Context: an optimization exercise on an open-source flow, tuned for a short achievable clock period and few clock cycles. The choices shown serve that exercise and are no tape-out recipe.
Function was checked by simulation only, so behaviour that the tests miss may differ from the original.
Not every run is shown, and edits may drop behaviour that the tests do not exercise.
No activity file was given, so power comes from the tool's default toggle rates.

**Run 1: met1 routing**

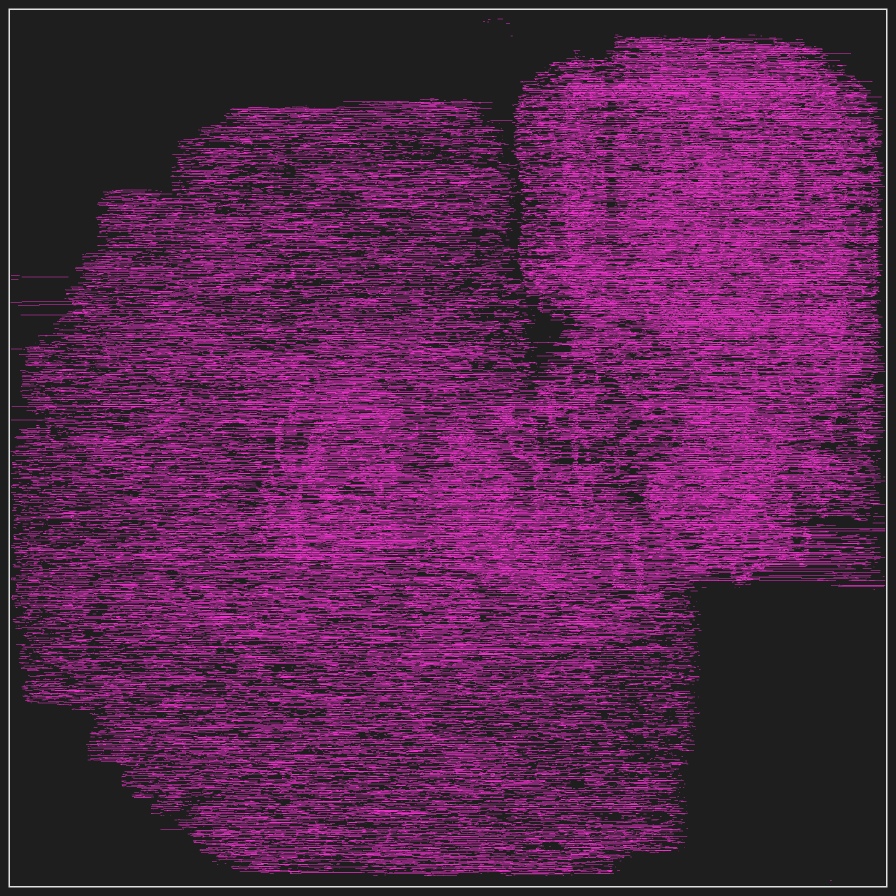
**Run 1: sequential cells colored by netlist name**

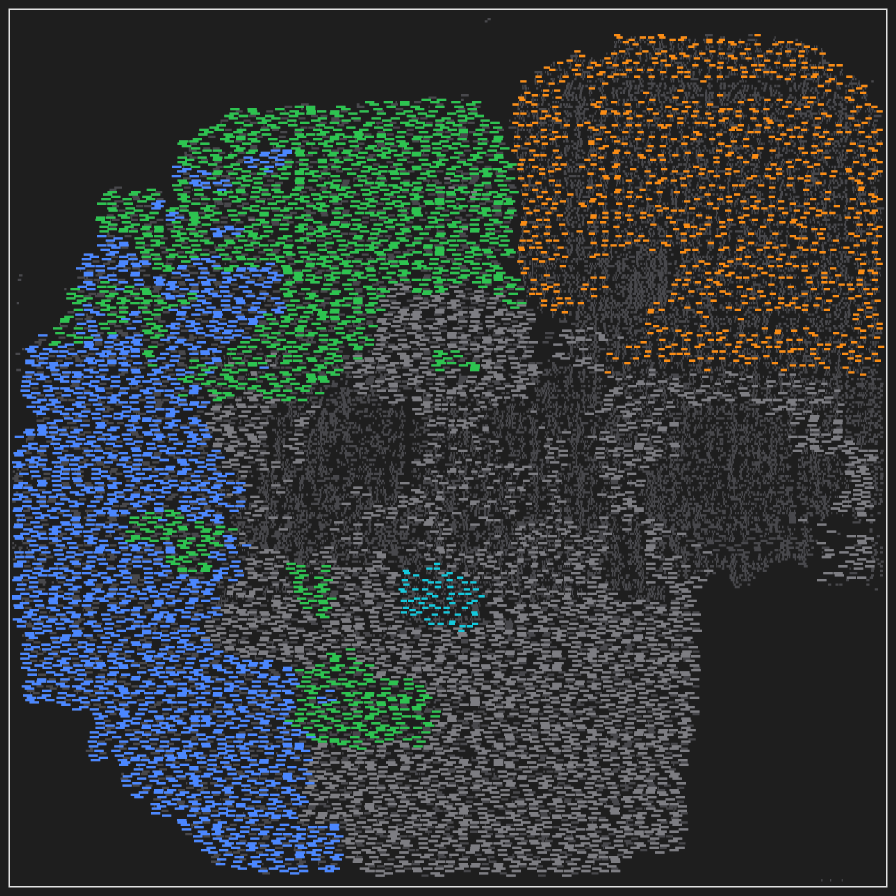
**Run 1: signal wires by layer**

Bar = 200 microns.
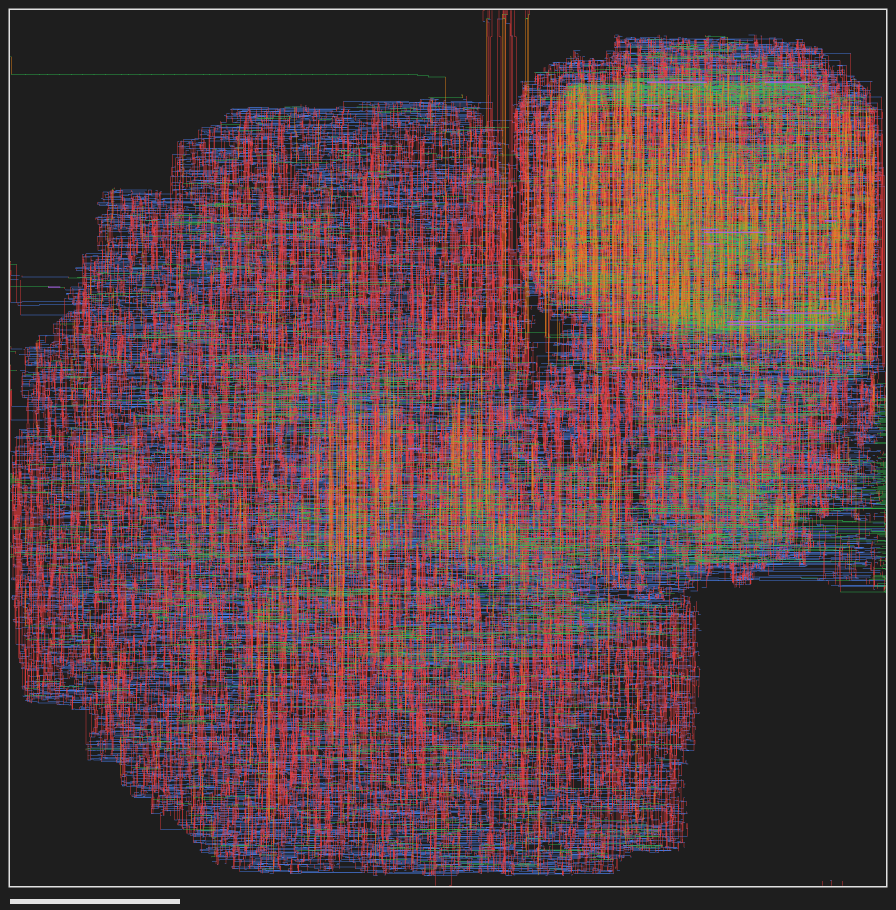
[flow/config.mk]
export PLATFORM = sky130hd
export DESIGN_NAME = riscv_cpu
export DESIGN_NICKNAME = riscv_cpu
export VERILOG_FILES = /design/flow/design.v
export SDC_FILE = /design/flow/constraint.sdc
export NUM_CORES = 4
export LEC_CHECK = 0
export CAP_MARGIN = 20
export CELL_PAD_IN_SITES_DETAIL_PLACEMENT = 1
export CORE_MARGIN = 2
export CORE_UTILIZATION = 30
export PLACE_DENSITY = 0.42
export SETUP_SLACK_MARGIN = 4.4
export SLEW_MARGIN = 20
export TNS_END_PERCENT = 100
[flow/constraint.sdc]
create_clock -name core_clock -period 8.5 [get_ports {clk}]
set_input_delay 1.7000 -clock core_clock [delete_from_list [all_inputs] [get_ports {clk}]]
set_output_delay 1.7000 -clock core_clock [all_outputs]
set_load 0.01 [all_outputs]
[flow/design.v]
`timescale 10ns / 1ns
module riscv_cpu(
	input  rst,
	input  clk,
	output reg [31:0] PC,
	output reg Inst_Req_Valid,
	input Inst_Req_Ack,
	input  [31:0] Instruction,
	input Inst_Valid,
	output reg Inst_Ack,
	output reg [31:0] Address,
	output reg MemWrite,
	output reg [31:0] Write_data,
	output reg [3:0] Write_strb,
	output reg MemRead,
	input Mem_Req_Ack,
	input  [31:0] Read_data,
	input Read_data_Valid,
	output reg Read_data_Ack
);
localparam CB     = 6;               
localparam CN     = 1 << CB;
localparam TB     = 30 - CB;         
localparam SAHEAD = 40;              
reg [31:0] rf [1:31];
reg        ifly;     
reg [31:0] ra;       
reg        sf;       
reg        pa_v;     
reg [4:0]  pa_rd;    
reg [31:0] pa_val;   
reg [31:0] pa_nx;    
reg [CN-1:0] cv;
reg [TB-1:0] ctag [0:CN-1];
reg [31:0]   cins [0:CN-1];
reg [29:0]   cnpc [0:CN-1];
reg [31:0] IP;
reg        f2_v, f2_byp, f2_ev;
reg [TB-1:0] f2_tag;
reg [31:0] f2_pc, f2_ins, f2_npc;
reg        dv;
reg [31:0] d_inst, d_pc, d_npc;
reg        xv;
reg [4:0]  x_rd, x_rs1, x_rs2;
reg [31:0] x_a, x_b, x_b2, x_imm, x_lnk, x_alt, x_jv;
reg        w_we;
reg [4:0]  w_rd;
reg [31:0] w_res;
reg [2:0]  x_f3;
reg        x_use1, x_use2, x_wr;
reg        x_br, x_jalr, x_ld, x_st, x_lnksel, x_useimm, x_pt;
reg        x_add, x_sub, x_sll, x_slt, x_sltu, x_xor, x_srl, x_sra, x_or, x_and;
reg [4:0]  rq_rd;
reg [2:0]  rq_f3;
reg [1:0]  rq_off;
reg        lr_pend;
reg [4:0]  lr_rd;
reg [2:0]  lr_f3;
reg [1:0]  lr_off;
function pred_taken(input [31:0] w);
    reg same;
    begin
        same = (w[19:15] == w[24:20]);
        pred_taken = (w[6:2] == 5'b11000) &
                     (w[31] | (same ? ((w[14:12] == 3'b000) | (w[14] & w[12])) : w[12]));
    end
endfunction
wire ldrsp = lr_pend & Read_data_Valid;
wire ldw   = ldrsp & (lr_rd != 5'd0);
reg  [31:0] ld_data;
always @(*) begin
    case (lr_f3[1:0])
        2'b00: begin
            case (lr_off)
                2'd0: ld_data = {{24{~lr_f3[2] & Read_data[ 7]}}, Read_data[ 7: 0]};
                2'd1: ld_data = {{24{~lr_f3[2] & Read_data[15]}}, Read_data[15: 8]};
                2'd2: ld_data = {{24{~lr_f3[2] & Read_data[23]}}, Read_data[23:16]};
                default: ld_data = {{24{~lr_f3[2] & Read_data[31]}}, Read_data[31:24]};
            endcase
        end
        2'b01: ld_data = lr_off[1] ? {{16{~lr_f3[2] & Read_data[31]}}, Read_data[31:16]}
                                   : {{16{~lr_f3[2] & Read_data[15]}}, Read_data[15: 0]};
        default: ld_data = Read_data;
    endcase
end
wire [31:0] I = Instruction;
wire        a_jal = (I[6:2] == 5'b11011);
wire        a_pt  = pred_taken(I);
wire [31:0] a_immj = {{12{I[31]}}, I[19:12], I[20], I[30:21], 1'b0};
wire [31:0] a_immb = {{20{I[31]}}, I[7], I[30:25], I[11:8], 1'b0};
wire [31:0] a_tj, a_tb;
ks_add u_atj (.a(ra), .b(a_immj), .ci(1'b0), .s(a_tj), .co());
ks_add u_atb (.a(ra), .b(a_immb), .ci(1'b0), .s(a_tb), .co());
wire [31:0] a_seq  = ra + 32'd4;
wire        a_jalr = (I[6:2] == 5'b11001);
wire        a_fuse = a_jalr & pa_v & (pa_nx == ra) & (pa_rd == I[19:15]);
wire [31:0] a_tr;
ks_add u_atr (.a(pa_val), .b({{21{I[31]}}, I[30:20]}), .ci(1'b0), .s(a_tr), .co());
wire [31:0] a_npc  = a_jal ? a_tj : a_fuse ? a_tr : a_pt ? a_tb : a_seq;
wire        a_follow = a_jal | a_fuse | (a_pt & ~I[31]);
wire acc = Inst_Req_Valid & Inst_Req_Ack;
wire rsp = Inst_Valid & Inst_Ack & ifly;
wire [CB-1:0] ci     = IP[CB+1:2];
wire          byp1   = rsp & (ra == IP);
wire [31:0]   f1_ins = byp1 ? Instruction : cins[ci];
wire [31:0]   f1_npc = byp1 ? a_npc : cv[ci] ? {cnpc[ci], 2'b00} : IP;
wire          hit2   = f2_byp | (f2_ev & (f2_tag == f2_pc[31:CB+2]));
wire          byp2   = f2_v & ~hit2 & rsp & (ra == f2_pc);
wire          ok2    = hit2 | byp2;
wire [4:0] op = d_inst[6:2];
wire i_lui   = (op == 5'b01101);
wire i_auipc = (op == 5'b00101);
wire i_jal   = (op == 5'b11011);
wire i_jalr  = (op == 5'b11001);
wire i_br    = (op == 5'b11000);
wire i_ld    = (op == 5'b00000);
wire i_st    = (op == 5'b01000);
wire i_opi   = (op == 5'b00100);
wire i_op    = (op == 5'b01100);
wire i_alu   = i_op | i_opi;
wire [2:0] i_f3 = d_inst[14:12];
wire [4:0] i_rd  = d_inst[11:7];
wire [4:0] i_rs1 = d_inst[19:15];
wire [4:0] i_rs2 = d_inst[24:20];
wire       i_pt  = pred_taken(d_inst);
wire [31:0] imm_i = {{21{d_inst[31]}}, d_inst[30:20]};
wire [31:0] imm_s = {{21{d_inst[31]}}, d_inst[30:25], d_inst[11:7]};
wire [31:0] imm_b = {{20{d_inst[31]}}, d_inst[7], d_inst[30:25], d_inst[11:8], 1'b0};
wire [31:0] imm_u = {d_inst[31:12], 12'b0};
wire [31:0] d_pc4 = d_pc + 32'd4;
wire [31:0] d_tb, d_tu;
ks_add u_dtb (.a(d_pc), .b(imm_b), .ci(1'b0), .s(d_tb), .co());
ks_add u_dtu (.a(d_pc), .b(imm_u), .ci(1'b0), .s(d_tu), .co());
wire [31:0] b2   = x_b2;
wire [31:0] sum, dif;
wire        dco;
ks_add u_sum (.a(x_a), .b(b2),  .ci(1'b0), .s(sum), .co());
ks_add u_dif (.a(x_a), .b(~b2), .ci(1'b1), .s(dif), .co(dco));
wire        sltu = ~dco;
wire        slt  = (x_a[31] ^ b2[31]) ? x_a[31] : sltu;
wire [31:0] shl  = x_a << b2[4:0];
wire [31:0] shr  = x_a >> b2[4:0];
wire [31:0] sra  = shr | ({32{x_a[31]}} & ~(32'hffffffff >> b2[4:0]));
wire [31:0] alu  = ({32{x_add}}  & sum)
                 | ({32{x_sub}}  & dif)
                 | ({32{x_slt}}  & {31'd0, slt})
                 | ({32{x_sltu}} & {31'd0, sltu})
                 | ({32{x_xor}}  & (x_a ^ b2))
                 | ({32{x_or}}   & (x_a | b2))
                 | ({32{x_and}}  & (x_a & b2))
                 | ({32{x_sll}}  & shl)
                 | ({32{x_srl}}  & shr)
                 | ({32{x_sra}}  & sra);
wire [31:0] x_res = x_lnksel ? x_lnk : alu;
wire beq  = (x_a == x_b);
wire bco;
wire [31:0] bdif;
ks_add u_bcmp (.a(x_a), .b(~x_b), .ci(1'b1), .s(bdif), .co(bco));
wire bltu = ~bco;
wire blt  = (x_a[31] ^ x_b[31]) ? x_a[31] : bltu;
reg  btk;
always @(*) begin
    case (x_f3)
        3'b000: btk = beq;
        3'b001: btk = ~beq;
        3'b100: btk = blt;
        3'b101: btk = ~blt;
        3'b110: btk = bltu;
        default: btk = ~bltu;
    endcase
end
wire [31:0] agu;
ks_add u_agu (.a(x_a), .b(x_imm), .ci(1'b0), .s(agu), .co());
wire rqbusy = MemRead | MemWrite;
wire accd   = rqbusy & Mem_Req_Ack;
wire dep_rq = MemRead & (rq_rd != 5'd0) &
              ((x_use1 & (x_rs1 == rq_rd)) | (x_use2 & (x_rs2 == rq_rd)) | (x_wr & (x_rd == rq_rd)));
wire dep_lr = lr_pend & (lr_rd != 5'd0) &
              ((x_use1 & (x_rs1 == lr_rd)) | (x_use2 & (x_rs2 == lr_rd)) | (x_wr & (x_rd == lr_rd)));
wire stall  = dep_rq | dep_lr | ((x_ld | x_st) & rqbusy & ~Mem_Req_Ack);
wire xgo    = xv & ~stall;
wire redir   = xv & ~(dep_rq | dep_lr) & ((x_jalr & (x_a != x_jv)) | (x_br & (btk ^ x_pt)));
wire [31:0] rpc = x_jalr ? agu : x_alt;
wire ex_we   = xgo & x_wr & ~x_ld;
wire [31:0] rf_r1 = (i_rs1 == 5'd0) ? 32'd0 : rf[i_rs1];
wire [31:0] rf_r2 = (i_rs2 == 5'd0) ? 32'd0 : rf[i_rs2];
wire [31:0] d_a = (ex_we && x_rd == i_rs1) ? x_res : (w_we && w_rd == i_rs1)  ? w_res :
                  (ldw && lr_rd == i_rs1)  ? ld_data : rf_r1;
wire [31:0] d_b = (ex_we && x_rd == i_rs2) ? x_res : (w_we && w_rd == i_rs2)  ? w_res :
                  (ldw && lr_rd == i_rs2)  ? ld_data : rf_r2;
wire d_use1 = i_alu | i_jalr | i_br | i_ld | i_st;
wire d_use2 = i_op | i_br | i_st;
wire haz_x  = xv & x_wr & ~x_ld & (((x_rd == i_rs1) & d_use1) | ((x_rd == i_rs2) & d_use2));
wire dmove  = dv & (~xv | xgo);
wire dgo    = dmove & ~redir;
wire dload  = ~dv | dmove;
wire fire   = f2_v & ok2 & dload & ~redir;
wire replay = f2_v & ~fire & ~redir;
wire sredir = f2_v & ~ok2 & ~(ifly & (ra == f2_pc)) & (PC != f2_pc);
wire sfol   = rsp & sf & a_follow;
wire [29:0] sdist = PC[31:2] - d_pc[31:2];
wire        thr   = ~sdist[29] & (sdist[28:0] >= SAHEAD);
wire        ifly_n = acc | (ifly & ~rsp);
always @(posedge clk) begin
    if (rst) begin
        PC             <= 32'd0;
        Inst_Req_Valid <= 1'b0;
        Inst_Ack       <= 1'b1;
        Read_data_Ack  <= 1'b0;
        ifly           <= 1'b0;
        sf             <= 1'b0;
        pa_v           <= 1'b0;
        cv             <= {CN{1'b0}};
        IP             <= 32'd0;
        f2_v           <= 1'b0;
        dv             <= 1'b0;
        xv             <= 1'b0;
    end else begin
        Inst_Ack       <= 1'b1;
        Read_data_Ack  <= 1'b1;
        if (sredir)                  PC <= f2_pc;
        else if (acc)                PC <= PC + 32'd4;
        else if (sfol)               PC <= a_npc;
        if (sredir)   sf <= 1'b0;
        else if (acc) sf <= 1'b1;
        ifly <= ifly_n;
        Inst_Req_Valid <= ~ifly_n & (sredir | ~thr);
        if (rsp) cv[ra[CB+1:2]] <= 1'b1;
        if (rsp) pa_v <= (I[6:2] == 5'b00101) & (I[11:7] != 5'd0);
        if (redir)       IP <= rpc;
        else if (replay) IP <= f2_pc;
        else if (byp2)   IP <= a_npc;
        else             IP <= f1_npc;
        f2_v <= ~redir & ~replay & ~byp2;
        dv   <= fire | (dv & ~dgo & ~redir);
        xv   <= dgo | (xv & stall);
    end
end
always @(posedge clk) begin
    if (acc) ra <= PC;
    if (rsp) begin
        pa_rd  <= I[11:7];
        pa_val <= ra + {I[31:12], 12'b0};
        pa_nx  <= a_seq;
    end
    if (rsp) begin
        ctag[ra[CB+1:2]] <= ra[31:CB+2];
        cins[ra[CB+1:2]] <= Instruction;
        cnpc[ra[CB+1:2]] <= a_npc[31:2];
    end
    f2_pc  <= IP;
    f2_ins <= f1_ins;
    f2_npc <= f1_npc;
    f2_byp <= byp1;
    f2_ev  <= cv[ci];
    f2_tag <= ctag[ci];
    if (rst)
        d_pc   <= 32'd0;
    else if (fire)
        d_pc   <= f2_pc;
    if (dload) begin
        d_inst <= byp2 ? Instruction : f2_ins;
        d_npc  <= byp2 ? a_npc : f2_npc;
    end
end
always @(posedge clk) begin
    if (dmove) begin
        x_rd    <= i_rd;
        x_rs1   <= i_rs1;
        x_rs2   <= i_rs2;
        x_a     <= d_a;
        x_b     <= d_b;
        x_b2    <= i_opi ? imm_i : d_b;
        x_imm   <= i_st ? imm_s : imm_i;
        x_lnk   <= i_lui ? imm_u : i_auipc ? d_tu : d_pc4;
        x_alt   <= i_pt ? d_pc4 : d_tb;
        x_jv    <= d_npc - imm_i;
        x_f3    <= i_f3;
        x_use1  <= d_use1;
        x_use2  <= d_use2;
        x_wr    <= (i_alu | i_lui | i_auipc | i_jal | i_jalr | i_ld) & (i_rd != 5'd0);
        x_br    <= i_br;
        x_jalr  <= i_jalr;
        x_ld    <= i_ld;
        x_st    <= i_st;
        x_lnksel<= i_lui | i_auipc | i_jal | i_jalr;
        x_useimm<= i_opi;
        x_pt    <= i_pt;
        x_add   <= i_alu & (i_f3 == 3'b000) & ~(i_op & d_inst[30]);
        x_sub   <= i_alu & (i_f3 == 3'b000) &  (i_op & d_inst[30]);
        x_sll   <= i_alu & (i_f3 == 3'b001);
        x_slt   <= i_alu & (i_f3 == 3'b010);
        x_sltu  <= i_alu & (i_f3 == 3'b011);
        x_xor   <= i_alu & (i_f3 == 3'b100);
        x_srl   <= i_alu & (i_f3 == 3'b101) & ~d_inst[30];
        x_sra   <= i_alu & (i_f3 == 3'b101) &  d_inst[30];
        x_or    <= i_alu & (i_f3 == 3'b110);
        x_and   <= i_alu & (i_f3 == 3'b111);
    end else begin
        if (ldw && lr_rd == x_rs1) x_a <= ld_data;
        if (ldw && lr_rd == x_rs2) x_b <= ld_data;
        if (ldw && lr_rd == x_rs2 && !x_useimm) x_b2 <= ld_data;
    end
end
wire issue = xgo & (x_ld | x_st);
always @(posedge clk) begin
    if (rst) begin
        MemRead  <= 1'b0;
        MemWrite <= 1'b0;
        lr_pend  <= 1'b0;
    end else begin
        if (issue) begin
            MemRead  <= x_ld;
            MemWrite <= x_st;
        end else if (accd) begin
            MemRead  <= 1'b0;
            MemWrite <= 1'b0;
        end
        if (accd & MemRead) lr_pend <= 1'b1;
        else if (ldrsp)     lr_pend <= 1'b0;
    end
end
always @(posedge clk) begin
    if (issue) begin
        Address <= {agu[31:2], 2'b00};
        rq_rd   <= x_rd;
        rq_f3   <= x_f3;
        rq_off  <= agu[1:0];
        case (x_f3[1:0])
            2'b00: begin
                Write_data <= {4{x_b[7:0]}};
                Write_strb <= 4'b0001 << agu[1:0];
            end
            2'b01: begin
                Write_data <= {2{x_b[15:0]}};
                Write_strb <= agu[1] ? 4'b1100 : 4'b0011;
            end
            default: begin
                Write_data <= x_b;
                Write_strb <= 4'b1111;
            end
        endcase
    end
    if (accd & MemRead) begin
        lr_rd  <= rq_rd;
        lr_f3  <= rq_f3;
        lr_off <= rq_off;
    end
end
always @(posedge clk) begin
    if (rst) w_we <= 1'b0;
    else     w_we <= ex_we;
    w_rd  <= x_rd;
    w_res <= x_res;
end
integer k;
always @(posedge clk) begin
    for (k = 1; k < 32; k = k + 1) begin
        if (rst)
            rf[k] <= 32'd0;
        else if (w_we && w_rd == k)
            rf[k] <= w_res;
        else if (ldw && lr_rd == k)
            rf[k] <= ld_data;
    end
end
endmodule
`timescale 10ns / 1ns
module ks_add(
    input  [31:0] a,
    input  [31:0] b,
    input         ci,
    output [31:0] s,
    output        co
);
wire [31:0] p0 = a ^ b;
wire [31:0] g0 = (a & b) | {31'd0, p0[0] & ci};
wire [31:0] g1, p1, g2, p2, g3, p3, g4, p4, g5;
genvar i;
generate
    for (i = 0; i < 32; i = i + 1) begin : l1
        if (i >= 1) begin : c
            assign g1[i] = g0[i] | (p0[i] & g0[i-1]);
            assign p1[i] = p0[i] & p0[i-1];
        end else begin : n
            assign g1[i] = g0[i];
            assign p1[i] = p0[i];
        end
    end
    for (i = 0; i < 32; i = i + 1) begin : l2
        if (i >= 2) begin : c
            assign g2[i] = g1[i] | (p1[i] & g1[i-2]);
            assign p2[i] = p1[i] & p1[i-2];
        end else begin : n
            assign g2[i] = g1[i];
            assign p2[i] = p1[i];
        end
    end
    for (i = 0; i < 32; i = i + 1) begin : l3
        if (i >= 4) begin : c
            assign g3[i] = g2[i] | (p2[i] & g2[i-4]);
            assign p3[i] = p2[i] & p2[i-4];
        end else begin : n
            assign g3[i] = g2[i];
            assign p3[i] = p2[i];
        end
    end
    for (i = 0; i < 32; i = i + 1) begin : l4
        if (i >= 8) begin : c
            assign g4[i] = g3[i] | (p3[i] & g3[i-8]);
            assign p4[i] = p3[i] & p3[i-8];
        end else begin : n
            assign g4[i] = g3[i];
            assign p4[i] = p3[i];
        end
    end
    for (i = 0; i < 32; i = i + 1) begin : l5
        if (i >= 16) begin : c
            assign g5[i] = g4[i] | (p4[i] & g4[i-16]);
        end else begin : n
            assign g5[i] = g4[i];
        end
    end
endgenerate
assign s  = p0 ^ {g5[30:0], ci};
assign co = g5[31];
endmodule
[flow/run.sh]
#!/bin/bash
# synth_recipe.tcl (not shown) runs the flow's synth.tcl, then flattens the netlist and writes it again
# the make line also repeats each setting of config.mk as NAME=value (left out here)
make -C /OpenROAD-flow-scripts/flow DESIGN_CONFIG=/design/flow/config.mk WORK_HOME=/design/flow/orfs CLKGATE_MAP_FILE= SYNTH_SCRIPT=/design/flow/synth_recipe.tcl finish
==> flow_summary.yaml, run 1 <==
synth:
  synthCells: 21900
  synth-edff-count: 5865
  synth_fa_ha_area_share_pct: 1.49
  synth.area.mux_share_pct: 13.9
  ys_ff_latch: 7186
  avgSynthCellArea_sq_um: 14.5
  synthFlopType: "edfxtp_1"
  syn_area_sq_um: 317000
  synth_top_family_by_area: "multiplexers"
  synth_cell_type_count: 102
  seq_area_frac_synth_pct: 63.9
  synth-simple-area-share_pct: 6.38
  postSynth.asyncResetShare_pct: 0
  synth_compound_gate_area_share_pct: 10.2
  yosys.area_share.xor_xnor_pct: 1.56
  yosysWarnings: 34
clocking:
  htreeDepth: 6
  clock_latency_ns: 1.28
  cts_root_buffer: "clkbuf_16"
  cts_tree: "yes"
  clkTransAtPathRegs_ns: 0.06
  clock_sinks: 7186
  cts_buffers: 805
  cts_buffer_depth: 5
sta:
  rsz0062_at_grt: "yes"
  fmax_mhz: 231
  setup_tns_ns: 0
  tightest_slew_ns: 1.43
  final-setup-viol-count: 0
  drv_slew: 0
  clock_skew_ns: 0.205
  hold_slack_ns: 0.287
  worst_slew_margin_rel_pct: 4.43
  final.period_utilization_pct: 51.0
  hold_violations: 0
  period_needed_ns: 4.34
run:
  maxCapViolCount: 0
power:
  power.total_mw: 78.6
  p_per_area_nw_per_um2: 209
  leakage_nw: 117
  ir_drop_v: 0.000193
drt:
  first_pass_iters: 12
  vias: 223000
  ant_nets: 0
  drt-vias-per-instance: 5.99
  drt_iter0_markers: 32700
  drt_wl_total_microns: 1460000
  drc_errors: 0
  wl_per_cell_microns: 39.2
die:
  die_height_microns: 1030
  row_count: 377
  io_pins: 175
  core_sq_um: 1050000
  start_util_pct: 30.1
  die-area_sq_um: 1070000
  die_w_microns: 1030
critical_path:
  required_ns: 9.30
  cp-start-kind: "flop"
  r2r_slack_ns: 4.16
  startpoint: "x_a[9]$_DFFE_PP_"
  reg2reg_depth: 13
  r2r-start: "x_a[9]$_DFFE_PP_"
  r2r-end: "x_b[28]$_DFFE_PP_"
  path_class: "reg -> reg"
  critPathArrivalTime_ns: 5.13
  cp-end-kind: "flop"
  path_max_fanout: 12
  endpoint: "x_b[28]$_DFFE_PP_"
global_routing:
  grt_pass1_wl_microns: 1940000
  grt_pass1_vias: 218000
  gr-total-overflow: 0
  grt_max_degree: 168
  grt_usage_pct: 26.4
  antenna_found_initial: 157
min_path:
  min_path_type: "reg -> reg"
  hold_start: "IP[19]$_SDFF_PP0_"
place:
  dp_hpwl_microns: 838000
  port_buffers: 169
  place_congestion: 0.942
layout:
  fillers: 108000
  drive_above_1_share_pct: 22.8
  syn_to_final_growth_pct: 18.5
  nets: 22900
status:
  status: "timing/DRC/antenna clean"
Testbench counts for the RTL of run 1, summed over its fixed seeds: cycles 35,084.
About 'met1 routing':
wire length on this layer: 600 mm
share of all routed wire: 41%
longest straight run: 269 microns
nets with wire on the layer: 21898

About 'sequential cells colored by netlist name':
legend:
  orange:
    netlist_name: rf
    sequential_cells: 992
    where: north-east
  green:
    netlist_name: ctag
    sequential_cells: 1536
  blue:
    netlist_name: cins
    sequential_cells: 1920
  cyan:
    netlist_name: cv
    sequential_cells: 64

About 'signal wires by layer':
legend:
  purple:
    layer: metal 5
    wire_length: 731 microns
  green:
    layer: metal 3
    wire_length: 135 mm
  red:
    layer: metal 2
    wire_length: 643 mm
  blue:
    layer: metal 1
    wire_length: 600 mm
  orange:
    layer: metal 4
    wire_length: 80.9 mm

## run 1: cell families after synthesis
kind of cell    count (synthesis)
compound gates               4908
buf+inv                      2064
xor+xnor                      566
simple gates                 4736
flops                        7186
other cells                     2
mux                          2096
fa+ha+maj                     372
## run 1: state kept, by name, indices dropped and copies added (netlist names), 64 cells and up
signal,cells
cnpc,1920
cins,1920
rf,992
cv,64
ctag,1536
## run 1: where the power goes
part / switching, mW / internal, mW
logic: 3.52 / 1.54
clock network: 15.3 / 19.5
registers: 0.186 / 38.5
total: 19.0 / 59.6
## run 1: synthesized netlist by cell type, types with 81 or more instances
cell | count | share of area [%]
buf_2 | 165 | 0.26
a221oi_1 | 167 | 0.46
mux2i_1 | 188 | 0.59
edfxtp_1 | 5865 | 56
o22ai_1 | 96 | 0.19
clkbuf_1 | 1380 | 1.6
xnor2_1 | 307 | 0.85
a22oi_1 | 580 | 1.4
ha_1 | 361 | 1.4
nand2_1 | 1678 | 2.0
xor2_1 | 259 | 0.72
a211oi_1 | 536 | 1.3
nor4_1 | 81 | 0.16
buf_1 | 150 | 0.18
nor2_1 | 1954 | 2.3
inv_1 | 300 | 0.36
mux4_2 | 1827 | 13
a22o_1 | 137 | 0.38
a21oi_1 | 1442 | 2.3
nor3_1 | 194 | 0.31
nand4_1 | 192 | 0.38
dfxtp_1 | 1321 | 8.3
o21ai_0 | 657 | 1.0
mux2_2 | 81 | 0.29
nand3_1 | 223 | 0.35
a21o_1 | 132 | 0.31
o211ai_1 | 652 | 1.5
## run 1: per-stage QoR
stage	instances	worst slack, ns	cell area (sq um)	util, %
after CTS	36900	4.24	371000	35.3
after global placement	35100	1.74	339000	32.1
final	37200	4.16	376000	35.7
after global routing	37100	4.12	376000	35.7
after floorplan	21900	2.77	318000	-
after detailed placement	35100	1.74	339000	32.2
## run 1: routing by layer
metal	part of all wire (%)	vias to the layer above	global-route usage [%]	wire length, microns
met1	41	120000	35.9	600000
met5	0.050	-	0.0313	731
met4	5.5	53	12.2	80900
met3	9.2	3409	6.02	135000
li1	-	87400	-	-
met2	44	12400	40.0	643000
## run 1: timing repair
| action | 4_1_cts | 5_1_grt |
|---|---|---|
| hold buffers | 0 | 0 |
| setup endpoints to repair | 2956 | 1761 |
| pin swaps | 132 | 199 |
| buffers inserted | 278 | 181 |
| cloned | 35 | 29 |
| gates resized for setup | 812 | 451 |
## run 1: cell usage in the layout (no fill, tap or decap), types with 80 or more instances in the layout
cell type           n
buf_6             135
a21o_1            131
nor2_1           1756
xor2_1            252
a221oi_1          151
mux2_2             80
buf_4             875
dfxtp_1          1270
nand3_1           210
nor2_4            182
buf_12            200
clkinv_1          161
nand2_1          1645
clkdlybuf4s50_1   105
mux4_2           1827
a22o_1            137
clkbuf_1          204
xnor2_1           288
clkinv_2          112
mux2i_1           169
edfxtp_1         5865
a21oi_1          1345
o211ai_1          652
o21ai_0           608
nand4_1           192
ha_1              308
a22oi_1           577
clkbuf_16         837
a211oi_1          497
nor3_1            139
inv_1             276
o22ai_1            82
## run 1: worst min path at each step
stage | end | slack (ns) | cells after the start
2_1_floorplan | f2_pc[4]$_DFF_P_ | 0.33 | 0
3_3_place_gp | f2_pc[17]$_DFF_P_ | 0.37 | 0
3_5_place_dp | f2_pc[17]$_DFF_P_ | 0.38 | 0
4_1_cts | f2_pc[19]$_DFF_P_ | 0.25 | 0
5_1_grt | f2_pc[19]$_DFF_P_ | 0.28 | 0
6_report | f2_pc[19]$_DFF_P_ | 0.29 | 0
## run 1: worst max-delay path: stages, from the launching register on
cell and delay (ns):
edfxtp_1 0.33, buf_4 0.31, inv_1 0.16, ha_2 0.50, nand2_1 0.12, o31ai_4 0.44
o2111ai_4 0.20, a211oi_2 0.32, nor2_2 0.11, o41ai_2 0.26, xnor2_1 0.17, a221oi_4 0.36
o22ai_2 0.15, o31a_1 0.40
## run 1: cell type report
type | count | area, sq um | area share (%)
multi-input combinational | 12700 | 112000 | 29.9
clock buffer | 1061 | 21700 | 5.78
sequential | 7186 | 203000 | 53.9
inverter | 308 | 1290 | 0.344
timing repair buffer | 1462 | 16200 | 4.30
tap | 14000 | 17500 | 4.67
timing repair inverter | 2 | 16.3 | 0.00433
clock inverter | 400 | 3980 | 1.06
antenna | 49 | 123 | 0.0326
## Run 2: what changed since run 1
--- a/flow/design.v
+++ b/flow/design.v
@@ -21,7 +21,7 @@
 localparam CB     = 6;               
 localparam CN     = 1 << CB;
 localparam TB     = 30 - CB;         
-localparam SAHEAD = 40;              
+localparam SAHEAD = 48;              
 reg [31:0] rf [1:31];
 reg        ifly;     
 reg [31:0] ra;       
**Run 2: sequential cells colored by netlist name**

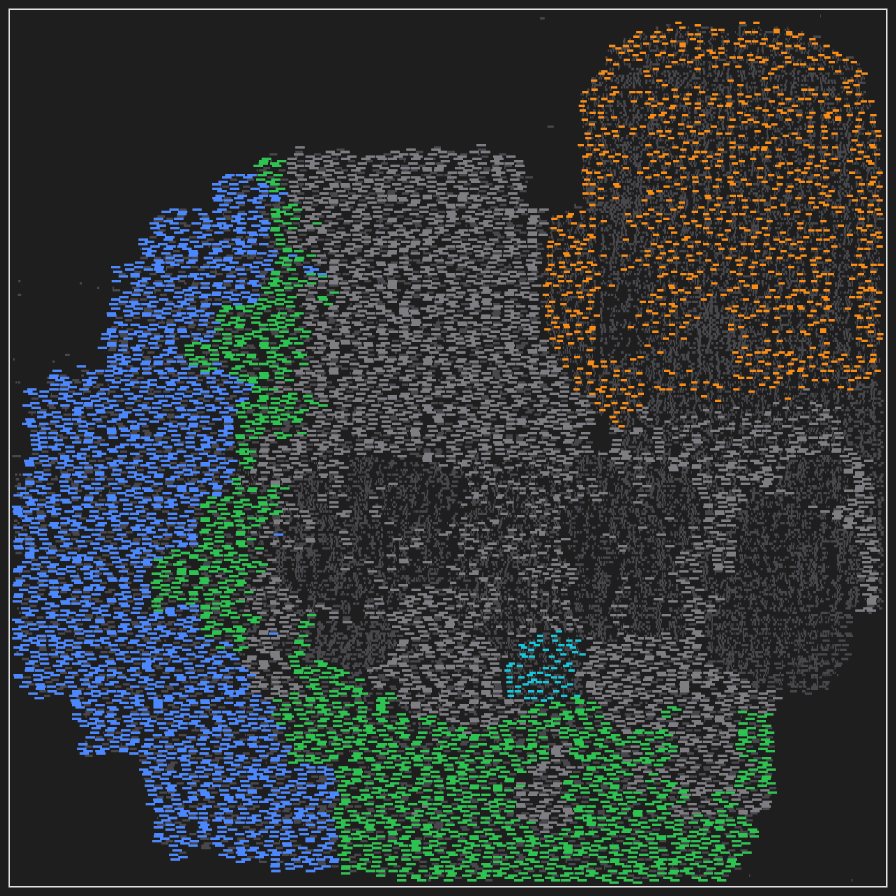
legend:
  cyan:
    netlist_name: cv
    sequential_cells: 64
    where: south
  green:
    netlist_name: ctag
    sequential_cells: 1536
  blue:
    netlist_name: cins
    sequential_cells: 1920
  orange:
    netlist_name: rf
    sequential_cells: 992

**Run 2: signal wires by layer**

Bar = 200 microns.
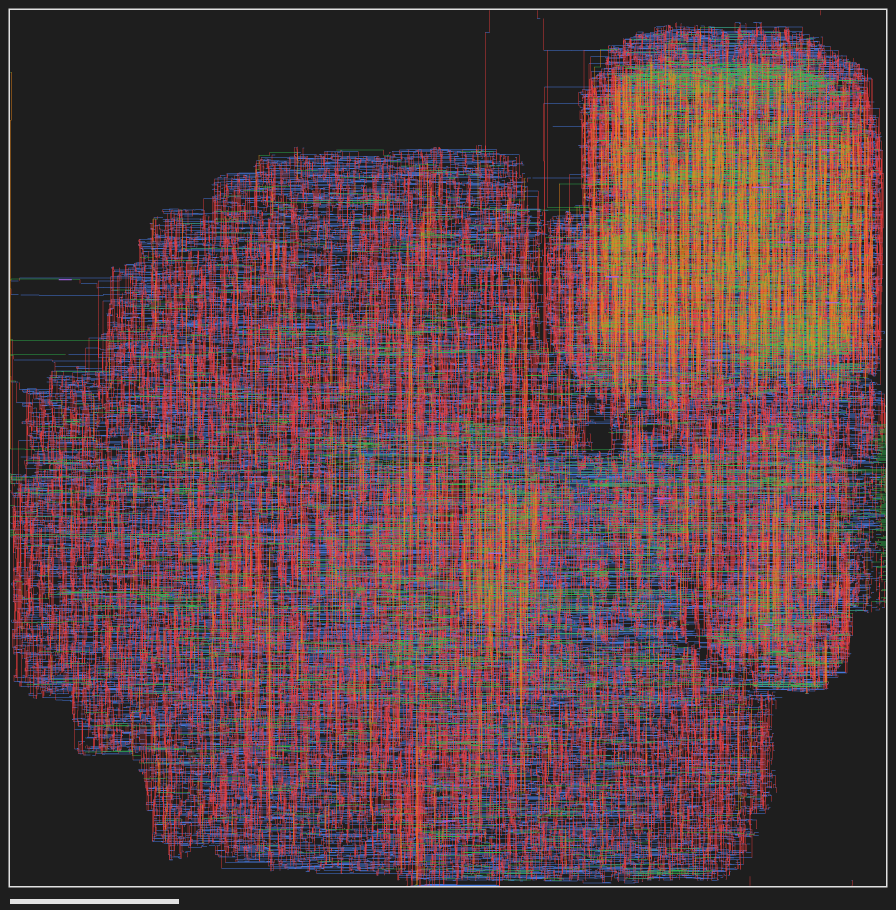
legend:
  purple:
    layer: metal 5
    wire_length: 259 microns
  red:
    layer: metal 2
    wire_length: 661 mm
  green:
    layer: metal 3
    wire_length: 136 mm
  orange:
    layer: metal 4
    wire_length: 86.5 mm
  blue:
    layer: metal 1
    wire_length: 627 mm

==> run 2 against run 1 <==
Compared with the run above:
- still clean on timing, DRC and antenna
- non-clock buffer count decreased by 23
- largest cell class unchanged
- maximum frequency shrank 1.0%
- die area is 0.37% higher
- first-iteration DRC count up 3.5%
==> flow_summary.yaml, run 2 <==
drt:
  drc_errors: 0
  drt-vias-per-instance: 6.07
  drt_iter0_markers: 33900
  first_pass_iters: 9
  wl_per_cell_microns: 40.4
  ant_nets: 0
  vias: 227000
  drt_wl_total_microns: 1510000
layout:
  drive_above_1_share_pct: 22.9
  nets: 23000
  mostFrequentLayoutCell: "edfxtp_1"
  final_cell_mix: "5865 x edfxtp_1, 1840 x mux4_2, 1790 x nor2_1, 1563 x nand2_1, 1433 x a21oi_1"
  syn_to_final_growth_pct: 18.6
die:
  row_count: 378
  die_height_microns: 1030
  start_util_pct: 30.1
  die-area_sq_um: 1070000
  die_w_microns: 1030
  core_sq_um: 1060000
  io_pins: 175
synth:
  yosysWarnings: 34
  yosysMostFrequentCell: "edfxtp_1"
  syn_area_sq_um: 318000
  synthTopCellsByCount: "5865 x edfxtp_1, 1969 x nor2_1, 1841 x mux4_2"
  ys_ff_latch: 7186
  avgSynthCellArea_sq_um: 14.4
  synthCells: 22100
  postSynth.asyncResetShare_pct: 0
  synth-edff-count: 5865
  synth_cell_type_count: 105
  synthFlopType: "edfxtp_1"
  synth_largest_area_cell: "edfxtp_1"
  seq_area_frac_synth_pct: 63.7
  synth_top_area_share_pct: 55.3
  synthTopCellsByArea: "edfxtp_1 55%, mux4_2 13%, dfxtp_1 8.3%, a21oi_1 2.4%, nor2_1 2.3%"
min_path:
  hold_end: "lr_off[1]$_DFFE_PP_"
  min_path_type: "reg -> reg"
  hold_depth: 0
  hold_start: "rq_off[1]$_DFFE_PP_"
global_routing:
  gr-total-overflow: 0
  grt_max_degree: 183
  grt_usage_pct: 27.3
  antenna_found_initial: 136
  grt_pass1_wl_microns: 2010000
  grt_pass1_vias: 221000
place:
  dp_hpwl_microns: 874000
  pre_cts_ws_ns: 1.36
  port_buffers: 169
  place_congestion: 0.950
critical_path:
  critPathArrivalTime_ns: 5.47
  path_class: "in -> reg"
  cp-start-kind: "primary input"
  r2r-start: "x_a[2]$_DFFE_PP_"
  reg2reg_depth: 13
  r2r-end: "IP[23]$_SDFF_PP0_"
  r2r_slack_ns: 4.20
  cp-end-kind: "flop"
  required_ns: 9.58
  path_max_fanout: 30
sta:
  hold_slack_ns: 0.372
  drv_slew: 0
  worst_slew_margin_rel_pct: 9.08
  fmax_mhz: 228
  final-setup-viol-count: 0
  final.period_utilization_pct: 51.6
  tightest_slew_ns: 1.36
  hold_violations: 0
  rsz0062_at_grt: "yes"
  clock_skew_ns: 0.163
power:
  ir_drop_v: 0.000257
  p_per_area_nw_per_um2: 209
  leakage_nw: 118
clocking:
  clock_latency_ns: 1.26
  htreeDepth: 6
  cts_root_buffer: "clkbuf_16"
  cts_tree: "yes"
  clock_sinks: 7186
  cts_buffer_depth: 5
  clkTransAtPathRegs_ns: 0.06
  cts_buffers: 808
run:
  maxCapViolCount: 0
status:
  status: "timing/DRC/antenna clean"
Testbench counts for the RTL of run 2, summed over its fixed seeds: cycles 34,947.
**Run 2: path with the least slack**

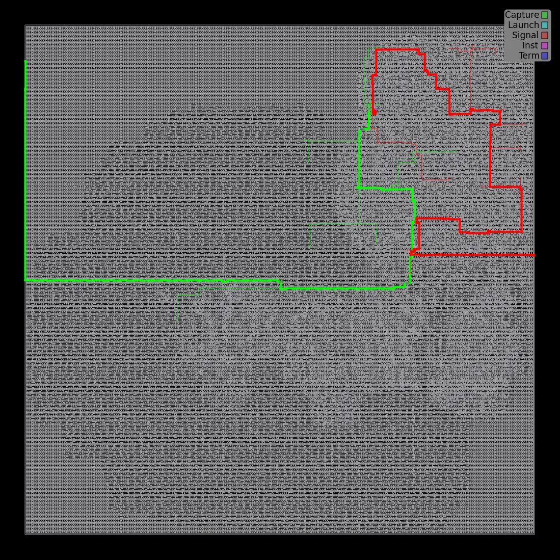
crit path time final: 4.38 ns
worst setup margin: 4.12 ns
final core occ: 35.7%
Fin Setup TNS: 0 ns

==> run 2: cell types whose count changed after synthesis, moves of 29 or more <==
cell      before   now
a22oi_1      580   798
nor2b_1       55    84
a221oi_1     167    77
a211oi_1     536   631
o211ai_1     652   550
xor2_1       259   219
a21oi_1     1442  1507
a22o_1       137    37
nand2_1     1678  1590
nor3_1       194   263
o21ai_0      657   507
a31oi_1       45    74
==> run 2: how the worst max path moves through the flow <==
stage,startpoint,end,slack [ns]
6_report,Read_data_Valid,rf[27][14]$_SDFFE_PP0P_,4.12
5_1_grt,Read_data_Valid,rf[27][14]$_SDFFE_PP0P_,4.23
4_1_cts,d_pc[12]$_SDFFE_PP0P_,Inst_Req_Valid$_SDFF_PP0_,4.33
3_5_place_dp,Instruction[22],cnpc[9][20]$_DFFE_PP_,1.36
3_3_place_gp,Instruction[22],IP[30]$_SDFF_PP0_,1.39
2_1_floorplan,Instruction[15],cnpc[0][24]$_DFFE_PP_,2.56
==> run 2: cell type report <==
type | instances | area [sq um]
timing repair inverter | 3 | 38.8
timing repair buffer | 1439 | 16200
clock buffer | 1066 | 21700
clock inverter | 418 | 4270
inverter | 300 | 1250
sequential | 7186 | 203000
multi-input combinational | 12800 | 114000
antenna | 97 | 243
fill | 108000 | 681000
tap | 14100 | 17600
==> run 2: power by group <==
part           internal, mW  switching [mW]
clock network          19.7            15.4
registers              38.9           0.195
logic                  1.32            3.37
==> run 2: routing by layer <==
| layer | routed length [microns] | track usage [%] | part of all wire [%] | vias up |
|---|---|---|---|---|
| met3 | 136000 | 5.71 | 9.0 | 3685 |
| li1 | - | - | - | 88000 |
| met5 | 259 | 0.0267 | 0.017 | - |
| met2 | 661000 | 41.2 | 44 | 13100 |
| met4 | 86500 | 12.5 | 5.7 | 38 |
| met1 | 627000 | 37.7 | 42 | 122000 |
==> run 2: what timing repair did <==
item                                     CTS  global route
resized for setup                        832           484
gates cloned                              35            20
endpoints found under the setup margin  5955          1479
hold buffers                               0             0
buffers inserted                         234           163
pin swaps                                122           139
==> run 2: metrics by stage <==
stage / power, mW / cells / instance area (sq um)
floorplan: 41.8 / 22100 / 319000
global placement: 43.7 / 35300 / 340000
detailed placement: 43.8 / 35300 / 341000
CTS: 79.0 / 37100 / 373000
global route: 80.9 / 37300 / 377000
finish: 78.9 / 37400 / 377000
==> run 2: kinds of logic (layout without fill, tap and decap cells) <==
logic type      after synthesis  after routing  synth area share (%)
simple gates               4883           4889                  6.70
mux                        2122           2122                  13.9
fa+ha+maj                   372            372                  1.49
buf+inv                    2081           3226                  2.59
compound gates             4887           4891                  10.1
xor+xnor                    534            534                  1.47
other cells                   2            100               0.00236
flops                      7186           7186                  63.7
==> run 2: critical path: stages <==
cell	delay, ns
clkdlybuf4s50_1	0.64
and3_1	0.35
nand2_1	0.36
nor2_4	0.95
buf_4	0.71
nor2_1	0.11
a211oi_1	0.25
a21oi_1	0.07
nor2_1	0.12
## Run 3: what changed since run 2
==> flow/config.mk (replaced) <==
export PLATFORM = sky130hd
export DESIGN_NAME = riscv_cpu
export DESIGN_NICKNAME = riscv_cpu
export VERILOG_FILES = /design/flow/design.v
export SDC_FILE = /design/flow/constraint.sdc
export NUM_CORES = 4
export LEC_CHECK = 0
export CAP_MARGIN = 30
export CELL_PAD_IN_SITES_DETAIL_PLACEMENT = 1
export CORE_MARGIN = 2
export CORE_UTILIZATION = 33
export PLACE_DENSITY = 0.46
export SETUP_SLACK_MARGIN = 4.5
export SLEW_MARGIN = 30
export TNS_END_PERCENT = 100
**Run 3: met1 routing**

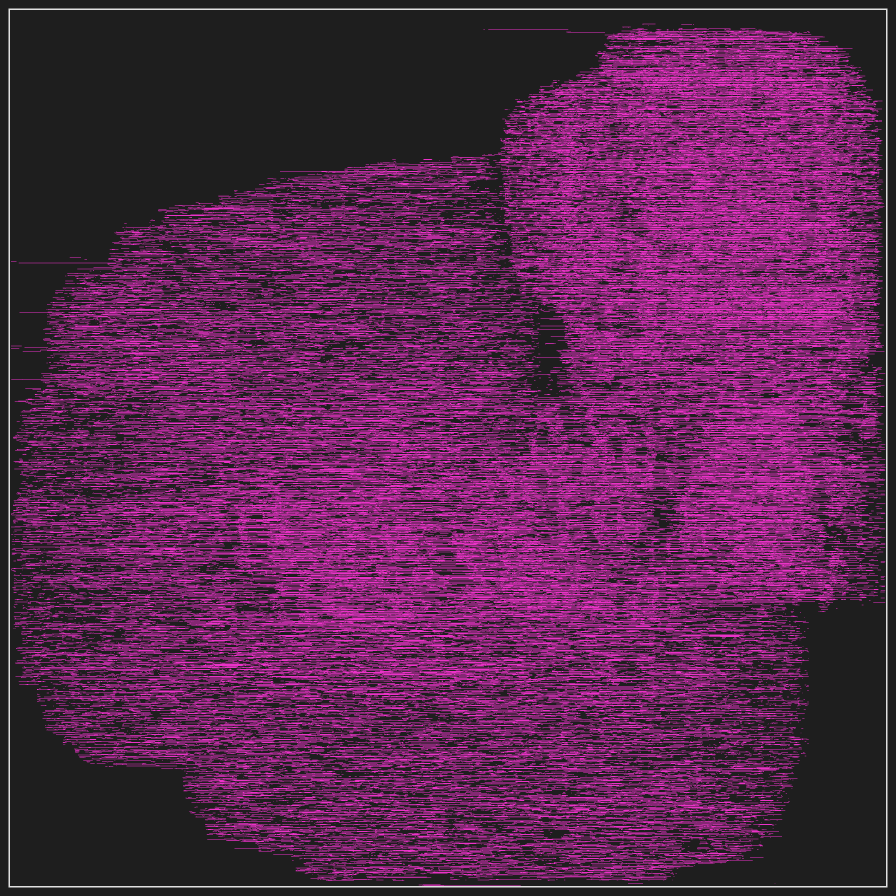
share of all routed wire: 41%
main direction: horizontal
nets with wire on the layer: 22206
longest straight run: 350 microns
wire length on this layer: 593 mm

**Run 3: sequential cells colored by netlist name**

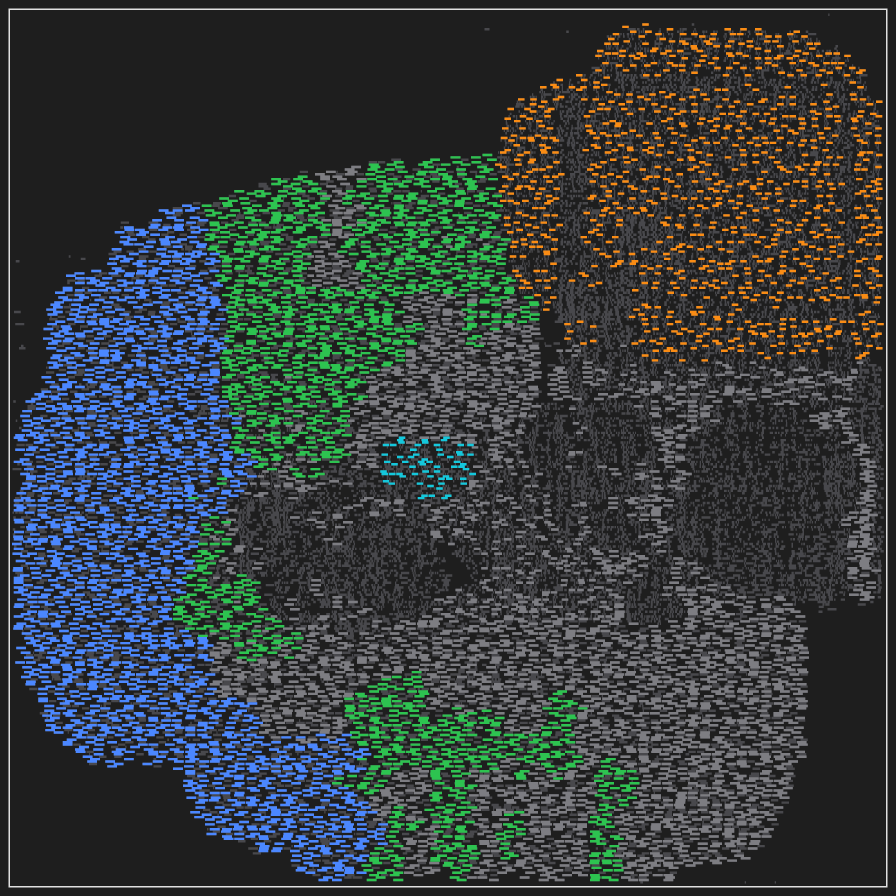
legend:
  green:
    netlist_name: ctag
    sequential_cells: 1536
  orange:
    netlist_name: rf
    sequential_cells: 992
    where: north-east
  blue:
    netlist_name: cins
    sequential_cells: 1920
  cyan:
    netlist_name: cv
    sequential_cells: 64
    where: center
not colored: 2674

==> run 3 against run 2 <==
Compared with the run above:
- still clean on timing, DRC and antenna
- die area fell by 9.1%
- worst hold slack got worse by 0.0014 ns
- count of clock-buffer cells in the layout fell by 16
- largest power group unchanged
==> flow_summary.yaml, run 3 <==
clocking:
  htreeDepth: 6
  clock_latency_ns: 1.19
  cts_hold_buf: 0
  cts_tree: "yes"
  cts_buffer_depth: 5
  cts_buffers: 799
  clock_sinks: 7186
  clkTransAtPathRegs_ns: 0.06
  cts_root_buffer: "clkbuf_16"
sta:
  fmax_mhz: 234
  drv_slew: 0
  hold_slack_ns: 0.371
  final.period_utilization_pct: 50.2
  tightest_slew_ns: 1.21
  clock_skew_ns: 0.115
  setup_tns_ns: 0
  rsz0062_at_grt: "yes"
  worst_slew_margin_rel_pct: 19.5
  hold_violations: 0
  final-setup-viol-count: 0
synth:
  yosysWarnings: 34
  synth_largest_area_cell: "edfxtp_1"
  synthCells: 22100
  synthTopCellsByArea: "edfxtp_1 55%, mux4_2 13%, dfxtp_1 8.3%, a21oi_1 2.4%, nor2_1 2.3%"
  synth_top_area_share_pct: 55.3
  synth-edff-count: 5865
  synthTopCellsByCount: "5865 x edfxtp_1, 1969 x nor2_1, 1841 x mux4_2"
  syn_area_sq_um: 318000
  yosysMostFrequentCell: "edfxtp_1"
  ys_ff_latch: 7186
  avgSynthCellArea_sq_um: 14.4
  postSynth.asyncResetShare_pct: 0
  seq_area_frac_synth_pct: 63.7
  synth_cell_type_count: 105
  synthFlopType: "edfxtp_1"
drt:
  drt-vias-per-instance: 6.31
  drc_errors: 0
  first_pass_iters: 10
  vias: 229000
  drt_wl_total_microns: 1460000
  drt_iter0_markers: 35700
  wl_per_cell_microns: 40.3
  ant_nets: 0
critical_path:
  cp_num_buf_inv: 8
  cp_common_cell: "buf_12"
  path_class: "in -> reg"
  max_stage_delay_ns: 0.35
  critPathArrivalTime_ns: 5.21
  critPathTopFamily: "compound AO/OA/AOI/OAI gates"
  cp-start-kind: "primary input"
  r2r-end: "cnpc[61][23]$_DFFE_PP_"
  reg2reg_depth: 19
  path_max_fanout: 8
  slowest_stage: "o311a_4"
  required_ns: 9.45
  startpoint: "Instruction[8]"
  r2r_slack_ns: 4.26
  cp-end-kind: "flop"
  cp_cell_sequence: "buf_16, ha_4, inv_2, fa_2, nor2b_2, o31a_1, a21oi_4, o311a_4, o31ai_4, buf_12, buf_4, a41oi_2, xor2_1, o211a_1, a22o_4, clkinvlp_4, buf_12, buf_12, clkbuf_16"
  r2r-start: "ra[1]$_DFFE_PP_"
die:
  die_w_microns: 986
  die-area_sq_um: 972000
  start_util_pct: 33.1
  row_count: 360
  io_pins: 175
  die_height_microns: 986
  core_sq_um: 961000
global_routing:
  grt_pass1_wl_microns: 1940000
  grt_max_degree: 198
  grt_usage_pct: 28.9
  grt_pass1_vias: 222000
  gr-total-overflow: 0
  antenna_found_initial: 115
place:
  place_congestion: 0.962
  port_buffers: 169
  dp_hpwl_microns: 831000
min_path:
  hold_end: "f2_pc[0]$_DFF_P_"
  min_path_type: "reg -> reg"
  hold_depth: 0
  hold_start: "IP[0]$_SDFF_PP0_"
power:
  p_seq_share_pct: 49.3
  power_frac_comb_pct: 6.6
  leakage_nw: 120
  power_frac_clock_pct: 44.2
  ir_drop_v: 0.000201
  swShare_pct: 23.9
  p_int_mw: 60.3
  p_sw_mw: 18.9
  p_per_area_nw_per_um2: 208
  power.total_mw: 79.2
status:
  status: "timing/DRC/antenna clean"
layout:
  mostFrequentLayoutCell: "edfxtp_1"
  syn_to_final_growth_pct: 19.7
  drive_above_1_share_pct: 24.4
  final_cell_mix: "5865 x edfxtp_1, 1841 x mux4_2, 1780 x nor2_1, 1562 x nand2_1, 1396 x a21oi_1"
  nets: 23200
run:
  maxCapViolCount: 0
**Run 3: path with the least slack**

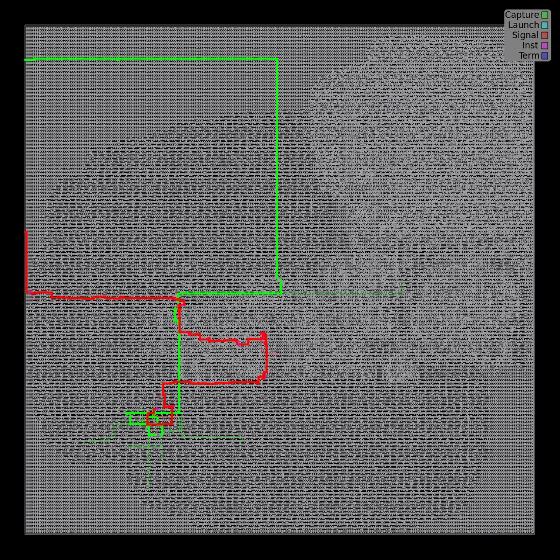
non-filler instance count after layout: 36300
crit path time final: 4.27 ns
final core occ: 39.6%
worst setup margin: 4.23 ns

## run 3: cell counts after synthesis
No cell type changed its count.
## run 3: power by group through the flow
stage / clock network (mW) / registers, mW / logic, mW
final: 35.0 / 39.0 / 5.21
after global routing: 36.6 / 39.0 / 5.41
after floorplan: 0 / 39.9 / 1.83
after CTS: 35.4 / 39.0 / 4.53
after global placement: 0 / 39.8 / 3.83
after detailed placement: 0 / 39.8 / 3.92
## run 3: worst register-to-register path: cells and delay by family, from the launching register on
kind | cells | cell delay, ns
AOI/OAI and AO/OA | 7 | 1.70
buffers and inverters | 8 | 1.17
adders and majority gates | 2 | 0.56
DFF | 1 | 0.38
xor gates and xnor gates | 1 | 0.16
and+or+nand+nor | 1 | 0.14
## run 3: timing repair
item	CTS	global route
buffers inserted	322	198
setup endpoints to repair	6467	1923
pin swaps	149	229
gates cloned	66	54
resized for setup	1072	661
## run 3: worst max path at each step
stage,depth (start not counted),to,slack (ns)
detailed placement,15,cnpc[37][23]$_DFFE_PP_,1.38
global route,19,cnpc[56][27]$_DFFE_PP_,4.26
finish,19,cnpc[61][23]$_DFFE_PP_,4.23
CTS,17,d_pc[31]$_SDFFE_PP0P_,4.35
global placement,15,cnpc[38][23]$_DFFE_PP_,1.41
floorplan,11,cnpc[0][24]$_DFFE_PP_,2.56
## run 3: through the flow
stage	cell area, sq um	worst slack (ns)	instances	util [%]
floorplan	319000	2.56	22100	-
global placement	338000	1.41	34100	35.2
detailed placement	339000	1.38	34100	35.3
CTS	375000	4.35	36000	39.0
global route	381000	4.26	36200	39.6
finish	381000	4.23	36300	39.6
## run 3: logic make-up after synthesis
kind of cell | count (synthesis) | synth area share, %
xor+xnor | 534 | 1.47
fa+ha+maj | 372 | 1.49
flops | 7186 | 63.7
compound gates | 4887 | 10.1
other cells | 2 | 0.00236
buf+inv | 2081 | 2.59
simple gates | 4883 | 6.70
mux | 2122 | 13.9
## run 3: layout make-up
cell class / count / area [sq um]
flip-flops and latches: 7186 / 203000
inverters: 300 / 1260
diodes: 77 / 193
fillers: 96800 / 580000
well taps: 12900 / 16100
clock inverters: 403 / 4070
clock buffers: 1050 / 21600
repair buffers: 1621 / 20200
multi-input cells: 12800 / 115000
## run 3: metal layers
layer | share of wire, % | GRT usage [%] | vias to the layer above
met5 | 0.032 | 0.141 | -
met4 | 5.7 | 13.5 | 43
met3 | 11 | 7.46 | 3815
met2 | 43 | 42.8 | 14100
met1 | 41 | 39.8 | 123000
li1 | - | - | 88300
## Run 4: what changed since run 3
--- a/flow/design.v
+++ b/flow/design.v
@@ -18,10 +18,10 @@
 	input Read_data_Valid,
 	output reg Read_data_Ack
 );
-localparam CB     = 6;               
+localparam CB     = 5;               
 localparam CN     = 1 << CB;
 localparam TB     = 30 - CB;         
-localparam SAHEAD = 48;              
+localparam SAHEAD = 20;              
 reg [31:0] rf [1:31];
 reg        ifly;     
 reg [31:0] ra;       
==> flow/config.mk (replaced) <==
export PLATFORM = sky130hd
export DESIGN_NAME = riscv_cpu
export DESIGN_NICKNAME = riscv_cpu
export VERILOG_FILES = /design/flow/design.v
export SDC_FILE = /design/flow/constraint.sdc
export NUM_CORES = 4
export LEC_CHECK = 0
export CAP_MARGIN = 20
export CELL_PAD_IN_SITES_DETAIL_PLACEMENT = 2
export CORE_MARGIN = 2
export CORE_UTILIZATION = 25
export PLACE_DENSITY = 0.38
export SETUP_SLACK_MARGIN = 4.3
export SLEW_MARGIN = 20
export TNS_END_PERCENT = 100
**Run 4: met1 routing**

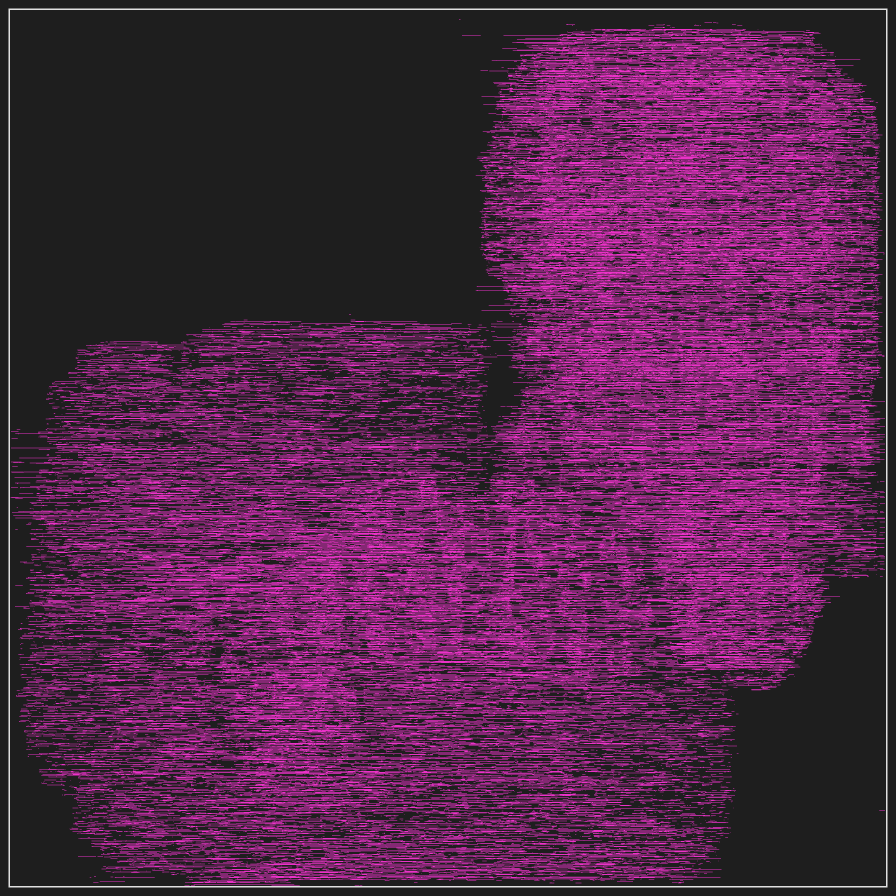
nets with wire on the layer: 18025
share of all routed wire: 42%
wire length on this layer: 487 mm
longest straight run: 335 microns

**Run 4: sequential cells colored by netlist name**

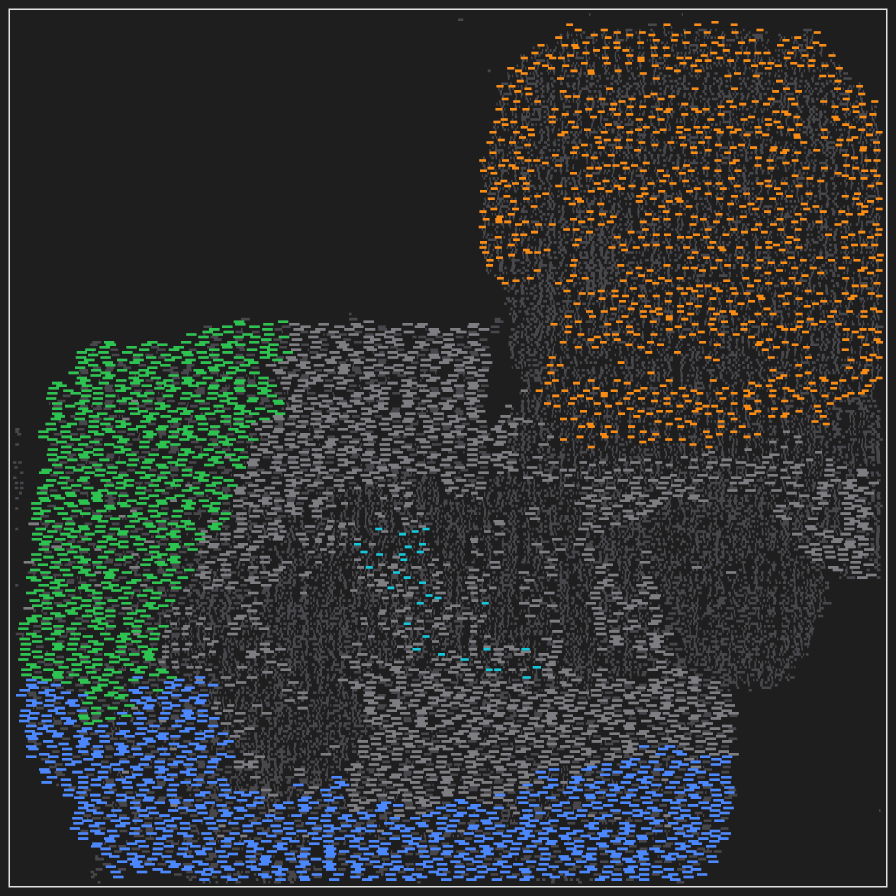
legend:
  blue:
    netlist_name: cins
    sequential_cells: 960
    where: a horizontal strip, bottom
  cyan:
    netlist_name: IP
    sequential_cells: 32
  green:
    netlist_name: ctag
    sequential_cells: 800
    where: west
  orange:
    netlist_name: rf
    sequential_cells: 992
not colored: 1715

**Run 4: path with the least slack**

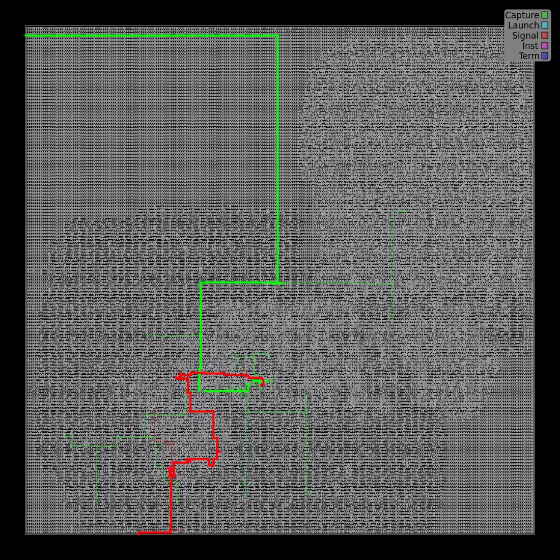
non-filler instance count after layout: 30400
worst setup margin: 4.06 ns
final core occ: 30.4%
crit path time final: 4.44 ns

==> run 4 against run 3 <==
Compared with the run above:
- now fails the layout checks on capacitance limit, slew limit
- core utilization is 9.2 points lower
- sequential power shrank 37%
- design area decreased by 32%
- clock skew increased by 0.028 ns
- worst setup slack lost 0.17 ns
- count of clock-buffer cells in the layout decreased by 283
- critical path type unchanged
- critical endpoint is now d_npc[31]$_DFFE_PN_
==> flow_summary.yaml, run 4 <==
status:
  status: "complete, but fails checks"
  so.violations: "capacitance limit, slew limit"
clocking:
  cts_buffer_depth: 4
  clock_sinks: 4499
  cts_tree: "yes"
  clock_latency_ns: 1.15
  clkTransAtPathRegs_ns: 0.06
  htreeDepth: 6
  cts_hold_buf: 0
  cts_buffers: 548
  cts_root_buffer: "clkbuf_16"
sta:
  fmax_mhz: 225
  hold_violations: 0
  final-setup-viol-count: 0
  rsz0062_at_grt: "yes"
  worst_slew_margin_rel_pct: -6.89
  clock_skew_ns: 0.143
  final.period_utilization_pct: 52.2
  drv_slew: 13
  setup_tns_ns: 0
  tightest_slew_ns: 1.60
synth:
  synth-edff-count: 3209
  synth_top_area_share_pct: 44.9
  ys_ff_latch: 4499
  yosysWarnings: 34
  synthFlopType: "edfxtp_1"
  syn_area_sq_um: 215000
  postSynth.asyncResetShare_pct: 0
  synthTopCellsByCount: "3209 x edfxtp_1, 2084 x nor2_1, 1625 x nand2_1"
  synthTopCellsByArea: "edfxtp_1 45%, dfxtp_1 12%, mux4_2 9.5%, nor2_1 3.6%, a21oi_1 3.2%"
  synth_cell_type_count: 102
  yosysMostFrequentCell: "edfxtp_1"
  synth_largest_area_cell: "edfxtp_1"
  avgSynthCellArea_sq_um: 11.8
  seq_area_frac_synth_pct: 56.9
  synthCells: 18200
critical_path:
  cp_common_cell: "buf_6"
  r2r_slack_ns: 4.16
  slowest_stage: "a2111oi_4"
  critPathTopFamily: "compound AO/OA/AOI/OAI gates"
  critPathArrivalTime_ns: 5.32
  cp-start-kind: "primary input"
  path_class: "in -> reg"
  cp_cell_sequence: "buf_4, ha_4, o21a_4, a21oi_4, a2111oi_4, a221o_1, buf_6, a31oi_4, o31a_1, buf_6, o211ai_1, a311oi_2, a2111oi_2, nand2_1, buf_6, and2_4, mux2_4"
  max_stage_delay_ns: 0.38
  cp-end-kind: "flop"
  cp_num_buf_inv: 4
  path_max_fanout: 4
  required_ns: 9.38
die:
  die_height_microns: 931
  die_w_microns: 931
  core_sq_um: 857000
  io_pins: 175
  row_count: 340
  start_util_pct: 25.1
  die-area_sq_um: 867000
run:
  maxCapViolCount: 1
drt:
  ant_nets: 0
  drt_iter0_markers: 24400
  drc_errors: 0
  drt_wl_total_microns: 1160000
  wl_per_cell_microns: 38.0
  drt-vias-per-instance: 5.88
  first_pass_iters: 12
  vias: 179000
global_routing:
  antenna_found_initial: 102
  gr-total-overflow: 0
  grt_pass1_wl_microns: 1550000
  grt_usage_pct: 25.5
  grt_max_degree: 164
  grt_pass1_vias: 180000
place:
  dp_cells: 29000
  dp_hpwl_microns: 714000
  port_buffers: 169
  place_congestion: 0.931
  dpl_cell_area_sq_um: 233000
  pre_cts_ws_ns: 1.37
layout:
  syn_to_final_growth_pct: 21.2
  drive_above_1_share_pct: 19.6
  nets: 18900
  mostFrequentLayoutCell: "edfxtp_1"
  largest_register_ffs: 992
  fin_area_sq_um: 260000
  largest_register: "rf"
  final_cell_mix: "3209 x edfxtp_1, 1923 x nor2_1, 1590 x nand2_1, 1306 x a21oi_1, 1248 x dfxtp_1"
power:
  leakage_nw: 84.1
  p_per_area_nw_per_um2: 218
  ir_drop_v: 0.000227
min_path:
  min_path_type: "reg -> reg"
Testbench counts for the RTL of run 4, summed over its fixed seeds: cycles 36,388.
-- run 4: cell count changes in the layout (fill, tap and decap cells not counted), sizes merged, moves of 125 or more --
| cell | delta |
|---|---|
| a22oi | -221 |
| clkinv | -125 |
| mux4 | -936 |
| edfxtp | -2656 |
| clkbuf | -305 |
| buf | -265 |
-- run 4: cells by family after synthesis --
family / after synthesis / synth area share, %
buffers and inverters: 1897 / 3.42
XOR/XNOR: 537 / 2.19
other: 2 / 0.00350
AND/OR/NAND/NOR: 4934 / 9.82
multiplexers: 1090 / 10.4
AO/OA/AOI/OAI: 4834 / 15.1
adder cells (fa/ha/maj): 372 / 2.20
flip-flops: 4499 / 56.9
-- run 4: worst register-to-register path: stages (launching register included) --
cell and delay (ns):
edfxtp_1 0.41, buf_12 0.17, buf_8 0.13, buf_8 0.12, ha_4 0.15, fa_2 0.35
a21o_1 0.20, a21oi_4 0.23, o21ai_4 0.10, a31oi_4 0.20, a31oi_4 0.17, or4_4 0.57
buf_6 0.16, a311oi_4 0.31, nor3b_4 0.10, a32oi_4 0.35, a21o_1 0.26, nor2_1 0.07
o22ai_1 0.12
-- run 4: final timing paths --
check / startpoint / to / cells past startpoint
worst min register to register: rq_f3[2]$_DFFE_PP_ / lr_f3[2]$_DFFE_PP_ / 0
worst max-delay path: Instruction[23] / d_npc[31]$_DFFE_PN_ / 17
worst min-delay path: rq_f3[2]$_DFFE_PP_ / lr_f3[2]$_DFFE_PP_ / 0
worst max register to register: x_a[0]$_DFFE_PP_ / x_b2[26]$_DFFE_PP_ / 18
-- run 4: repair_timing --
action / 4_1_cts / 5_1_grt
pin swaps: 108 / 136
resized for setup: 636 / 490
gates cloned: 26 / 20
buffers inserted: 283 / 113
setup endpoints to repair: 4116 / 754
-- run 4: layout make-up --
type | instances | area, sq um
clock inverter | 219 | 2180
clock buffer | 767 | 15300
timing repair inverter | 6 | 45.0
inverter | 335 | 1350
sequential | 4499 | 122000
timing repair buffer | 1317 | 14000
multi-input combinational | 11800 | 90800
fill | 91000 | 596000
antenna | 48 | 120
tap | 11500 | 14300
-- run 4: where the power goes --
| group | internal, mW | switching, mW |
|---|---|---|
| logic | 2.92 | 5.73 |
| registers | 24.0 | 0.506 |
| clock network | 13.3 | 10.1 |
| total | 40.3 | 16.4 |
-- run 4: per-layer routing --
layer / track usage (%) / share of wire, % / routed length (microns) / vias up
met5: 0.196 / 0.029 / 339 / -
met4: 12.7 / 6.3 / 73300 / 12
met3: 5.31 / 8.7 / 101000 / 2977
met2: 38.3 / 43 / 496000 / 9905
met1: 34.9 / 42 / 487000 / 95700
li1: - / - / - / 70300
-- run 4: through the flow --
stage          power, mW  hold WS (ns)
3_5_place_dp        32.6         0.407
5_1_grt             58.1         0.439
6_report            56.7         0.423
2_1_floorplan       28.8         0.329
4_1_cts             56.5         0.425
3_3_place_gp        32.5         0.411

==> separate check: timing with driven ports <==
In the flow no input, the clock included, has a driving cell. The finished layouts below were timed again as built, in two steps. Step 1 assumes that a clkbuf_16 drives the clock port and a buf_2 every other input. Step 2, shift: input delay + t, output delay - t, t = (earliest + latest rising clock arrival at the registers) / 2. This alone moves slack from input paths to output paths. a / b / c = no drivers / after step 1 / after step 2; a / b = the first two.
| run | t (ns) | setup WS [ns] | worst slew at a driven data input, ns | pins driven straight from the clock port |
|---|---|---|---|---|
| run 1 | 1.335 | 4.163 / 4.067 / 2.733 | 0.45 | 1 |
| run 2 | 1.329 | 4.117 / 4.077 / 2.748 | 0.51 | 1 |
| run 3 | 1.264 | 4.233 / 4.217 / 2.954 | 0.29 | 1 |
| run 4 | 1.225 | 4.061 / 4.130 / 2.905 | 0.13 | 1 |
For run 1, which loses most, drivers alone change the setup slack by -0.096 ns; drivers and shift together by -1.430 ns.
